Background: an optimization exercise with open tools, aiming at small area. Do not read the settings as production practice. At most, simulation tests tie the RTL to the original design; equivalence was not proved. Some runs may be left out. An edit can pass the tests and still lose a function that they never use. Function not checked in runs 5 and 7: the RTL went through the layout flow alone.

File: design/flow/run.sh
#!/bin/bash
# synth_recipe.tcl (not shown) runs the flow's synth.tcl, then flattens the netlist and writes it again
# the make line also repeats each setting of config.mk as NAME=value (left out here)
make -C /OpenROAD-flow-scripts/flow DESIGN_CONFIG=/design/flow/config.mk WORK_HOME=/design/flow/orfs CLKGATE_MAP_FILE= SYNTH_SCRIPT=/design/flow/synth_recipe.tcl finish
File: design/flow/design.v
`timescale 1ns / 1ps
module globalCounter(count,clk,rst);
input clk;
input rst;
output [4:0]count;
parameter limit = 21;
reg [4:0]countReg;
always@(posedge clk)
begin
	if(rst)
		countReg <= 0;
	else if(countReg == limit)
		countReg <= 0;
	else
		countReg <= countReg + 1;
end
assign count = countReg;
endmodule
`timescale 1ns / 1ps
module synchronizer(count,
							a11,a12,a13,a14,
							a21,a22,a23,a24,a25,
							a31,a32,a33,a34,a35,a36,
							a41,a42,a43,a44,a45,a46,a47,
								 a52,a53,a54,a55,a56,a57,a58,
									  a63,a64,a65,a66,a67,a68,
										   a74,a75,a76,a77,a78,
												 a85,a86,a87,a88,
							iL1,iL2,iL3,iL4,iL5,iL6,iL7);
input [4:0]count;
input [7:0] a11,a12,a13,a14,
				a21,a22,a23,a24,a25,
				a31,a32,a33,a34,a35,a36,
				a41,a42,a43,a44,a45,a46,a47,
					 a52,a53,a54,a55,a56,a57,a58,
						  a63,a64,a65,a66,a67,a68,
								a74,a75,a76,a77,a78,
									 a85,a86,a87,a88;
output [7:0]iL1,iL2,iL3,iL4,iL5,iL6,iL7;
reg [7:0]iL1Reg;
reg [7:0]iL2Reg;
reg [7:0]iL3Reg;
reg [7:0]iL4Reg;
reg [7:0]iL5Reg;
reg [7:0]iL6Reg;
reg [7:0]iL7Reg;
always@ (*)
begin
	case(count)
	0 : begin
			iL1Reg <= 0;
			iL2Reg <= 0;
			iL3Reg <= 0;
			iL4Reg <= a11;
			iL5Reg <= 0;
			iL6Reg <= 0;
			iL7Reg <= 0;
		  end
	1 : begin
			iL1Reg <= 0;
			iL2Reg <= 0;
			iL3Reg <= 0;
			iL4Reg <= 0;
			iL5Reg <= 0;
			iL6Reg <= 0;
			iL7Reg <= 0;
		  end
	2 : begin
			iL1Reg <= 0;
			iL2Reg <= 0;
			iL3Reg <= a21;
			iL4Reg <= 0;
			iL5Reg <= a12;
			iL6Reg <= 0;
			iL7Reg <= 0;
		  end
	3 : begin
			iL1Reg <= 0;
			iL2Reg <= 0;
			iL3Reg <= 0;
			iL4Reg <= a22;
			iL5Reg <= 0;
			iL6Reg <= 0;
			iL7Reg <= 0;
		  end
	4 : begin
			iL1Reg <= 0;
			iL2Reg <= a31;
			iL3Reg <= 0;
			iL4Reg <= 0;
			iL5Reg <= 0;
			iL6Reg <= a13;
			iL7Reg <= 0;
		  end
	5 : begin
			iL1Reg <= 0;
			iL2Reg <= 0;
			iL3Reg <= a32;
			iL4Reg <= 0;
			iL5Reg <= a23;
			iL6Reg <= 0;
			iL7Reg <= 0;
		  end
	6 : begin
			iL1Reg <= a41;
			iL2Reg <= 0;
			iL3Reg <= 0;
			iL4Reg <= a33;
			iL5Reg <= 0;
			iL6Reg <= 0;
			iL7Reg <= a14;
		  end
	7 : begin
			iL1Reg <= 0;
			iL2Reg <= a42;
			iL3Reg <= 0;
			iL4Reg <= 0;
			iL5Reg <= 0;
			iL6Reg <= a24;
			iL7Reg <= 0;
		  end
	8 : begin
			iL1Reg <= 0;
			iL2Reg <= 0;
			iL3Reg <= a43;
			iL4Reg <= 0;
			iL5Reg <= a34;
			iL6Reg <= 0;
			iL7Reg <= 0;
		  end
	9 : begin
			iL1Reg <= a52;
			iL2Reg <= 0;
			iL3Reg <= 0;
			iL4Reg <= a44;
			iL5Reg <= 0;
			iL6Reg <= 0;
			iL7Reg <= a25;
		  end
	10 : begin
			iL1Reg <= 0;
			iL2Reg <= a53;
			iL3Reg <= 0;
			iL4Reg <= 0;
			iL5Reg <= 0;
			iL6Reg <= a35;
			iL7Reg <= 0;
		  end
	11 : begin
			iL1Reg <= 0;
			iL2Reg <= 0;
			iL3Reg <= a54;
			iL4Reg <= 0;
			iL5Reg <= a45;
			iL6Reg <= 0;
			iL7Reg <= 0;
		  end
	12 : begin
			iL1Reg <= a63;
			iL2Reg <= 0;
			iL3Reg <= 0;
			iL4Reg <= a55;
			iL5Reg <= 0;
			iL6Reg <= 0;
			iL7Reg <= a36;
		  end
	13 : begin
			iL1Reg <= 0;
			iL2Reg <= a64;
			iL3Reg <= 0;
			iL4Reg <= 0;
			iL5Reg <= 0;
			iL6Reg <= a46;
			iL7Reg <= 0;
		  end
	14 : begin
			iL1Reg <= 0;
			iL2Reg <= 0;
			iL3Reg <= a65;
			iL4Reg <= 0;
			iL5Reg <= a56;
			iL6Reg <= 0;
			iL7Reg <= 0;
		  end
	15 : begin
			iL1Reg <= a74;
			iL2Reg <= 0;
			iL3Reg <= 0;
			iL4Reg <= a66;
			iL5Reg <= 0;
			iL6Reg <= 0;
			iL7Reg <= a47;
		  end
	16 : begin
			iL1Reg <= 0;
			iL2Reg <= a75;
			iL3Reg <= 0;
			iL4Reg <= 0;
			iL5Reg <= 0;
			iL6Reg <= a57;
			iL7Reg <= 0;
		  end
	17 : begin
			iL1Reg <= 0;
			iL2Reg <= 0;
			iL3Reg <= a76;
			iL4Reg <= 0;
			iL5Reg <= a67;
			iL6Reg <= 0;
			iL7Reg <= 0;
		  end
	18 : begin
			iL1Reg <= a85;
			iL2Reg <= 0;
			iL3Reg <= 0;
			iL4Reg <= a77;
			iL5Reg <= 0;
			iL6Reg <= 0;
			iL7Reg <= a58;
		  end
	19 : begin
			iL1Reg <= 0;
			iL2Reg <= a86;
			iL3Reg <= 0;
			iL4Reg <= 0;
			iL5Reg <= 0;
			iL6Reg <= a68;
			iL7Reg <= 0;
		  end
	20 : begin
			iL1Reg <= 0;
			iL2Reg <= 0;
			iL3Reg <= a87;
			iL4Reg <= 0;
			iL5Reg <= a78;
			iL6Reg <= 0;
			iL7Reg <= 0;
		  end
	21 : begin
			iL1Reg <= 0;
			iL2Reg <= 0;
			iL3Reg <= 0;
			iL4Reg <= a88;
			iL5Reg <= 0;
			iL6Reg <= 0;
			iL7Reg <= 0;
		  end
	default : begin
			iL1Reg <= 0;
			iL2Reg <= 0;
			iL3Reg <= 0;
			iL4Reg <= 0;
			iL5Reg <= 0;
			iL6Reg <= 0;
			iL7Reg <= 0;
		  end
	endcase
end
assign iL1 = iL1Reg;		  
assign iL2 = iL2Reg;
assign iL3 = iL3Reg;
assign iL4 = iL4Reg;
assign iL5 = iL5Reg;
assign iL6 = iL6Reg;
assign iL7 = iL7Reg;
endmodule
`timescale 1ns / 1ps
module vertexCell(clk,
						x,y,z,
						zOut,rst);
parameter SZ = 8;
parameter mSZ = 16;
input clk;
input rst;
input [SZ-1:0]x,y,z;
output [SZ-1:0]zOut;
reg [SZ-1:0]zReg;
wire [SZ-1:0]c,mS;
wire [mSZ-1:0]m;
assign m = x*y;
assign mS = m[7:0];
assign c = z + mS;	 
always@(posedge clk)
begin
if(rst)
zReg <= 0;
else
zReg <= c;
end
assign zOut = zReg;
endmodule
`timescale 1ns / 1ps
module edgeCell(clk,
					 x,y,z,
					 xOut,zOut,rst);
parameter SZ = 8;
parameter mSZ = 16;
input clk;
input rst;
input [SZ-1:0]x,y,z;
output [SZ-1:0]xOut,zOut;
reg [SZ-1:0]xReg;
reg [SZ-1:0]zReg;
wire [SZ-1:0]c,mS;
wire [mSZ-1:0]m;
assign m = x*y;
assign mS = m[7:0];
assign c = z + mS;	 
always@(posedge clk)
begin
if(rst)
begin
xReg <= 0;
zReg <= 0;
end
else
begin
xReg <= x;
zReg <= c;
end
end
assign xOut = xReg;
assign zOut = zReg;
endmodule
`timescale 1ns / 1ps
module basicCell(clk,
					  x,y,z,
					  xOut,yOut,zOut,rst);
parameter SZ = 8;
parameter mSZ = 16;
input clk;
input rst;
input [SZ-1:0]x,y,z;
output [SZ-1:0]xOut,yOut,zOut;
reg [SZ-1:0]xReg;
reg [SZ-1:0]yReg;
reg [SZ-1:0]zReg;
wire [SZ-1:0]c,mS;
wire [mSZ-1:0]m;
assign m = x*y;
assign mS = m[7:0];
assign c = z + mS;	 
always@(posedge clk)
begin
if(rst)
begin
xReg <= 0;
yReg <= 0;
zReg <= 0;
end
else
begin
xReg <= x;
yReg <= y;
zReg <= c;
end
end
assign xOut = xReg;
assign yOut = yReg;
assign zOut = zReg;
endmodule
`timescale 1ns / 1ps
module negCell(clk,
					x,
					xOut,zOut,rst);
parameter SZ = 8;
input clk;
input rst;
input [SZ-1:0]x;
output [SZ-1:0]xOut,zOut;
reg [SZ-1:0]xReg;
reg [SZ-1:0]zReg;
wire [SZ-1:0]neg;
wire [SZ-1:0]c;
assign neg[0] = ~x[0];
assign neg[1] = ~x[1];
assign neg[2] = ~x[2];
assign neg[3] = ~x[3];
assign neg[4] = ~x[4];
assign neg[5] = ~x[5];
assign neg[6] = ~x[6];
assign neg[7] = ~x[7];
assign c = neg + 8'b00000001;
always@(posedge clk)
begin
	if(rst)
	begin
		xReg <= 0;
		zReg <= 0;
	end
	else
	begin
		xReg <= x;
		zReg <= c;
	end
end
assign xOut = xReg;
assign zOut = zReg;
endmodule
`timescale 1ns / 1ps
module circularCell(clk,
						  x,
						  xInv,xOut,rst);
parameter SZ = 8;
input clk;
input rst;
input [SZ-1:0]x;
output [SZ-1:0]xInv;
output [SZ-1:0]xOut;
reg [SZ-1:0]xReg;
reg [SZ-1:0]xInvReg;
wire [SZ-1:0]I;
assign I = x;
always @(posedge clk)
begin
	if(rst)
	begin
		xReg <= 0;
		xInvReg <= 0;
	end
	else
	begin
		xReg <= x;
		xInvReg <= I;
	end
end
assign xInv = xInvReg;
assign xOut = xReg;
endmodule
`timescale 1ns / 1ps
module systolicArray(iL1,iL2,iL3,iL4,iL5,iL6,iL7,
							lL1,lL2,lL3,
							uL1,uL2,uL3,uL4,
							clk,rst);
parameter iSZ = 8;
parameter oSZ = 16;
input clk;
input rst;
input [iSZ-1:0]iL1,iL2,iL3,iL4,iL5,iL6,iL7;
output [iSZ-1:0]lL1,lL2,lL3;
output [iSZ-1:0]uL1,uL2,uL3,uL4;
wire [iSZ-1:0] x1,x2,x3,x4,x5,x6,x7,x8,x9;
wire [iSZ-1:0] y1,y2,y3,y4,y5,y6,y7,y8,y9,y10,y11;
wire [iSZ-1:0] yInv,pass;
wire [iSZ-1:0] z1,z2,z3,z4,z5,z6,z7,z8,z9;
wire [iSZ-1:0] u2W,u3W,u4W;
vertexCell v1(clk,x1,y1,iL4,z1,rst);
vertexCell v2(clk,iL1,y11,8'b00000000,y3,rst);
edgeCell   e1(clk,y3,x7,iL2,y2,z4,rst);
edgeCell   e2(clk,y2,x4,iL3,y1,z2,rst);
edgeCell	  e3(clk,x2,y4,iL5,x1,z3,rst);
edgeCell   e4(clk,x3,y7,iL6,x2,z6,rst);
edgeCell   e6(clk,y10,z4,8'b00000000,y11,y6,rst);
edgeCell   e7(clk,yInv,z7,8'b00000000,y10,y9,rst);
basicCell b1(clk,x5,y5,z1,x4,y4,z5,rst);
basicCell b2(clk,x8,y6,z2,x7,y5,z7,rst);
basicCell b3(clk,x6,y8,z3,x5,y7,z8,rst);
basicCell b4(clk,x9,y9,z5,x8,y8,z9,rst);
negCell n1(clk,z8,u2W,x9,rst);
negCell n2(clk,z6,u3W,x6,rst);
negCell n3(clk,iL7,u4W,x3,rst);
circularCell c1(clk,z9,yInv,pass,rst);
assign lL1 = y3;
assign lL2 = y6;
assign lL3 = y9;
assign uL1 = pass;
assign uL2 = u2W;
assign uL3 = u3W;
assign uL4 = u4W;
endmodule
`timescale 1ns / 1ps
module luFactorizer(clk,rst,
							a11,a12,a13,a14,
							a21,a22,a23,a24,a25,
							a31,a32,a33,a34,a35,a36,
							a41,a42,a43,a44,a45,a46,a47,
								 a52,a53,a54,a55,a56,a57,a58,
									  a63,a64,a65,a66,a67,a68,
										   a74,a75,a76,a77,a78,
												 a85,a86,a87,a88,
							lL1,lL2,lL3,
							uL1,uL2,uL3,uL4);
parameter iSZ = 8;
input clk;
input rst;
input [iSZ-1:0] a11,a12,a13,a14,
					 a21,a22,a23,a24,a25,
					 a31,a32,a33,a34,a35,a36,
					 a41,a42,a43,a44,a45,a46,a47,
						  a52,a53,a54,a55,a56,a57,a58,
								a63,a64,a65,a66,a67,a68,
									 a74,a75,a76,a77,a78,
										  a85,a86,a87,a88;
output [iSZ-1:0]lL1,lL2,lL3;
output [iSZ-1:0]uL1,uL2,uL3,uL4;
wire [4:0]count;
wire [iSZ-1:0]iL1,iL2,iL3,iL4,iL5,iL6,iL7;
globalCounter g1(count,clk,rst);
synchronizer s1(count,
						a11,a12,a13,a14,
						a21,a22,a23,a24,a25,
						a31,a32,a33,a34,a35,a36,
						a41,a42,a43,a44,a45,a46,a47,
							 a52,a53,a54,a55,a56,a57,a58,
								  a63,a64,a65,a66,a67,a68,
									   a74,a75,a76,a77,a78,
											 a85,a86,a87,a88,
						iL1,iL2,iL3,iL4,iL5,iL6,iL7);
systolicArray a1(iL1,iL2,iL3,iL4,iL5,iL6,iL7,
							lL1,lL2,lL3,
							uL1,uL2,uL3,uL4,
							clk,rst);
endmodule
File: design/flow/constraint.sdc
create_clock -name core_clock -period 8.0 [get_ports {clk}]
set_input_delay 1.6000 -clock core_clock [delete_from_list [all_inputs] [get_ports {clk}]]
set_output_delay 1.6000 -clock core_clock [all_outputs]
set_load 0.01 [all_outputs]
File: design/flow/config.mk
export PLATFORM = sky130hd
export DESIGN_NAME = luFactorizer
export DESIGN_NICKNAME = luFactorizer
export VERILOG_FILES = /design/flow/design.v
export SDC_FILE = /design/flow/constraint.sdc
export NUM_CORES = 4
export LEC_CHECK = 0
export CAP_MARGIN = 20
export CORE_MARGIN = 2
export CORE_UTILIZATION = 40
export SLEW_MARGIN = 20
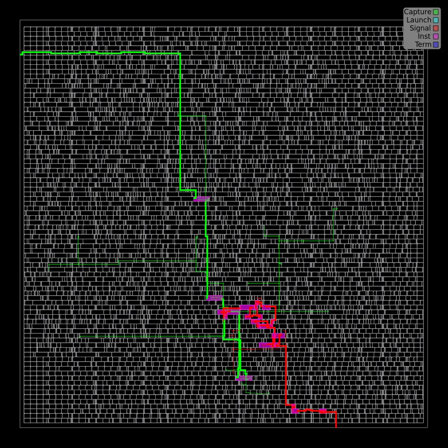
Fig. 1. The worst timing path (run 1).
Final min period: 5.981 ns
Fin Setup TNS: 0 ns
Final WS setup: 2.019 ns

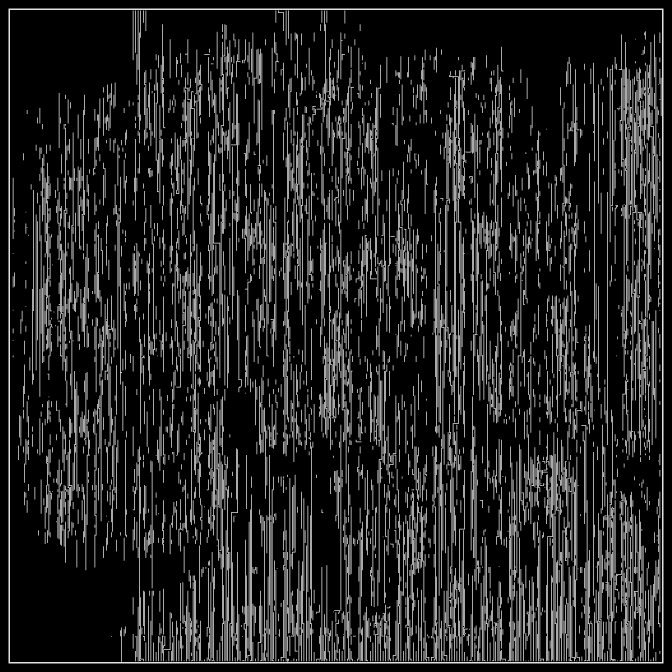
Fig. 2. Met2 routing (run 1).
The layer holds 47% of the routed length. 2928 nets have wire on it.
via count: 17122
drt total wl: 68000 um
met2 Use GR: 41.73%

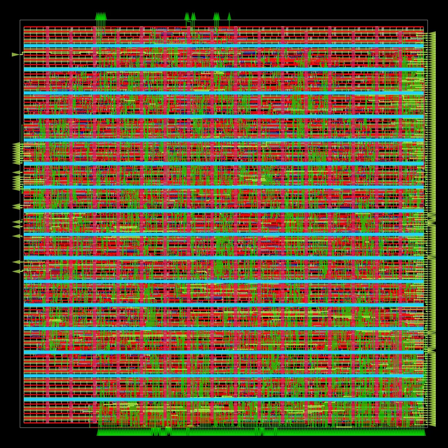
Fig. 3. Final layout (run 1).
fin area: 27290 um2
die area: 55310 um2
die height: 235.2 um
I/O pins: 410
FP Rows: 84

==> flow_metrics.tcl, run 1 <==
set metrics [dict create \
    hold-path-endpoint "a1.c1.xInvReg[5]" \
    initial_utilization_pct 40.60 \
    path_cells "clkdlybuf4s50_1 -> a222oi_1 -> o21ai_0 -> and2_1 -> fa_1 -> fa_1 -> ha_1 -> inv_1 -> fa_1 -> inv_1 -> ha_1 -> nor2b_1 -> o21ai_0 -> nand2b_1 -> xnor2_1 -> xnor3_1 -> nor2b_1 -> mux2_4" \
    clock-sinks 266 \
    grt_start_max_net_pins 144 \
    root_buffer "clkbuf_16" \
    path_buf_inv 3 \
    ctsResizeCount 0 \
    hold_buffers 0 \
    reg2reg_to "a1.v2.zReg[7]" \
    critPathSlowestCell "fa_1" \
    worst_pin_slew_ns 1.030 \
    cts_tree "yes" \
    synth_cell_types 44 \
    cp_top_family "adder cells" \
    grt_pass1_wl_um 107700 \
    synth_xor_area_share_pct 9.347 \
    nets 3492 \
    areaGrowthSynthToFinish_pct 27.67 \
    grt_busiest_layer "met2" \
    status "no timing/DRC/antenna violations" \
    slowest_delay_ns 0.47 \
    ys_seq_area_share_pct 24.91 \
    synth_area_um2 21380 \
    crit_type "primary input to flip-flop" \
    ys_warn_count 7 \
    worstPathRequired_ns 8.47 \
    clk_pin_slew_ns 0.06 \
    clock_latency_ns 0.58 \
    die_w_um 235.2 \
    io_buffers 409 \
    drive_above_1_share_pct 3.013 \
    synth_compound_area_share_pct 7.673 \
]
run 1: synthesized netlist by cell type:
cell       number  area, um2
a21o_1         24      180.2
a21oi_1        31      155.2
a221oi_1        1      8.760
a222oi_1       69      690.7
a22o_1          2      17.52
a22oi_1        62      465.5
a31oi_1         2      12.51
a32oi_1         1      8.760
and2_1        195       1220
and2b_1         1      7.510
and3_1         12      75.07
and4_1          1      8.760
and4b_1         1      10.01
and4bb_2        2      25.02
buf_1           5      18.77
buf_2           5      25.02
buf_4           4      30.03
buf_6           1      11.26
clkbuf_1       56      210.2
dfxtp_1       266       5325
fa_1          198       3964
ha_1          209       2615
inv_1         361       1355
mux2_4          1      15.01
nand2_1       257      964.7
nand2b_1       12      75.07
nand3_1        20      100.1
nand3b_1        1      7.510
nand4bb_1       2      22.52
nor2_1         92      345.3
nor2b_1       194       1214
nor3_1          6      30.03
nor3b_1         4      30.03
nor4bb_1        1      10.01
o211ai_2        1      12.51
o21a_1          4      30.03
o21ai_0         6      30.03
o21ai_1         4      20.02
o32ai_1         1      8.760
or2_2           2      12.51
or4_4           1      11.26
xnor2_1       165       1445
xnor3_1         2      45.04
xor2_1         58      508.0
run 1: through the flow:
stage	utilization (%)	instances	hold slack (ns)	setup WS, ns
6_report	51.83	3447	0.4406	2.019
4_1_cts	51.81	3443	0.4459	2.036
5_1_grt	51.83	3447	0.4597	1.716
3_5_place_dp	49.75	3387	0.4253	1.448
3_3_place_gp	49.75	3387	0.4282	1.515
2_1_floorplan	-	2343	0.4138	2.394
run 1: cells by family (layout without fill, tap and decap cells):
family / Yosys count / after routing
xor+xnor: 225 / 225
fa+ha+maj: 407 / 407
other cells: 0 / 4
flops: 266 / 266
compound gates: 208 / 208
mux: 1 / 1
simple gates: 804 / 804
buf+inv: 432 / 844
run 1: area by class of cell:
class / instances / area (um2) / share of cell area [%]
sequential: 266 / 5325 / 19.51
tap: 688 / 860.8 / 3.154
clock inverter: 16 / 227.7 / 0.8344
antenna: 4 / 10.01 / 0.03668
timing repair buffer: 427 / 4233 / 15.51
multi-input combinational: 1645 / 14420 / 52.84
inverter: 361 / 1355 / 4.965
clock buffer: 40 / 859.6 / 3.150
--- run 2 (changed files replaced; the others as in run 1) ---
removed: design/flow/run.sh
==> design/flow/design.v <==
`timescale 1ns / 1ps
module globalCounter(count,clk,rst);
input clk;
input rst;
output [4:0]count;
parameter limit = 21;
reg [4:0]countReg;
always@(posedge clk)
begin
	if(rst)
		countReg <= 0;
	else if(countReg == limit)
		countReg <= 0;
	else
		countReg <= countReg + 1;
end
assign count = countReg;
endmodule
module luFactorizer(clk,rst,a11,a12,a13,a14,a21,a22,a23,a24,a25,a31,a32,a33,a34,a35,a36,a41,a42,a43,a44,a45,a46,a47,a52,a53,a54,a55,a56,a57,a58,a63,a64,a65,a66,a67,a68,a74,a75,a76,a77,a78,a85,a86,a87,a88,lL1,lL2,lL3,uL1,uL2,uL3,uL4);
input clk;
input rst;
input [7:0] a11,a12,a13,a14,a21,a22,a23,a24,a25,a31,a32,a33,a34,a35,a36,a41,a42,a43,a44,a45,a46,a47,a52,a53,a54,a55,a56,a57,a58,a63,a64,a65,a66,a67,a68,a74,a75,a76,a77,a78,a85,a86,a87,a88;
output [7:0] lL1,lL2,lL3,uL1,uL2,uL3,uL4;
wire [4:0] count;
reg first;
globalCounter g1(count,clk,rst);
always @(posedge clk) first <= rst;
wire [5:0] st = {first,count};
reg [7:0] ACC1;
reg [7:0] ACC2;
reg [7:0] ACC3;
reg [7:0] ACC4;
reg [7:0] H7;
reg [7:0] HY3;
reg [7:0] HY6;
reg [7:0] HY9;
reg [7:0] HZ6;
reg [7:0] HZ8;
reg [7:0] HZ9;
reg [7:0] U1_x,U1_y,U1_z; reg U1_s;
always @* begin
  U1_x = HZ8; U1_y = HY9; U1_z = ACC1; U1_s = 1;
  case (st)
    6'd0: begin U1_x = HZ6; U1_y = HY6; end
    6'd7: begin U1_x = HZ6; U1_y = HY6; end
    6'd9: begin U1_x = H7; U1_y = HY3; U1_z = a44; end
    6'd10: begin U1_x = HZ6; U1_y = HY6; end
    6'd12: begin U1_x = H7; U1_y = HY3; U1_z = a55; end
    6'd13: begin U1_x = HZ6; U1_y = HY6; end
    6'd15: begin U1_x = H7; U1_y = HY3; U1_z = a66; end
    6'd16: begin U1_x = HZ6; U1_y = HY6; end
    6'd18: begin U1_x = H7; U1_y = HY3; U1_z = a77; end
    6'd19: begin U1_x = HZ6; U1_y = HY6; end
    6'd21: begin U1_x = H7; U1_y = HY3; U1_z = a88; end
    default: ;
  endcase
end
wire [7:0] U1_p = U1_x * U1_y;
wire [7:0] U1_o = U1_z - U1_p;
reg [7:0] U2_x,U2_y,U2_z; reg U2_s;
always @* begin
  U2_x = HZ9; U2_y = ACC2; U2_z = 8'd0; U2_s = 1;
  case (st)
    6'd0: begin U2_s = 0; end
    6'd4: begin U2_s = 0; end
    6'd6: begin U2_x = HZ8; U2_y = HY6; U2_z = ACC2; end
    6'd7: begin U2_s = 0; end
    6'd8: begin U2_x = HY3; U2_y = HZ6; U2_z = a43; end
    6'd9: begin U2_x = HZ8; U2_y = HY6; U2_z = ACC2; end
    6'd10: begin U2_s = 0; end
    6'd11: begin U2_x = HY3; U2_y = HZ6; U2_z = a54; end
    6'd12: begin U2_x = HZ8; U2_y = HY6; U2_z = ACC2; end
    6'd13: begin U2_s = 0; end
    6'd14: begin U2_x = HY3; U2_y = HZ6; U2_z = a65; end
    6'd15: begin U2_x = HZ8; U2_y = HY6; U2_z = ACC2; end
    6'd16: begin U2_s = 0; end
    6'd17: begin U2_x = HY3; U2_y = HZ6; U2_z = a76; end
    6'd18: begin U2_x = HZ8; U2_y = HY6; U2_z = ACC2; end
    6'd19: begin U2_s = 0; end
    6'd20: begin U2_x = HY3; U2_y = HZ6; U2_z = a87; end
    6'd21: begin U2_x = HZ8; U2_y = HY6; U2_z = ACC2; end
    default: ;
  endcase
end
wire [7:0] U2_p = U2_x * U2_y;
wire [7:0] U2_o = U2_z + (U2_p ^ {8{U2_s}}) + {7'd0,U2_s};
reg [7:0] U3_x,U3_y,U3_z; reg U3_s;
always @* begin
  U3_x = H7; U3_y = HY9; U3_z = ACC3; U3_s = 1;
  case (st)
    6'd6: begin U3_x = HZ6; end
    6'd7: begin U3_z = a24; end
    6'd8: begin U3_y = HY6; U3_z = a34; end
    6'd9: begin U3_x = HZ6; end
    6'd10: begin U3_z = a35; end
    6'd11: begin U3_y = HY6; U3_z = a45; end
    6'd12: begin U3_x = HZ6; end
    6'd13: begin U3_z = a46; end
    6'd14: begin U3_y = HY6; U3_z = a56; end
    6'd15: begin U3_x = HZ6; end
    6'd16: begin U3_z = a57; end
    6'd17: begin U3_y = HY6; U3_z = a67; end
    6'd18: begin U3_x = HZ6; end
    6'd19: begin U3_z = a68; end
    6'd20: begin U3_y = HY6; U3_z = a78; end
    6'd21: begin U3_x = HZ6; end
    default: ;
  endcase
end
wire [7:0] U3_p = U3_x * U3_y;
wire [7:0] U3_o = U3_z - U3_p;
reg [7:0] U4_x,U4_y,U4_z; reg U4_s;
always @* begin
  U4_x = HZ9; U4_y = ACC4; U4_z = 8'd0; U4_s = 0;
  case (st)
    6'd6: begin U4_x = a41; U4_y = HZ9; end
    6'd7: begin U4_x = HY3; U4_y = HZ8; U4_z = a42; U4_s = 1; end
    6'd9: begin U4_x = a52; U4_y = HZ9; end
    6'd10: begin U4_x = HY3; U4_y = HZ8; U4_z = a53; U4_s = 1; end
    6'd12: begin U4_x = a63; U4_y = HZ9; end
    6'd13: begin U4_x = HY3; U4_y = HZ8; U4_z = a64; U4_s = 1; end
    6'd15: begin U4_x = a74; U4_y = HZ9; end
    6'd16: begin U4_x = HY3; U4_y = HZ8; U4_z = a75; U4_s = 1; end
    6'd18: begin U4_x = a85; U4_y = HZ9; end
    6'd19: begin U4_x = HY3; U4_y = HZ8; U4_z = a86; U4_s = 1; end
    default: ;
  endcase
end
wire [7:0] U4_p = U4_x * U4_y;
wire [7:0] U4_o = U4_z + (U4_p ^ {8{U4_s}}) + {7'd0,U4_s};
always @(posedge clk) begin
  case (st)
    6'd2: ACC1 <= HY3;
    6'd3: ACC1 <= a22;
    6'd4: ACC1 <= ACC1;
    6'd6: ACC1 <= a33;
    6'b100000: ACC1 <= 8'd0;
    default: ACC1 <= U1_o;
  endcase
end
always @(posedge clk) begin
  case (st)
    6'd2: ACC2 <= a21;
    6'd3: ACC2 <= ACC2;
    6'd5: ACC2 <= a32;
    default: ACC2 <= U2_o;
  endcase
end
always @(posedge clk) begin
  case (st)
    6'd2: ACC3 <= a12;
    6'd3: ACC3 <= ACC3;
    6'd4: ACC3 <= a13;
    6'd5: ACC3 <= a23;
    default: ACC3 <= U3_o;
  endcase
end
always @(posedge clk) begin
  case (st)
    6'd4: ACC4 <= a31;
    default: ACC4 <= U4_o;
  endcase
end
always @(posedge clk) begin
  case (st)
    6'd6: H7 <= a14;
    6'd9: H7 <= a25;
    6'd12: H7 <= a36;
    6'd15: H7 <= a47;
    6'd18: H7 <= a58;
    default: H7 <= H7;
  endcase
end
always @(posedge clk) begin
  case (st)
    6'd0: HY3 <= a11;
    6'd6: HY3 <= U4_o;
    6'd9: HY3 <= U4_o;
    6'd12: HY3 <= U4_o;
    6'd15: HY3 <= U4_o;
    6'd18: HY3 <= U4_o;
    6'b100000: HY3 <= a11;
    default: HY3 <= HY3;
  endcase
end
always @(posedge clk) begin
  case (st)
    6'd5: HY6 <= U4_o;
    6'd8: HY6 <= U4_o;
    6'd11: HY6 <= U4_o;
    6'd14: HY6 <= U4_o;
    6'd17: HY6 <= U4_o;
    6'd20: HY6 <= U4_o;
    default: HY6 <= HY6;
  endcase
end
always @(posedge clk) begin
  case (st)
    6'd0: HY9 <= U2_o;
    6'd4: HY9 <= U2_o;
    6'd7: HY9 <= U2_o;
    6'd10: HY9 <= U2_o;
    6'd13: HY9 <= U2_o;
    6'd16: HY9 <= U2_o;
    6'd19: HY9 <= U2_o;
    6'b100000: HY9 <= 8'd0;
    default: HY9 <= HY9;
  endcase
end
always @(posedge clk) begin
  case (st)
    6'd5: HZ6 <= ACC3;
    6'd8: HZ6 <= ACC3;
    6'd11: HZ6 <= ACC3;
    6'd14: HZ6 <= ACC3;
    6'd17: HZ6 <= ACC3;
    6'd20: HZ6 <= ACC3;
    default: HZ6 <= HZ6;
  endcase
end
always @(posedge clk) begin
  case (st)
    6'd0: HZ8 <= ACC3;
    6'd4: HZ8 <= ACC3;
    6'd7: HZ8 <= ACC3;
    6'd10: HZ8 <= ACC3;
    6'd13: HZ8 <= ACC3;
    6'd16: HZ8 <= ACC3;
    6'd19: HZ8 <= ACC3;
    6'b100000: HZ8 <= 8'd0;
    default: HZ8 <= HZ8;
  endcase
end
always @(posedge clk) begin
  case (st)
    6'd2: HZ9 <= ACC1;
    6'd3: HZ9 <= ACC1;
    6'd6: HZ9 <= ACC1;
    6'd9: HZ9 <= ACC1;
    6'd12: HZ9 <= ACC1;
    6'd15: HZ9 <= ACC1;
    6'd18: HZ9 <= ACC1;
    6'd21: HZ9 <= ACC1;
    default: HZ9 <= HZ9;
  endcase
end
reg [7:0] lL1_r;
always @* begin
  case (st)
    6'd7, 6'd10, 6'd13, 6'd16, 6'd19: lL1_r = HY3;
    default: lL1_r = 8'd0;
  endcase
end
assign lL1 = lL1_r;
reg [7:0] lL2_r;
always @* begin
  case (st)
    6'd6, 6'd9, 6'd12, 6'd15, 6'd18, 6'd21: lL2_r = HY6;
    default: lL2_r = 8'd0;
  endcase
end
assign lL2 = lL2_r;
reg [7:0] lL3_r;
always @* begin
  case (st)
    6'd1, 6'd5, 6'd8, 6'd11, 6'd14, 6'd17, 6'd20: lL3_r = HY9;
    default: lL3_r = 8'd0;
  endcase
end
assign lL3 = lL3_r;
reg [7:0] uL1_r;
always @* begin
  case (st)
    6'd0, 6'd3, 6'd4, 6'd7, 6'd10, 6'd13, 6'd16, 6'd19: uL1_r = HZ9;
    default: uL1_r = 8'd0;
  endcase
end
assign uL1 = uL1_r;
reg [7:0] uL2_r;
always @* begin
  case (st)
    6'd1, 6'd5, 6'd8, 6'd11, 6'd14, 6'd17, 6'd20: uL2_r = HZ8;
    default: uL2_r = 8'd0;
  endcase
end
assign uL2 = uL2_r;
reg [7:0] uL3_r;
always @* begin
  case (st)
    6'd6, 6'd9, 6'd12, 6'd15, 6'd18, 6'd21: uL3_r = HZ6;
    default: uL3_r = 8'd0;
  endcase
end
assign uL3 = uL3_r;
reg [7:0] uL4_r;
always @* begin
  case (st)
    6'd7, 6'd10, 6'd13, 6'd16, 6'd19: uL4_r = H7;
    default: uL4_r = 8'd0;
  endcase
end
assign uL4 = uL4_r;
endmodule
==> design/flow/flow/run.sh <==
#!/bin/bash
set -euo pipefail
cd "$(dirname "$0")/.."
bash standard.sh BUFFER_PORTS_ARGS="-buffer_cell sky130_fd_sc_hd__buf_1" finish > make_finish.log 2>&1
==> design/flow/standard.sh <==
#!/bin/bash
# synth_recipe.tcl (not shown) runs the flow's synth.tcl, then flattens the netlist and writes it again
# the make line also repeats each setting of config.mk as NAME=value (left out here)
make -C /OpenROAD-flow-scripts/flow DESIGN_CONFIG=/design/flow/config.mk WORK_HOME=/design/flow/orfs CLKGATE_MAP_FILE= SYNTH_SCRIPT=/design/flow/synth_recipe.tcl "${@:-finish}"
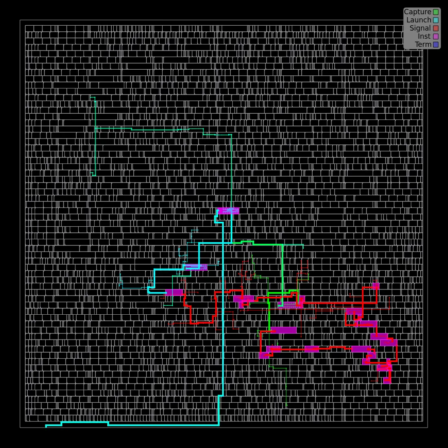
Fig. 4. The worst timing path (run 2).
non-filler cells, final: 2113
Final WS setup: 0.7837 ns
Final min period: 7.216 ns
Final Util: 48.10%

==> flow_metrics.tcl, run 2 <==
set metrics [dict create \
    status "no timing/DRC/antenna violations" \
    ctsResizeCount 0 \
    cts_tree "yes" \
    nets 2217 \
    synth_area_leaders "edfxtp_1 (20%), fa_1 (9.8%), ha_1 (9.3%)" \
    die_w_um 176.4 \
    vias 12249 \
    tns_ns 0 \
    synth_top_cell_area_share_pct 20.20 \
    finalHoldViolations 0 \
    hold-path-endpoint "HZ6[3]" \
    initial_utilization_pct 40.34 \
    row_count 63 \
    grt_pass1_wl_um 73150 \
    route.detailed.drc 0 \
    fmax_mhz 138.6 \
    grt_start_max_net_pins 32 \
    synthTopCellsByCount "nor2_1 (121), inv_1 (111), a22oi_1 (99), nand2_1 (99), ha_1 (88)" \
    clk_pin_slew_ns 0.07 \
    crit_type "flip-flop to flip-flop" \
    ys_seq_area_share_pct 22.56 \
    hold_buffers 0 \
    grt_pass1_vias 11773 \
    clock_latency_ns 0.37 \
    io_buffers 409 \
    core_um2 29480 \
    wl_um 50150 \
    io_pins 410 \
    worst_pin_slew_ns 0.9716 \
    root_buffer "clkbuf_16" \
    ys.flop_type "edfxtp_1" \
    post-synth-top-count-cell "nor2_1" \
    reg2reg_to "HY3[7]" \
    whs_path_depth 0 \
    clock-sinks 94 \
    areaGrowthSynthToFinish_pct 19.24 \
    synth_cell_types 89 \
    antenna_found_initial 1 \
    synth_area_um2 11890 \
    synth-seq-cells 94 \
    drive_above_1_share_pct 6.969 \
    chipHeight_um 176.4 \
    ys_async_sr_fraction_pct 0 \
    worstPathRequired_ns 8.12 \
    dieArea_um2 31130 \
    yosysTopAreaCell "edfxtp_1" \
    hold_path.class "flip-flop to flip-flop" \
    synth_edf_count 80 \
]
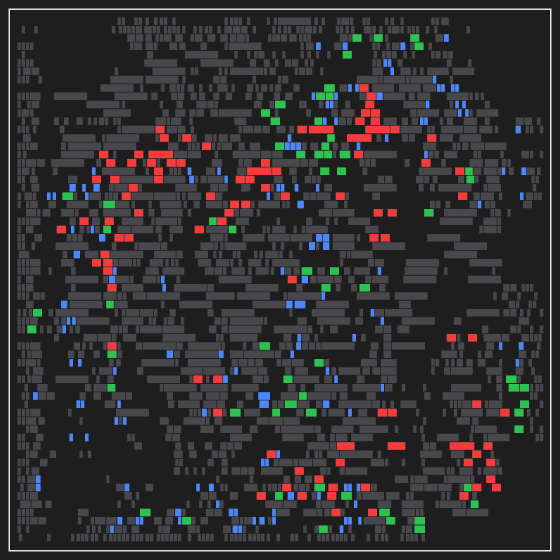
Fig. 5. Gate families picked out (run 2).
Key: red = XOR/XNOR gates [cells 98, where all over the die]; green = AND-OR and OR-AND gates [cells 64, where all over the die]; blue = NAND gates [cells 144, where all over the die]

## run 2: cell families (layout without fill, tap and decap cells)
family	after synthesis	count (layout)	share of synthesized area [%]
adders and majority gates	146	146	19.02
buffers and inverters	189	576	6.502
and+or+nand+nor	424	424	18.38
xor gates and xnor gates	98	98	8.038
DFF	94	94	22.56
other	0	1	0
AOI/OAI and AO/OA	361	361	23.48
muxes	23	23	2.020
## run 2: area by class of cell
type	instances	area (um2)
Timing Repair Buffer	448	1828
Fill cell	2974	15300
Multi-Input combinational cell	1052	8461
Inverter	112	420.4
Sequential cell	94	2683
Antenna cell	1	2.502
Clock buffer	10	229.0
Clock inverter	6	70.07
Tap cell	390	488.0
## run 2: worst max-delay path by stage
| stage | endpoint | depth (start not counted) |
|---|---|---|
| 6_report | HY3[7] | 21 |
| 5_1_grt | HY3[7] | 21 |
| 4_1_cts | HY3[7] | 21 |
| 3_5_place_dp | HY3[7] | 21 |
| 3_3_place_gp | HY3[7] | 22 |
| 2_1_floorplan | HY3[7] | 21 |
## run 2: layer usage
layer / wire length [um] / up-vias / global-route usage, %
met1: 20670 / 5853 / 41.64
met3: 3329 / 97 / 2.864
met4: 2144 / 0 / 13.71
met5: 0 / - / 0
li1: - / 5600 / -
met2: 24010 / 699 / 53.51
## run 2: worst max-delay path, stage by stage, from the launching register on
cell and delay [ns]:
dfxtp_1 0.87, nor4b_4 0.16, o21ai_1 0.57, nand2_1 0.28, and2_1 0.28, a211oi_1 0.67
nor2_1 0.14, fa_1 0.43, inv_1 0.08, fa_1 0.43, fa_1 0.50, fa_1 0.49
inv_1 0.04, ha_1 0.30, a21oi_1 0.18, xnor2_1 0.17, xnor2_1 0.16, xnor2_1 0.14
xnor3_1 0.46, xnor2_2 0.18, xnor2_2 0.16, mux2_2 0.27
## run 2: metrics by stage
step	worst slack, ns	utilization (%)	cells	instance area [um2]	hold slack (ns)
6_report	0.7837	48.10	2113	14180	0.4654
5_1_grt	0.3094	48.10	2113	14180	0.4902
4_1_cts	0.8952	48.09	2112	14180	0.4685
3_5_place_dp	0.9301	47.08	2096	13880	0.4514
3_3_place_gp	0.9919	47.08	2096	13880	0.4330
2_1_floorplan	1.399	-	1335	11890	0.4208
==> run 2 -> run 3 <==
==> design/flow/run.sh (new file) <==
#!/bin/bash
# synth_recipe.tcl (not shown) runs the flow's synth.tcl, then flattens the netlist and writes it again
# the make line also repeats each setting of config.mk as NAME=value (left out here)
make -C /OpenROAD-flow-scripts/flow DESIGN_CONFIG=/design/flow/config.mk WORK_HOME=/design/flow/orfs CLKGATE_MAP_FILE= SYNTH_SCRIPT=/design/flow/synth_recipe.tcl finish
removed: design/flow/flow/run.sh
removed: design/flow/standard.sh
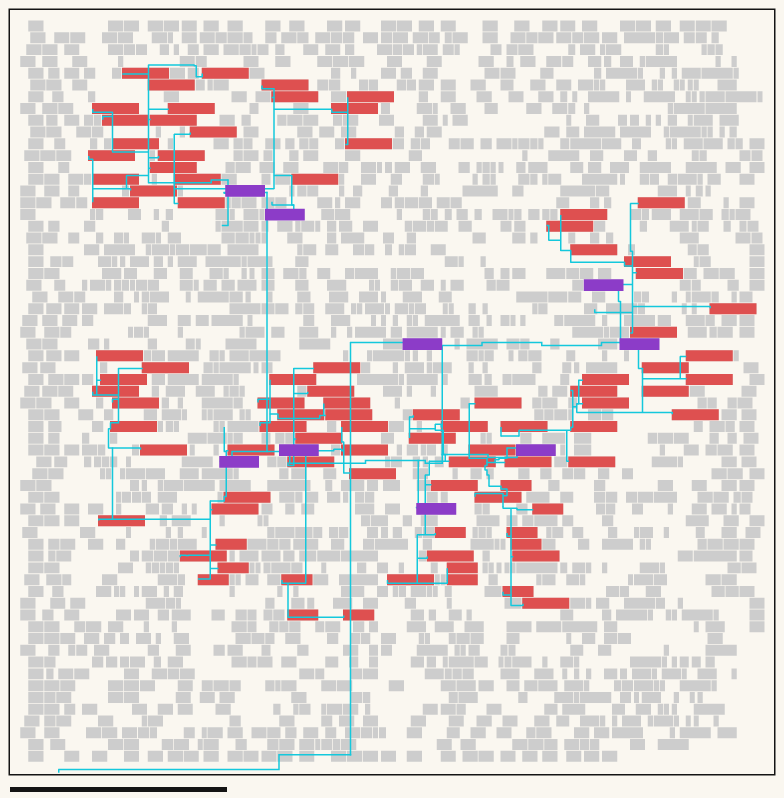
Fig. 6. Clock distribution (run 3).
Bar = 50 um.
Key: red = flip-flops [count 94]; purple = clock drivers [count 9]; cyan = clock wires [length 1410 um]
There are 10 routed clock nets.
clk latency of the worst-skew pair: 0.36 ns
Setup Skew: 0.01136 ns

==> flow_metrics.tcl, run 3 <==
set metrics [dict create \
    status "no timing/DRC/antenna violations" \
    io_buffers 409 \
    stdcell_count 2111 \
    finalHoldViolations 0 \
    reg2reg_to "HY3[7]" \
    fill_cells 2753 \
    row_count 63 \
    synth_edf_count 80 \
    synth_area_leaders "edfxtp_1 (20%), fa_1 (9.8%), ha_1 (9.3%)" \
    dp_slack_ns 0.5260 \
    areaGrowthSynthToFinish_pct 40.55 \
    post-synth-top-count-cell "nor2_1" \
    cp_top_family "adder cells" \
    yosysTopAreaCell "edfxtp_1" \
    wl_um 51700 \
    antenna_cells 0 \
    route.detailed.drc 0 \
    path_cells "mux2_1 -> a32oi_2 -> nand2_1 -> and2_1 -> a211oi_1 -> nor2_1 -> fa_1 -> inv_1 -> fa_1 -> fa_1 -> fa_1 -> inv_1 -> ha_1 -> a21oi_1 -> xnor2_1 -> xnor2_1 -> xnor2_1 -> xnor3_1 -> xnor2_2 -> xnor2_2 -> mux2_2" \
    nets 2216 \
    io_pins 410 \
    ctsResizeCount 0 \
    path_depth 21 \
    cp_common_cell "fa_1" \
    antenna_found_initial 1 \
    tns_ns 0 \
    crit_end "HY3[7]" \
    grt_pass1_vias 12062 \
    synth_top_cell_area_share_pct 20.20 \
    path_buf_inv 2 \
    vias 12071 \
    fmax_mhz 131.9 \
    synth_cell_types 89 \
    ys_async_sr_fraction_pct 0 \
]
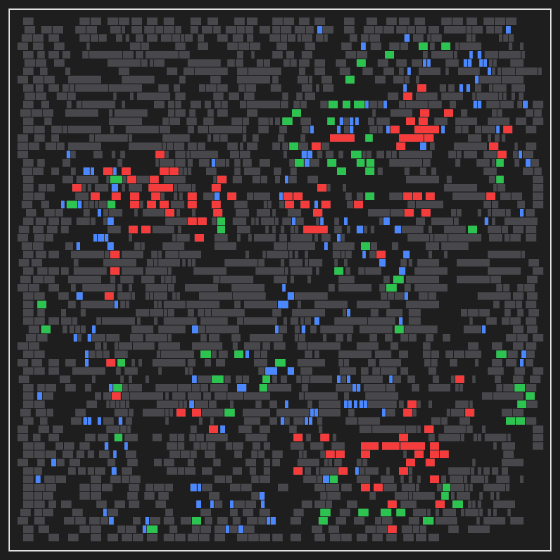
Fig. 7. Gate families picked out (run 3).
Key: green = AND-OR and OR-AND gates [cells 64, where all over the die]; blue = NAND gates [cells 144, where all over the die]; red = XOR/XNOR gates [cells 98]

run 3: changes by cell type in the layout (fill, tap and decap cells not counted), sizes merged:
cell | previous run | this run
clkinv | 3 | 2
buf | 448 | 38
diode | 1 | 0
clkinvlp | 1 | 2
bufinv | 1 | 0
clkbuf | 10 | 11
clkdlybuf4s50 | 0 | 409
run 3: per-stage QoR:
| stage | util, % | hold WS [ns] | instance area (um2) |
|---|---|---|---|
| finish | 56.70 | 0.4619 | 16710 |
| global route | 56.70 | 0.4780 | 16710 |
| CTS | 56.70 | 0.4646 | 16710 |
| detailed placement | 55.73 | 0.4469 | 16430 |
| global placement | 55.73 | 0.4284 | 16430 |
| floorplan | - | 0.4208 | 11890 |
run 3: logic make-up after synthesis:
kind of cell / Yosys count / share of synthesized area, %
xor+xnor: 98 / 8.038
buf+inv: 189 / 6.502
simple gates: 424 / 18.38
mux: 23 / 2.020
flops: 94 / 22.56
compound gates: 361 / 23.48
fa+ha+maj: 146 / 19.02
run 3: worst min-delay path by stage:
stage          slack, ns  endpoint
5_1_grt             0.48    HZ6[3]
3_5_place_dp        0.45    HZ6[3]
3_3_place_gp        0.43    HZ6[3]
4_1_cts             0.46    HZ6[3]
2_1_floorplan       0.42    HZ9[0]
6_report            0.46    HZ6[3]
run 3: metal layers:
| metal | vias up | global-route usage [%] | part of all wire, % |
|---|---|---|---|
| li1 | 5591 | - | - |
| met1 | 5848 | 41.28 | 41 |
| met2 | 561 | 56.67 | 49 |
| met3 | 69 | 4.823 | 6.8 |
| met4 | 2 | 11.09 | 3.2 |
| met5 | - | 0 | 0.019 |
run 3: cell type report:
type | count | area share, %
Clock inverter | 5 | 0.2470
Timing Repair Buffer | 447 | 26.20
Clock buffer | 11 | 1.452
Tap cell | 390 | 2.919
Multi-Input combinational cell | 1052 | 50.62
Inverter | 112 | 2.515
Sequential cell | 94 | 16.05
==> run 4: too many edits to list; what changed since run 3 <==
design/flow/design.v: 303 -> 299 lines; modules unchanged: 1
  luFactorizer: edited, 285 -> 281 lines
==> design/flow/flow/run.sh (new file) <==
#!/bin/bash
set -euo pipefail
cd "$(dirname "$0")/.."
bash standard.sh BUFFER_PORTS_ARGS="-buffer_cell sky130_fd_sc_hd__buf_1" finish > make_finish.log 2>&1
==> design/flow/standard.sh (new file) <==
#!/bin/bash
# synth_recipe.tcl (not shown) runs the flow's synth.tcl, then flattens the netlist and writes it again
# the make line also repeats each setting of config.mk as NAME=value (left out here)
make -C /OpenROAD-flow-scripts/flow DESIGN_CONFIG=/design/flow/config.mk WORK_HOME=/design/flow/orfs CLKGATE_MAP_FILE= SYNTH_SCRIPT=/design/flow/synth_recipe.tcl "${@:-finish}"
removed: design/flow/run.sh
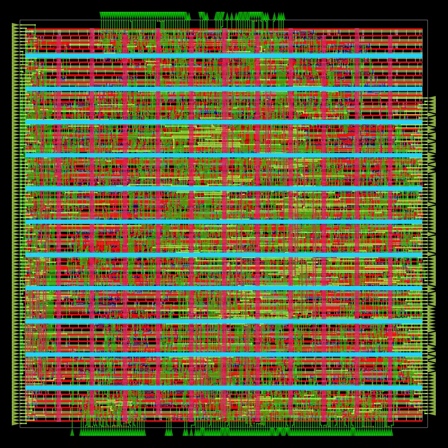
Fig. 8. Final layout (run 4).
fin area: 14170 um2
Die X: 166.9 um
non-filler cells, final: 2050
die height: 166.9 um

==> flow_metrics.tcl, run 4 <==
set metrics [dict create \
    antenna_found_initial 1 \
    vias 11753 \
    fill_cells 2491 \
    setup_slack_ns -0.1185 \
    io_pins 410 \
    route.detailed.drc 0 \
    grt_pass1_vias 11959 \
    yosysTopAreaCell "edfxtp_1" \
    antenna_cells 0 \
    post-synth-top-count-cell "nor2_1" \
    synth_cell_types 59 \
    so.violations "setup timing" \
    postLayoutCoreUtil_pct 54.37 \
    synth_edf_count 88 \
    status "finished with violations" \
    finalHoldViolations 0 \
    areaGrowthSynthToFinish_pct 33.43 \
    ys_async_sr_fraction_pct 0 \
    dpl_cell_area_um2 13500 \
    fmax_mhz 123.2 \
    nets 2196 \
    io_buffers 409 \
    setup_violations 4 \
    cp_common_cell "ha_2" \
]
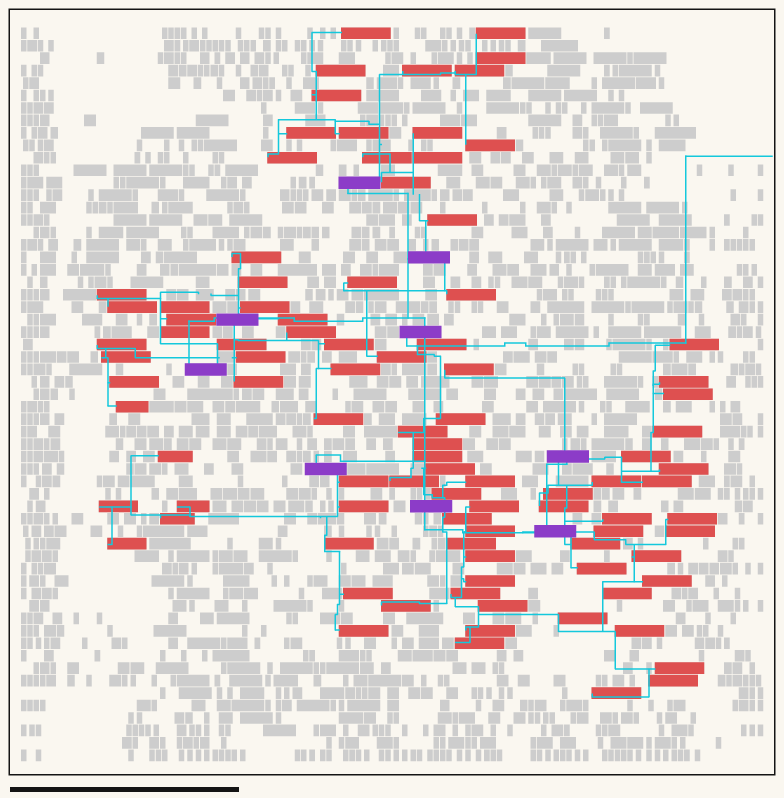
Fig. 9. Clock distribution (run 4).
Bar = 50 um.
Key: red = flip-flops [count 94]; purple = clock drivers [count 9]; cyan = clock wires [length 1380 um]
Position of the flops: all over the die. There are 10 routed clock nets.

-- run 4: worst paths after layout --
kind,startpoint,end
setup / recovery,g1.countReg[0],HY3[7]
hold / removal,ACC1[0],HZ9[0]
setup reg to reg,g1.countReg[0],HY3[7]
hold reg to reg,ACC1[0],HZ9[0]
-- run 4: cell type report --
cell class,instances,area [um2],area share (%)
clock inverter,7,78.83,0.5564
tap,335,419.2,2.959
timing repair buffer,574,2815,19.87
inverter,134,508.0,3.586
sequential,94,2773,19.57
clock buffer,9,225.2,1.590
multi-input combinational,897,7348,51.87
-- run 4: cell families after synthesis --
logic type,share of synthesized area (%)
buffers and inverters,7.448
DFF,26.02
xor gates and xnor gates,5.397
muxes,0.3889
AOI/OAI and AO/OA,20.09
adders and majority gates,21.49
and+or+nand+nor,19.16
-- run 4: through the flow --
stage | std cells | TNS [ns]
after floorplan | 1190 | -0.05618
after global placement | 2017 | -0.7999
after detailed placement | 2017 | -1.443
after CTS | 2036 | -0.1069
after global routing | 2050 | -1.904
final | 2050 | -0.2939
-- run 4: repair_timing --
item / CTS / global route
hold buffers: 0 / 0
setup endpoints to repair: 6 / 7
buffers inserted: 3 / 14
pin swaps: 4 / 43
gates resized for setup: 5 / 48
-- run 4: routing by layer --
layer / vias to the layer above / GRT usage, % / wire, um
li1: 5320 / - / -
met1: 5644 / 41.72 / 18340
met2: 689 / 55.23 / 22430
met3: 100 / 6.155 / 4089
met4: 0 / 11.99 / 1801
met5: - / 0 / 0
==> run 5: too many edits to list; what changed since run 4 <==
design/flow/design.v: 299 -> 322 lines; modules unchanged: 1
  luFactorizer: edited, 281 -> 304 lines
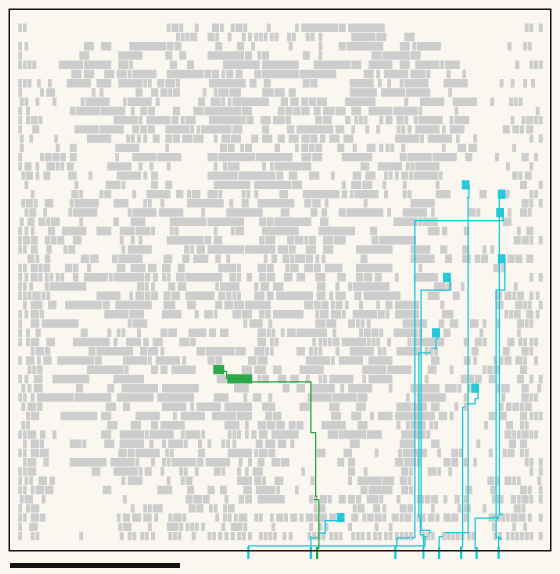
Fig. 10. I/O nets highlighted (run 5).
Bar = 50 um.
Key: cyan = a78 [bits 8, direction input, edge bottom, end cells 8, wire 728 um]; green = rst [bits 1, direction input, edge bottom, end cells 2, wire 80.6 um]
Port Buf Inserts: 409

==> flow_metrics.tcl, run 5 <==
set metrics [dict create \
    setup_violations 0 \
    vias 10676 \
    io_pins 410 \
    areaGrowthSynthToFinish_pct 24.28 \
    status "no timing/DRC/antenna violations" \
    hold_buffers 0 \
    post-synth-top-count-cell "nor2_1" \
    post_cts_buffers 0 \
    met1_usage_pct 42.22 \
    grt_pass1_vias 10856 \
    tns_ns 0 \
    ctsResizeCount 0 \
    route.detailed.drc 0 \
    antenna_found_initial 0 \
    synth_edf_count 56 \
    cp-startpoint "g1.countReg[0]" \
    r2r-start "g1.countReg[0]" \
    die_w_um 158.9 \
    synth_cell_types 64 \
    reg2reg_to "ACC1[7]" \
    chipHeight_um 158.9 \
    setup_slack_ns 0.5030 \
    grt_busiest_layer "met2" \
]
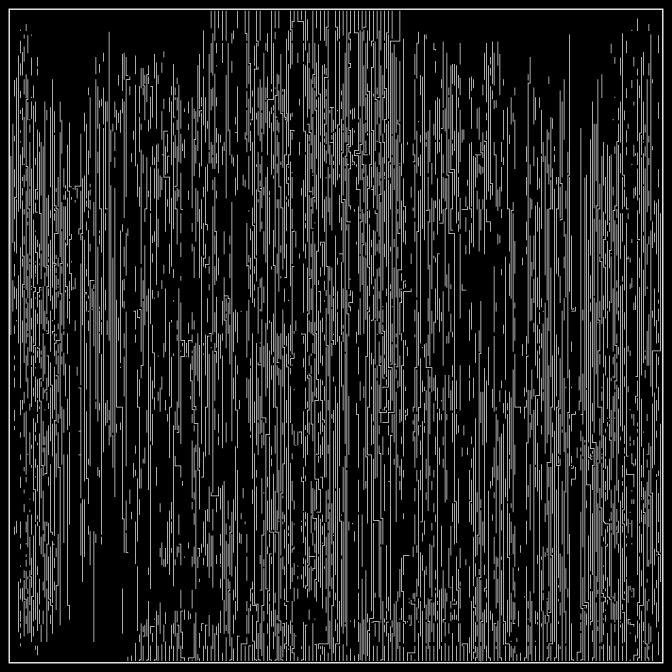
Fig. 11. Met2 routing (run 5).
The layer carries 22.5 mm of wire. The layer holds 48% of the routed length.

[run 5: cell type report]
class                   instances  area [um2]
diodes                          1       2.502
flip-flops and latches         86        2282
clock buffers                  10       229.0
inverters                      96       360.3
fillers                      2405       11620
well taps                     319       399.1
clock inverters                 6       86.33
multi-input cells             852        6709
repair buffers                452        1858
[run 5: per-layer routing]
metal | part of all wire [%] | vias to the layer above
li1 | - | 4730
met4 | 8.0 | 0
met2 | 48 | 728
met3 | 7.9 | 163
met1 | 36 | 5055
met5 | 0 | -
[run 5: worst max-delay path, cell delays in order, from the launching register on]
cell and delay (ns):
dfxtp_1 0.40, inv_1 0.09, ha_1 0.37, mux2_4 0.34
a32oi_2 0.25, nand3_1 0.61, a211oi_2 0.79, nor2_1 0.11
nor4_1 0.30, fa_1 0.48, inv_1 0.09, fa_1 0.17
inv_1 0.05, fa_1 0.41, fa_1 0.46, fa_1 0.46
fa_1 0.55, inv_1 0.04, ha_1 0.19, xnor2_1 0.13
xnor2_1 0.22, xnor2_1 0.15, xnor3_1 0.42, xnor2_1 0.14
xnor2_1 0.14
[run 5: cell families (layout without fill, tap and decap cells)]
family / after synthesis / in the layout / synth area share, %
other cells: 0 / 1 / 0
xor+xnor: 54 / 54 / 5.932
mux: 2 / 2 / 0.2737
simple gates: 414 / 414 / 22.46
compound gates: 273 / 273 / 20.83
flops: 86 / 86 / 23.78
buf+inv: 153 / 564 / 6.401
fa+ha+maj: 109 / 109 / 20.31
[run 5: through the flow]
step	instances	area (um2)	utilization (%)
after global placement	1805	11610	49.31
after detailed placement	1805	11610	49.31
after CTS	1821	11920	50.65
final	1822	11930	50.66
after global routing	1821	11920	50.65
after floorplan	1091	9597	-
==> run 5 -> run 6 <==
--- a/design/flow/design.v
+++ b/design/flow/design.v
@@ -39,35 +39,36 @@
 wire s10 = (st == 6'd3);
 wire s11 = (st == 6'd6);
 wire s12 = (st == 6'b100000);
-wire s13 = (st == 6'd12) | (st == 6'd15) | (st == 6'd18) | (st == 6'd21) | (st == 6'd6) | (st == 6'd9);
-wire s14 = (st == 6'd10) | (st == 6'd11) | (st == 6'd13) | (st == 6'd14) | (st == 6'd16) | (st == 6'd17) | (st == 6'd19) | (st == 6'd20) | (st == 6'd7) | (st == 6'd8);
-wire s15 = (st == 6'd10) | (st == 6'd13) | (st == 6'd16) | (st == 6'd19) | (st == 6'd7);
-wire s16 = (st == 6'd11) | (st == 6'd14) | (st == 6'd17) | (st == 6'd20) | (st == 6'd8);
-wire s17 = (st == 6'd12) | (st == 6'd15) | (st == 6'd18) | (st == 6'd21) | (st == 6'd3) | (st == 6'd6) | (st == 6'd9);
-wire s18 = (st == 6'd7);
-wire s19 = (st == 6'd8);
-wire s20 = (st == 6'd10);
-wire s21 = (st == 6'd11);
-wire s22 = (st == 6'd13);
-wire s23 = (st == 6'd14);
-wire s24 = (st == 6'd16);
-wire s25 = (st == 6'd17);
-wire s26 = (st == 6'd19);
-wire s27 = (st == 6'd20);
-wire s28 = (st == 6'd4);
-wire s29 = (st == 6'd5);
-wire s30 = (st == 6'd10) | (st == 6'd12) | (st == 6'd13) | (st == 6'd15) | (st == 6'd16) | (st == 6'd18) | (st == 6'd19) | (st == 6'd21) | (st == 6'd6) | (st == 6'd7) | (st == 6'd9);
-wire s31 = (st == 6'd0) | (st == 6'd10) | (st == 6'd11) | (st == 6'd13) | (st == 6'd14) | (st == 6'd16) | (st == 6'd17) | (st == 6'd19) | (st == 6'd20) | (st == 6'd4) | (st == 6'd5) | (st == 6'd7) | (st == 6'd8);
-wire s32 = (st == 6'd12) | (st == 6'd15) | (st == 6'd18) | (st == 6'd6) | (st == 6'd9);
-wire s33 = (st == 6'd0) | (st == 6'b100000) | (st == 6'd1) | (st == 6'd10) | (st == 6'd11) | (st == 6'd12) | (st == 6'd13) | (st == 6'd14) | (st == 6'd15) | (st == 6'd16) | (st == 6'd17) | (st == 6'd18) | (st == 6'd19) | (st == 6'd2) | (st == 6'd20) | (st == 6'd21) | (st == 6'd3) | (st == 6'd4) | (st == 6'd5) | (st == 6'd6) | (st == 6'd7) | (st == 6'd8) | (st == 6'd9);
-wire s34 = (st == 6'd10) | (st == 6'd11) | (st == 6'd12) | (st == 6'd13) | (st == 6'd14) | (st == 6'd15) | (st == 6'd16) | (st == 6'd17) | (st == 6'd18) | (st == 6'd19) | (st == 6'd2) | (st == 6'd20) | (st == 6'd21) | (st == 6'd3) | (st == 6'd4) | (st == 6'd5) | (st == 6'd6) | (st == 6'd7) | (st == 6'd8) | (st == 6'd9);
+wire s13 = (st == 6'd0) | (st == 6'd10) | (st == 6'd13) | (st == 6'd16) | (st == 6'd19) | (st == 6'd4) | (st == 6'd7);
+wire s14 = (st == 6'd12) | (st == 6'd15) | (st == 6'd18) | (st == 6'd21) | (st == 6'd6) | (st == 6'd9);
+wire s15 = (st == 6'd11) | (st == 6'd14) | (st == 6'd17) | (st == 6'd20) | (st == 6'd8);
+wire s16 = (st == 6'd12) | (st == 6'd15) | (st == 6'd18) | (st == 6'd21) | (st == 6'd3) | (st == 6'd6) | (st == 6'd9);
+wire s17 = (st == 6'd8);
+wire s18 = (st == 6'd11);
+wire s19 = (st == 6'd14);
+wire s20 = (st == 6'd17);
+wire s21 = (st == 6'd20);
+wire s22 = (st == 6'd5);
+wire s23 = (st == 6'd11) | (st == 6'd12) | (st == 6'd14) | (st == 6'd15) | (st == 6'd17) | (st == 6'd18) | (st == 6'd2) | (st == 6'd20) | (st == 6'd21) | (st == 6'd3) | (st == 6'd5) | (st == 6'd6) | (st == 6'd8) | (st == 6'd9);
+wire s24 = (st == 6'd10) | (st == 6'd11) | (st == 6'd13) | (st == 6'd14) | (st == 6'd16) | (st == 6'd17) | (st == 6'd19) | (st == 6'd20) | (st == 6'd7) | (st == 6'd8);
+wire s25 = (st == 6'd10) | (st == 6'd12) | (st == 6'd13) | (st == 6'd15) | (st == 6'd16) | (st == 6'd18) | (st == 6'd19) | (st == 6'd21) | (st == 6'd6) | (st == 6'd7) | (st == 6'd9);
+wire s26 = (st == 6'd7);
+wire s27 = (st == 6'd10);
+wire s28 = (st == 6'd13);
+wire s29 = (st == 6'd16);
+wire s30 = (st == 6'd19);
+wire s31 = (st == 6'd4);
+wire s32 = (st == 6'd11) | (st == 6'd14) | (st == 6'd17) | (st == 6'd20) | (st == 6'd5) | (st == 6'd8);
+wire s33 = (st == 6'd10) | (st == 6'd13) | (st == 6'd16) | (st == 6'd19) | (st == 6'd7);
+wire s34 = (st == 6'd12) | (st == 6'd15) | (st == 6'd18) | (st == 6'd6) | (st == 6'd9);
 wire s35 = (st == 6'd0) | (st == 6'b100000);
-wire s36 = (st == 6'd0) | (st == 6'b100000) | (st == 6'd12) | (st == 6'd15) | (st == 6'd18) | (st == 6'd6) | (st == 6'd9);
-wire s37 = (st == 6'd11) | (st == 6'd14) | (st == 6'd17) | (st == 6'd20) | (st == 6'd5) | (st == 6'd8);
-wire s38 = (st == 6'd0) | (st == 6'b100000) | (st == 6'd10) | (st == 6'd13) | (st == 6'd16) | (st == 6'd19) | (st == 6'd4) | (st == 6'd7);
-wire s39 = (st == 6'd0) | (st == 6'd10) | (st == 6'd13) | (st == 6'd16) | (st == 6'd19) | (st == 6'd4) | (st == 6'd7);
-wire s40 = (st == 6'd12) | (st == 6'd15) | (st == 6'd18) | (st == 6'd2) | (st == 6'd21) | (st == 6'd3) | (st == 6'd6) | (st == 6'd9);
-wire s41 = (st == 6'd0) | (st == 6'd10) | (st == 6'd13) | (st == 6'd16) | (st == 6'd19) | (st == 6'd3) | (st == 6'd4) | (st == 6'd7);
+wire s36 = (st == 6'd0) | (st == 6'b100000) | (st == 6'd1) | (st == 6'd10) | (st == 6'd11) | (st == 6'd12) | (st == 6'd13) | (st == 6'd14) | (st == 6'd15) | (st == 6'd16) | (st == 6'd17) | (st == 6'd18) | (st == 6'd19) | (st == 6'd2) | (st == 6'd20) | (st == 6'd21) | (st == 6'd3) | (st == 6'd4) | (st == 6'd5) | (st == 6'd6) | (st == 6'd7) | (st == 6'd8) | (st == 6'd9);
+wire s37 = (st == 6'd10) | (st == 6'd13) | (st == 6'd16) | (st == 6'd19) | (st == 6'd4) | (st == 6'd7);
+wire s38 = (st == 6'd10) | (st == 6'd11) | (st == 6'd12) | (st == 6'd13) | (st == 6'd14) | (st == 6'd15) | (st == 6'd16) | (st == 6'd17) | (st == 6'd18) | (st == 6'd19) | (st == 6'd2) | (st == 6'd20) | (st == 6'd21) | (st == 6'd3) | (st == 6'd4) | (st == 6'd5) | (st == 6'd6) | (st == 6'd7) | (st == 6'd8) | (st == 6'd9);
+wire s39 = (st == 6'd0) | (st == 6'b100000) | (st == 6'd12) | (st == 6'd15) | (st == 6'd18) | (st == 6'd6) | (st == 6'd9);
+wire s40 = (st == 6'd0) | (st == 6'b100000) | (st == 6'd10) | (st == 6'd13) | (st == 6'd16) | (st == 6'd19) | (st == 6'd4) | (st == 6'd7);
+wire s41 = (st == 6'd12) | (st == 6'd15) | (st == 6'd18) | (st == 6'd2) | (st == 6'd21) | (st == 6'd3) | (st == 6'd6) | (st == 6'd9);
+wire s42 = (st == 6'd0) | (st == 6'd10) | (st == 6'd13) | (st == 6'd16) | (st == 6'd19) | (st == 6'd3) | (st == 6'd4) | (st == 6'd7);
 reg [7:0] ACC1;
 reg [7:0] ACC2;
 reg [7:0] ACC3;
@@ -80,7 +81,7 @@
 reg [7:0] HZ9;
 wire [7:0] U1_x = ({8{s0}} & HZ6) | ({8{s1}} & HZ8) | ({8{s2}} & H7);
 wire [7:0] U1_y = ({8{s0}} & HY6) | ({8{s1}} & HY9) | ({8{s2}} & HY3);
-wire [7:0] U1_zi = ({8{s3}} & ~ACC1) | ({8{s4}} & ~a44) | ({8{s5}} & ~a55) | ({8{s6}} & ~a66) | ({8{s7}} & ~a77) | ({8{s8}} & ~a88) | ({8{s9}} & ~H7) | ({8{s10}} & ~a22) | ({8{s11}} & ~a33) | ({8{s12}} & 8'hff);
+wire [7:0] U1_zi = ({8{s3}} & ~ACC1) | ({8{s4}} & ~a44) | ({8{s5}} & ~a55) | ({8{s6}} & ~a66) | ({8{s7}} & ~a77) | ({8{s8}} & ~a88) | ({8{s9}} & ~HY3) | ({8{s10}} & ~a22) | ({8{s11}} & ~a33) | ({8{s12}} & 8'hff);
 wire U1_n = 1'b1;
 wire [7:0] U1_r;
 wire U1_w1 = U1_zi[0] ^ (U1_x[0] & U1_y[0]); wire U1_w2 = U1_zi[0] & (U1_x[0] & U1_y[0]);
@@ -128,10 +129,10 @@
 wire U1_w64 = U1_w56 ^ U1_w63;
 assign U1_r[7] = U1_w64;
 wire [7:0] U1_o = U1_r ^ {8{U1_n}};
-wire [7:0] U2_x = ({8{s13}} & HZ8) | ({8{s14}} & HY3);
-wire [7:0] U2_y = ({8{s13}} & HY6) | ({8{s15}} & HZ8) | ({8{s16}} & HZ6);
-wire [7:0] U2_zi = ({8{s17}} & ~ACC2) | ({8{s18}} & ~a42) | ({8{s19}} & ~a43) | ({8{s20}} & ~a53) | ({8{s21}} & ~a54) | ({8{s22}} & ~a64) | ({8{s23}} & ~a65) | ({8{s24}} & ~a75) | ({8{s25}} & ~a76) | ({8{s26}} & ~a86) | ({8{s27}} & ~a87) | ({8{s9}} & ~a21) | ({8{s28}} & ~a31) | ({8{s29}} & ~a32);
-wire U2_n = 1'b1;
+wire [7:0] U2_x = ({8{s13}} & HZ9) | ({8{s14}} & HZ8) | ({8{s15}} & HY3);
+wire [7:0] U2_y = ({8{s13}} & ACC2) | ({8{s14}} & HY6) | ({8{s15}} & HZ6);
+wire [7:0] U2_zi = ({8{s16}} & ~ACC2) | ({8{s17}} & ~a43) | ({8{s18}} & ~a54) | ({8{s19}} & ~a65) | ({8{s20}} & ~a76) | ({8{s21}} & ~a87) | ({8{s9}} & ~a21) | ({8{s22}} & ~a32);
+wire U2_n = s23;
 wire [7:0] U2_r;
 wire U2_w1 = U2_zi[0] ^ (U2_x[0] & U2_y[0]); wire U2_w2 = U2_zi[0] & (U2_x[0] & U2_y[0]);
 assign U2_r[0] = U2_w1;
@@ -178,9 +179,9 @@
 wire U2_w64 = U2_w56 ^ U2_w63;
 assign U2_r[7] = U2_w64;
 wire [7:0] U2_o = U2_r ^ {8{U2_n}};
-wire [7:0] U3_x = ({8{s13}} & HZ6) | ({8{s14}} & H7);
-wire [7:0] U3_y = ({8{s30}} & HY9) | ({8{s16}} & HY6);
-wire [7:0] U3_zi = ({8{s17}} & ~ACC3) | ({8{s18}} & ~a24) | ({8{s19}} & ~a34) | ({8{s20}} & ~a35) | ({8{s21}} & ~a45) | ({8{s22}} & ~a46) | ({8{s23}} & ~a56) | ({8{s24}} & ~a57) | ({8{s25}} & ~a67) | ({8{s26}} & ~a68) | ({8{s27}} & ~a78) | ({8{s9}} & ~a12) | ({8{s28}} & ~a13) | ({8{s29}} & ~a23);
+wire [7:0] U3_x = ({8{s14}} & HZ6) | ({8{s24}} & H7);
+wire [7:0] U3_y = ({8{s25}} & HY9) | ({8{s15}} & HY6);
+wire [7:0] U3_zi = ({8{s16}} & ~ACC3) | ({8{s26}} & ~a24) | ({8{s17}} & ~a34) | ({8{s27}} & ~a35) | ({8{s18}} & ~a45) | ({8{s28}} & ~a46) | ({8{s19}} & ~a56) | ({8{s29}} & ~a57) | ({8{s20}} & ~a67) | ({8{s30}} & ~a68) | ({8{s21}} & ~a78) | ({8{s9}} & ~a12) | ({8{s31}} & ~a13) | ({8{s22}} & ~a23);
 wire U3_n = 1'b1;
 wire [7:0] U3_r;
 wire U3_w1 = U3_zi[0] ^ (U3_x[0] & U3_y[0]); wire U3_w2 = U3_zi[0] & (U3_x[0] & U3_y[0]);
@@ -228,10 +229,10 @@
 wire U3_w64 = U3_w56 ^ U3_w63;
 assign U3_r[7] = U3_w64;
 wire [7:0] U3_o = U3_r ^ {8{U3_n}};
-wire [7:0] U4_x = ({8{s31}} & HZ9) | ({8{s11}} & a41) | ({8{s4}} & a52) | ({8{s5}} & a63) | ({8{s6}} & a74) | ({8{s7}} & a85);
-wire [7:0] U4_y = ({8{s31}} & ACC2) | ({8{s32}} & HZ9);
-wire [7:0] U4_zi = 8'd0;
-wire U4_n = 1'b0;
+wire [7:0] U4_x = ({8{s32}} & HZ9) | ({8{s11}} & a41) | ({8{s33}} & HY3) | ({8{s4}} & a52) | ({8{s5}} & a63) | ({8{s6}} & a74) | ({8{s7}} & a85);
+wire [7:0] U4_y = ({8{s32}} & ACC2) | ({8{s34}} & HZ9) | ({8{s33}} & HZ8);
+wire [7:0] U4_zi = ({8{s26}} & ~a42) | ({8{s27}} & ~a53) | ({8{s28}} & ~a64) | ({8{s29}} & ~a75) | ({8{s30}} & ~a86) | ({8{s31}} & a31) | ({8{s35}} & a11);
+wire U4_n = s33;
 wire [7:0] U4_r;
 wire U4_w1 = U4_zi[0] ^ (U4_x[0] & U4_y[0]); wire U4_w2 = U4_zi[0] & (U4_x[0] & U4_y[0]);
 assign U4_r[0] = U4_w1;
@@ -278,45 +279,46 @@
 wire U4_w64 = U4_w56 ^ U4_w63;
 assign U4_r[7] = U4_w64;
 wire [7:0] U4_o = U4_r ^ {8{U4_n}};
-wire [7:0] ACC1_d = ({8{s33}} & U1_o);
+wire [7:0] ACC1_d = ({8{s36}} & U1_o);
 always @(posedge clk) ACC1 <= U1_o;
-wire [7:0] ACC2_d = ({8{s34}} & U2_o);
-always @(posedge clk) ACC2 <= U2_o;
-wire [7:0] ACC3_d = ({8{s34}} & U3_o);
+wire [7:0] ACC2_d = ({8{s23}} & U2_o) | ({8{s37}} & U4_o);
+wire ACC2_en = s38;
+always @(posedge clk) if (ACC2_en) ACC2 <= ACC2_d;
+wire [7:0] ACC3_d = ({8{s38}} & U3_o);
 always @(posedge clk) ACC3 <= U3_o;
-wire [7:0] H7_d = ({8{s35}} & a11) | ({8{s11}} & a14) | ({8{s4}} & a25) | ({8{s5}} & a36) | ({8{s6}} & a47) | ({8{s7}} & a58);
-wire H7_en = s36;
+wire [7:0] H7_d = ({8{s11}} & a14) | ({8{s4}} & a25) | ({8{s5}} & a36) | ({8{s6}} & a47) | ({8{s7}} & a58);
+wire H7_en = s34;
 always @(posedge clk) if (H7_en) H7 <= H7_d;
-wire [7:0] HY3_d = ({8{s32}} & U4_o);
-wire HY3_en = s32;
+wire [7:0] HY3_d = ({8{s39}} & U4_o);
+wire HY3_en = s39;
 always @(posedge clk) if (HY3_en) HY3 <= HY3_d;
-wire [7:0] HY6_d = ({8{s37}} & U4_o);
-wire HY6_en = s37;
+wire [7:0] HY6_d = ({8{s32}} & U4_o);
+wire HY6_en = s32;
 always @(posedge clk) if (HY6_en) HY6 <= HY6_d;
-wire [7:0] HY9_d = ({8{s38}} & U4_o);
-wire HY9_en = s38;
+wire [7:0] HY9_d = ({8{s40}} & U2_o);
+wire HY9_en = s40;
 always @(posedge clk) if (HY9_en) HY9 <= HY9_d;
-wire [7:0] HZ6_d = ({8{s37}} & ACC3);
-wire HZ6_en = s37;
+wire [7:0] HZ6_d = ({8{s32}} & ACC3);
+wire HZ6_en = s32;
 always @(posedge clk) if (HZ6_en) HZ6 <= HZ6_d;
-wire [7:0] HZ8_d = ({8{s39}} & ACC3);
-wire HZ8_en = s38;
+wire [7:0] HZ8_d = ({8{s13}} & ACC3);
+wire HZ8_en = s40;
 always @(posedge clk) if (HZ8_en) HZ8 <= HZ8_d;
-wire [7:0] HZ9_d = ({8{s40}} & ACC1);
-wire HZ9_en = s40;
+wire [7:0] HZ9_d = ({8{s41}} & ACC1);
+wire HZ9_en = s41;
 always @(posedge clk) if (HZ9_en) HZ9 <= HZ9_d;
-wire [7:0] lL1_w = ({8{s15}} & HY3);
+wire [7:0] lL1_w = ({8{s33}} & HY3);
 assign lL1 = lL1_w;
-wire [7:0] lL2_w = ({8{s13}} & HY6);
+wire [7:0] lL2_w = ({8{s14}} & HY6);
 assign lL2 = lL2_w;
 wire [7:0] lL3_w = ({8{s1}} & HY9);
 assign lL3 = lL3_w;
-wire [7:0] uL1_w = ({8{s41}} & HZ9);
+wire [7:0] uL1_w = ({8{s42}} & HZ9);
 assign uL1 = uL1_w;
 wire [7:0] uL2_w = ({8{s1}} & HZ8);
 assign uL2 = uL2_w;
-wire [7:0] uL3_w = ({8{s13}} & HZ6);
+wire [7:0] uL3_w = ({8{s14}} & HZ6);
 assign uL3 = uL3_w;
-wire [7:0] uL4_w = ({8{s15}} & H7);
+wire [7:0] uL4_w = ({8{s33}} & H7);
 assign uL4 = uL4_w;
 endmodule
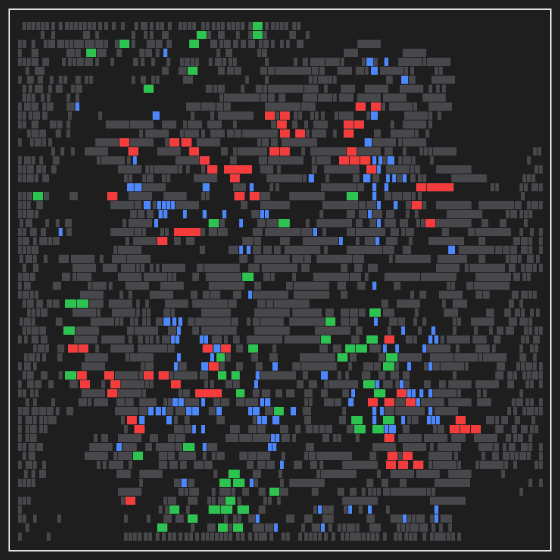
Fig. 12. Gate families picked out (run 6).
Key: blue = NAND gates [cells 138]; green = AND-OR and OR-AND gates [cells 53]; red = XOR/XNOR gates [cells 67]

==> flow_metrics.tcl, run 6 <==
set metrics [dict create \
    synth-seq-cells 86 \
    synth-simple-area-share_pct 21.22 \
    cp-start-kind "flip-flop" \
    synth_adder_area_share_pct 21.32 \
    fin_worst_skew_ns 0.01015 \
    ys_warn_count 2 \
    dpl_cell_area_um2 12390 \
    post-synth-top-count-cell "nor2_1" \
    end_kind "flip-flop" \
    vias 11644 \
    grt_pass1_vias 11261 \
    slowest_delay_ns 0.75 \
    postLayoutCoreUtil_pct 50.41 \
    synthMuxAreaShare_pct 0.4400 \
    avgViaCountPerCell 6.002 \
    reg2reg_depth 24 \
    areaGrowthSynthToFinish_pct 24.00 \
    synth_edf_count 64 \
    reg2reg_to "HY6[7]" \
    grt_remaining_overflow 0 \
    setup_slack_ns 0.6765 \
    wire_per_inst_um 24.97 \
    io_buffers 409 \
    synth_cell_types 59 \
    setup_violations 0 \
    numCtsBuffers 9 \
    root_buffer "clkbuf_16" \
    cp-startpoint "g1.countReg[2]" \
    route.detailed.drc 0 \
    antenna_found_initial 0 \
    synth_top_family_by_area "adder cells" \
    hold_buffers 0 \
    synth_xor_area_share_pct 6.282 \
    cp_top_family "adder cells" \
    tns_ns 0 \
    regArea_um2 2362 \
    critPathSlowestCell "dfxtp_1" \
    hold_path.class "flip-flop to flip-flop" \
    path_cells "nor2b_1 -> nand3_1 -> and3_1 -> inv_2 -> buf_12 -> a22oi_1 -> nand2_1 -> nand2_1 -> fa_1 -> fa_1 -> fa_1 -> fa_1 -> fa_1 -> fa_1 -> inv_1 -> ha_1 -> xor2_1 -> xnor2_1 -> xnor2_1 -> xnor2_1 -> xnor2_1 -> xnor2_1 -> xor3_1 -> nor2_1" \
    ctsResizeCount 0 \
    finalInstanceArea_um2 12690 \
    io_pins 410 \
    path_buf_inv 3 \
    multi_input_area_um2 7233 \
    finalHoldViolations 0 \
    status "no timing/DRC/antenna violations" \
    post_cts_buffers 0 \
    fill_cells 2528 \
    whs_path_depth 1 \
    cp_common_cell "fa_1" \
    synth_compound_area_share_pct 21.22 \
]
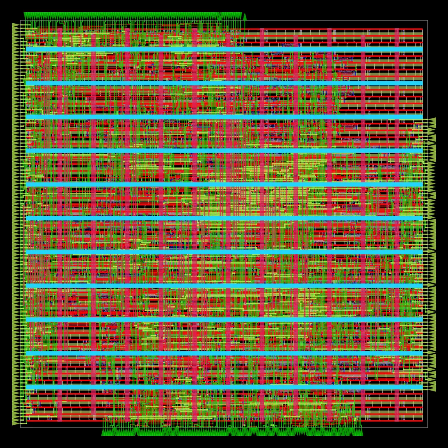
Fig. 13. Final layout (run 6).
Die X: 164.0 um
drt total wl: 48440 um

## run 6: cell types whose count changed after synthesis, sizes merged, moves of 16 or more
cell and delta:
a221o +17, nand2 +46, or2 -17, o22ai -21, a22oi -18, xnor2 +16
## run 6: per-stage QoR
stage                     instances
after floorplan                1188
after CTS                      1939
final                          1940
after global placement         1923
after detailed placement       1923
after global routing           1939
## run 6: layer usage
metal | vias to the layer above | share of wire (%) | global-route usage [%]
li1 | 5107 | - | -
met1 | 5524 | 38 | 45.75
met2 | 855 | 45 | 56.68
met3 | 158 | 9.7 | 6.086
met4 | 0 | 6.7 | 20.65
met5 | - | 0 | 0
## run 6: how the worst max path moves through the flow
stage,to,cells after the start
4_1_cts,HY6[7],22
5_1_grt,ACC2[7],23
3_5_place_dp,HY6[7],22
3_3_place_gp,ACC2[7],22
2_1_floorplan,ACC2[7],21
6_report,HY6[7],24
## run 6: kinds of logic (layout without fill, tap and decap cells)
group,count (synthesis),in the layout
simple gates,445,445
xor+xnor,67,67
fa+ha+maj,124,124
compound gates,294,294
other cells,0,1
mux,4,4
buf+inv,168,589
flops,86,86
## run 6: final cells by class
| cell class | instances | share of cell area (%) |
|---|---|---|
| inverter | 107 | 3.164 |
| tap | 330 | 3.253 |
| timing repair buffer | 466 | 15.56 |
| clock inverter | 7 | 0.6406 |
| clock buffer | 9 | 1.774 |
| antenna | 1 | 0.01971 |
| multi-input combinational | 934 | 56.98 |
| sequential | 86 | 18.61 |
==> run 7: too many edits to list; what changed since run 6 <==
design/flow/design.v: 324 -> 299 lines; modules unchanged: 1
  luFactorizer: edited, 306 -> 281 lines
--- a/design/flow/config.mk
+++ b/design/flow/config.mk
@@ -9,3 +9,4 @@
 export CORE_MARGIN = 2
 export CORE_UTILIZATION = 40
+export CTS_BUF_LIST = sky130_fd_sc_hd__clkbuf_8
 export SLEW_MARGIN = 20
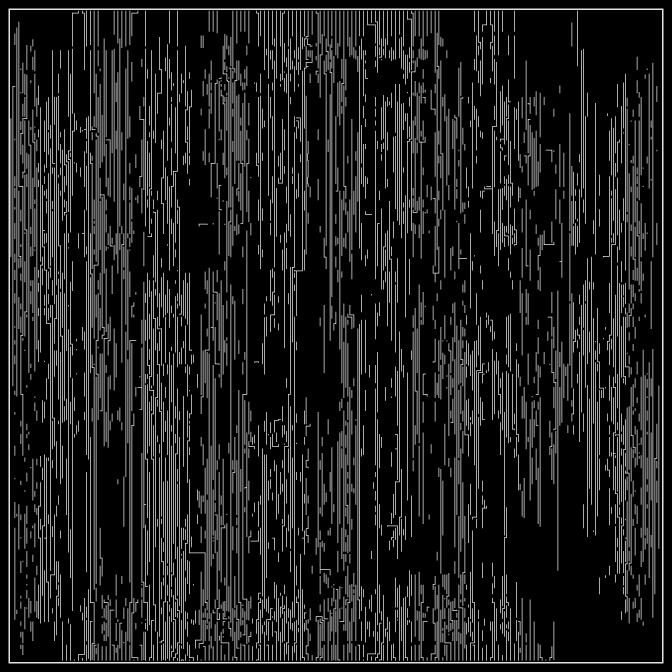
Fig. 14. Met2 routing (run 7).
The wires run mostly vertical. 1520 nets have wire on it. The layer holds 47% of the routed length. The layer carries 17600 um of wire. The longest straight run is 85.5 um.
drt total wl: 37840 um
via count: 9300
met2 Use GR: 52.90%

==> flow_metrics.tcl, run 7 <==
set metrics [dict create \
    fill_cells 2189 \
    post_cts_buffers 0 \
    tns_ns 0 \
    cp-start-kind "flip-flop" \
    status "no timing/DRC/antenna violations" \
    hold_path.class "flip-flop to flip-flop" \
    cp_data_arrival_time_ns 6.68 \
    areaGrowthSynthToFinish_pct 23.35 \
    avgViaCountPerCell 5.562 \
    synth_edf_count 32 \
    reg2reg_depth 21 \
    fin_worst_skew_ns 0.01158 \
    path_buf_inv 4 \
    synth-seq-cells 92 \
    slowest_delay_ns 0.73 \
    cp_common_cell "fa_1" \
    numCtsBuffers 9 \
    wire_per_inst_um 22.63 \
    setup_violations 0 \
    ys_warn_count 1 \
    end_kind "flip-flop" \
    route.detailed.drc 0 \
    post-synth-top-count-cell "o22ai_1" \
    io_buffers 409 \
    io_pins 410 \
    path_cells "or2_2 -> o22ai_1 -> nor4_1 -> nand3_1 -> a2111oi_0 -> buf_4 -> fa_1 -> inv_1 -> fa_1 -> inv_1 -> fa_1 -> fa_1 -> fa_1 -> fa_1 -> inv_1 -> ha_1 -> xor2_1 -> xnor2_1 -> xnor2_1 -> xnor2_1 -> xnor2_1" \
    root_buffer "clkbuf_8" \
    hold_buffers 0 \
    antenna_found_initial 5 \
    die_w_um 151.4 \
    path_depth 21 \
    finalHoldViolations 0 \
    whs_path_depth 0 \
    row_count 53 \
    cp_top_family "adder cells" \
]
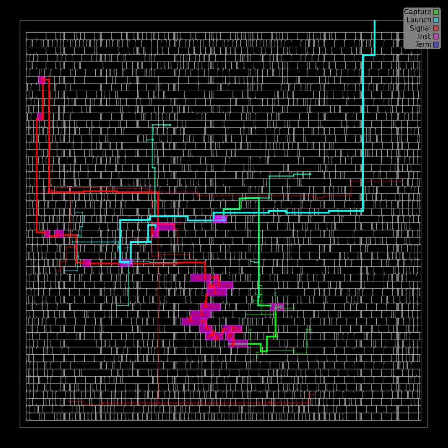
Fig. 15. The worst timing path (run 7).
non-filler cells, final: 1672
Final Util: 50.65%
Final WS setup: 1.633 ns
Final min period: 6.367 ns

[run 7: cell count changes after synthesis, sizes merged, moves of 32 or more]
cell    before  now
edfxtp      64   32
nand3       16   54
dfxtp       22   60
and3        10   49
nor2b       12   60
nor2       136   52
[run 7: cell families after synthesis]
group                    share of synthesized area (%)
buffers and inverters                            6.886
AO/OA/AOI/OAI                                    15.83
flip-flops                                       24.89
XOR/XNOR                                         6.021
AND/OR/NAND/NOR                                  24.50
adder cells (fa/ha/maj)                          21.87
[run 7: final timing paths]
check	startpoint	end	slack [ns]
setup / recovery	jq[0]	ACC1[7]	1.63
hold / removal	YC[7]	YB[7]	0.39
setup reg to reg	jq[0]	ACC1[7]	1.63
hold reg to reg	YC[7]	YB[7]	0.39
[run 7: metal layers]
| layer | wire, um | part of all wire [%] | global-route usage, % | vias to the layer above |
|---|---|---|---|---|
| li1 | - | - | - | 4282 |
| met1 | 15530 | 41 | 43.24 | 4391 |
| met2 | 17640 | 47 | 52.90 | 553 |
| met3 | 3575 | 9.4 | 6.506 | 70 |
| met4 | 1071 | 2.8 | 10.93 | 4 |
| met5 | 24 | 0.063 | 0 | - |
[run 7: area by class of cell]
type | count | area [um2] | share of cell area, %
multi-input combinational | 758 | 5956 | 55.59
sequential | 92 | 2162 | 20.18
timing repair buffer | 431 | 1700 | 15.87
inverter | 97 | 364.1 | 3.398
tap | 275 | 344.1 | 3.211
clock buffer | 9 | 123.9 | 1.156
clock inverter | 7 | 56.30 | 0.5255
antenna | 3 | 7.507 | 0.07007
[run 7: through the flow]
| stage | instance area (um2) | std cells | worst slack, ns |
|---|---|---|---|
| CTS | 10690 | 1669 | 1.644 |
| finish | 10710 | 1672 | 1.633 |
| global placement | 10510 | 1653 | 1.300 |
| floorplan | 8686 | 1005 | 1.820 |
| detailed placement | 10510 | 1653 | 1.239 |
| global route | 10710 | 1669 | 1.227 |

==> notes/layouts.md <==
Pictures saved along the way, in no particular order.

Met2 routing.
Plate I
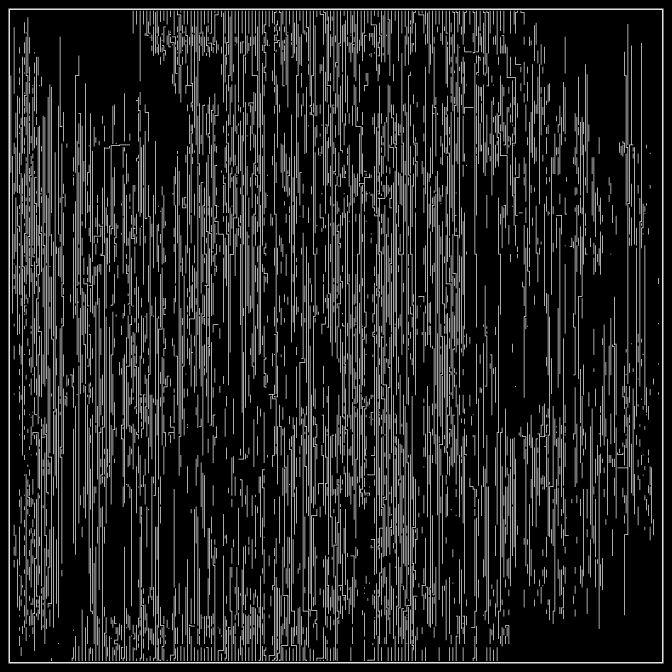
Plate II
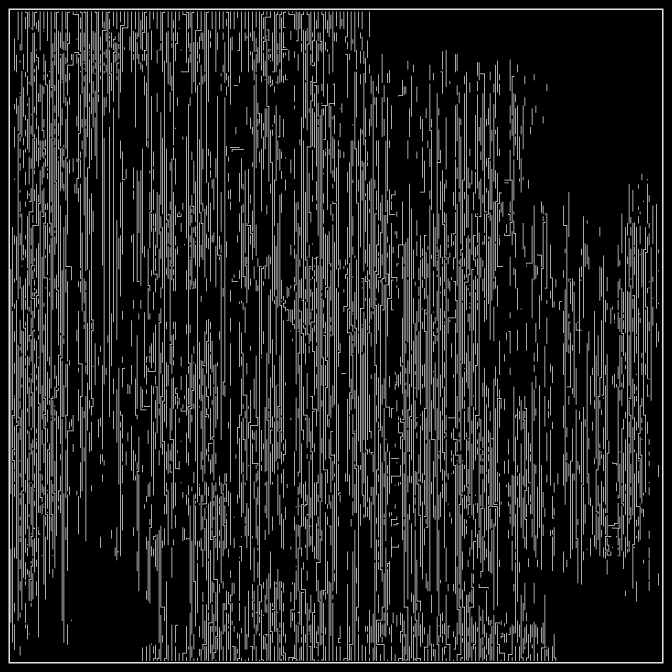
- run 6 = Plate II
- run 2 = Plate I


==> gallery <==
Clock distribution.
Bar = 50 um.
image #1
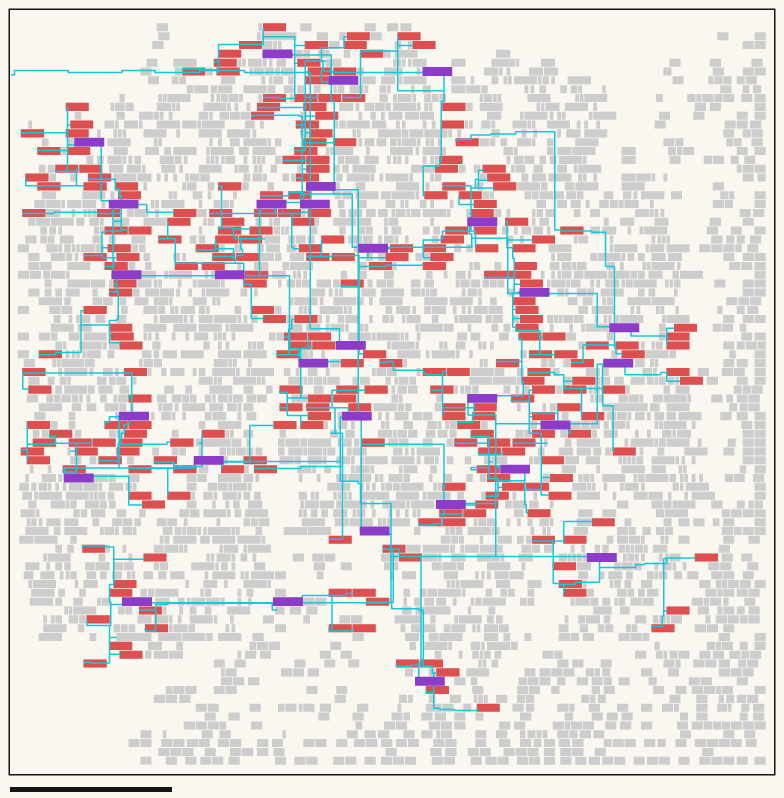
image #2
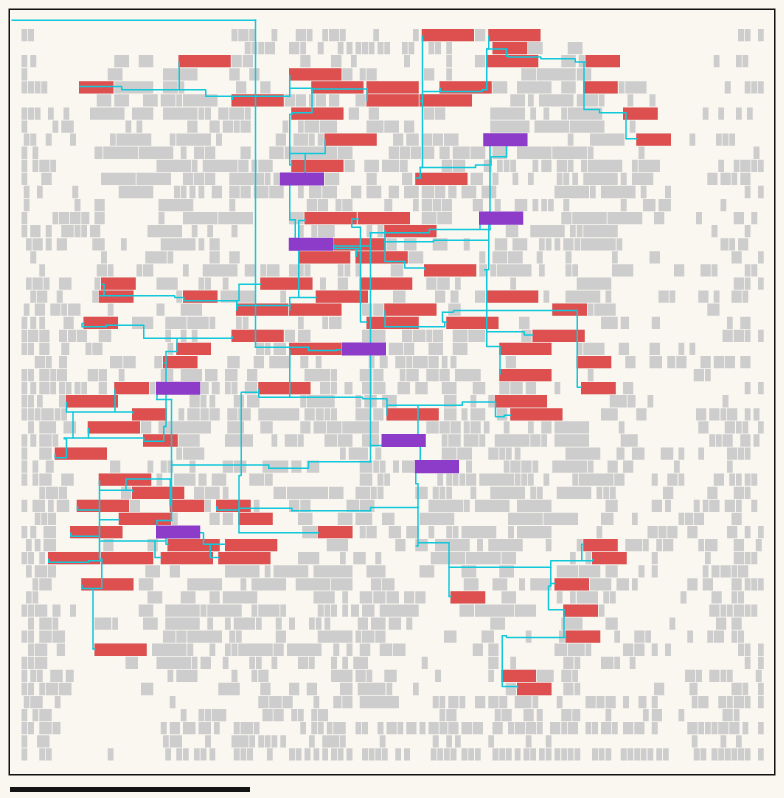
image #3
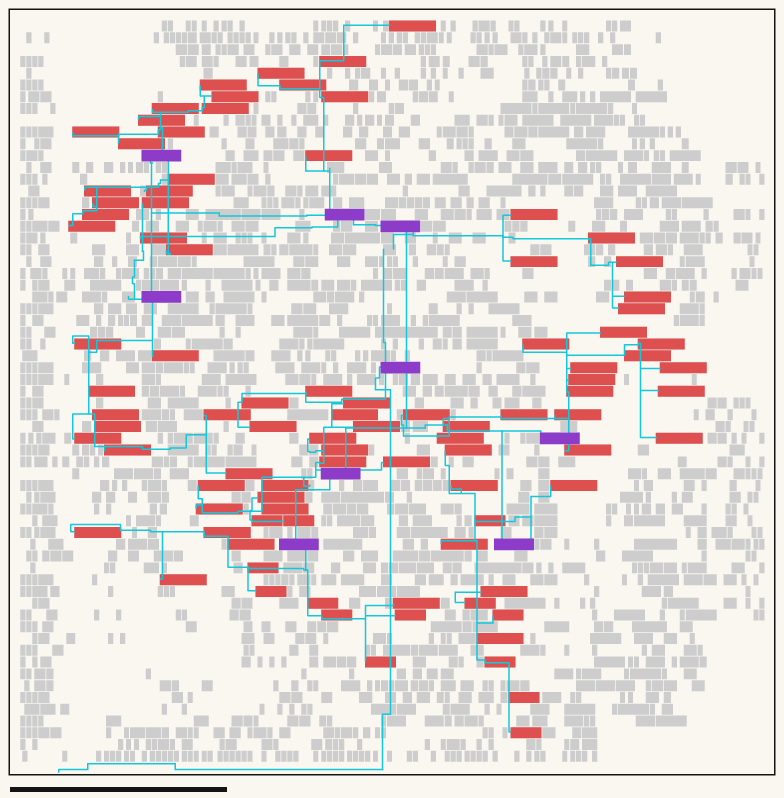
image #4
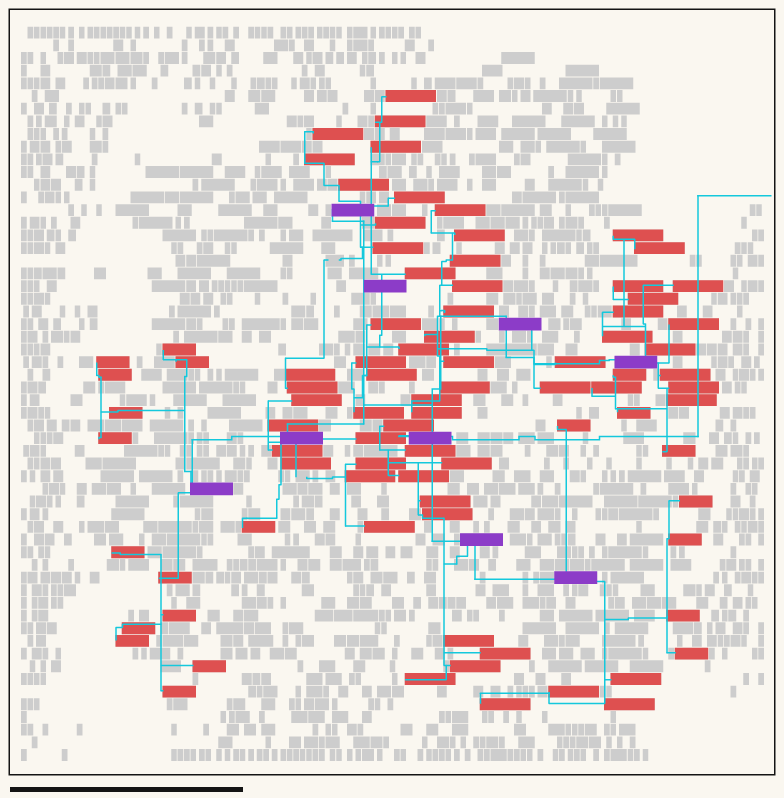
image #5
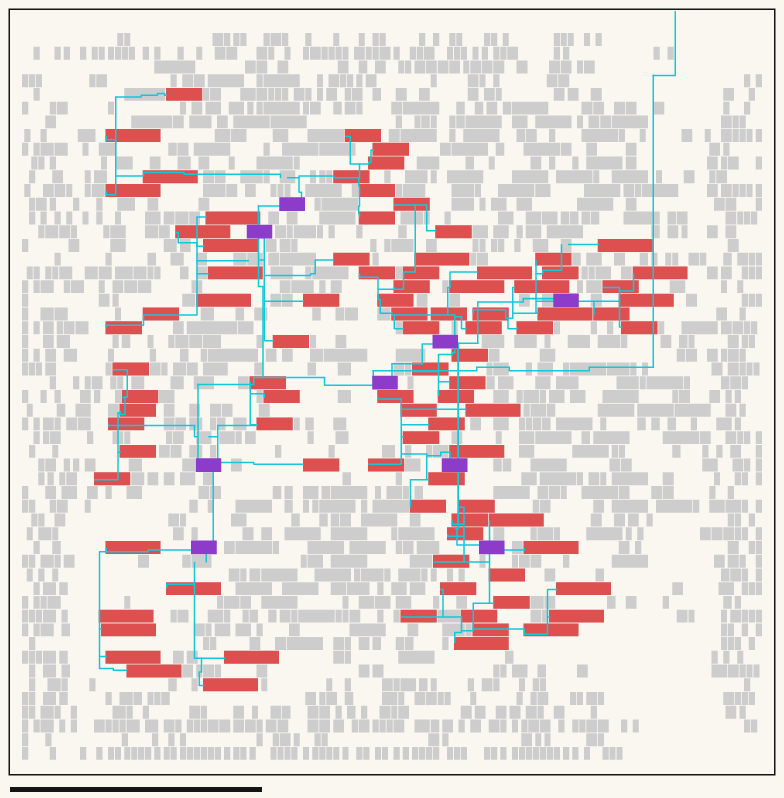
Of these, largest die: image #1
Of these, most sequential cells: image #1
run 5: image #2
run 2: image #3
run 6: image #4
run 7: image #5
run 1: image #1

Key to image #1:
Key: purple = clock drivers [count 30]; red = flip-flops [count 266]; cyan = clock wires [length 3850 um]
There are 31 routed clock nets.

-- separate check: timing with driven ports --
Ports are ideal in the flow. The routed layouts listed here were re-timed in OpenROAD.
Step 1 sets driving cells, clkbuf_16 on the clock port and buf_2 on the other inputs (assumed; they add their load-dependent delay and slew).
Step 2, shift: input delay + t, output delay - t, t = (earliest + latest rising clock arrival at the registers) / 2. This alone moves slack from input paths to output paths.
Slacks: ideal ports / drivers / drivers and shift; pairs: ideal ports / drivers.
| run | shift t [ns] | slack for setup (ns) | latest minus earliest clock arrival (ns) | slew at the worst register clock pin (ns) |
|---|---|---|---|---|
| run 1 | 0.625 | 2.019 / 2.040 / 1.416 | 0.025 / 0.025 | 0.07 / 0.07 |
| run 2 | 0.417 | 0.784 / 0.784 / 0.784 | 0.013 / 0.013 | 0.08 / 0.08 |
| run 3 | 0.410 | 0.420 / 0.420 / 0.420 | 0.011 / 0.011 | 0.07 / 0.07 |
| run 4 | 0.407 | -0.119 / -0.119 / -0.386 | 0.016 / 0.016 | 0.09 / 0.09 |
| run 5 | 0.397 | 0.503 / 0.503 / 0.503 | 0.010 / 0.010 | 0.07 / 0.07 |
| run 6 | 0.406 | 0.676 / 0.676 / 0.468 | 0.010 / 0.010 | 0.08 / 0.08 |
| run 7 | 0.417 | 1.633 / 1.633 / 1.250 | 0.013 / 0.013 | 0.10 / 0.10 |
The setup slack of run 1, which loses most, moves by +0.021 ns with the drivers and by -0.603 ns with both steps.
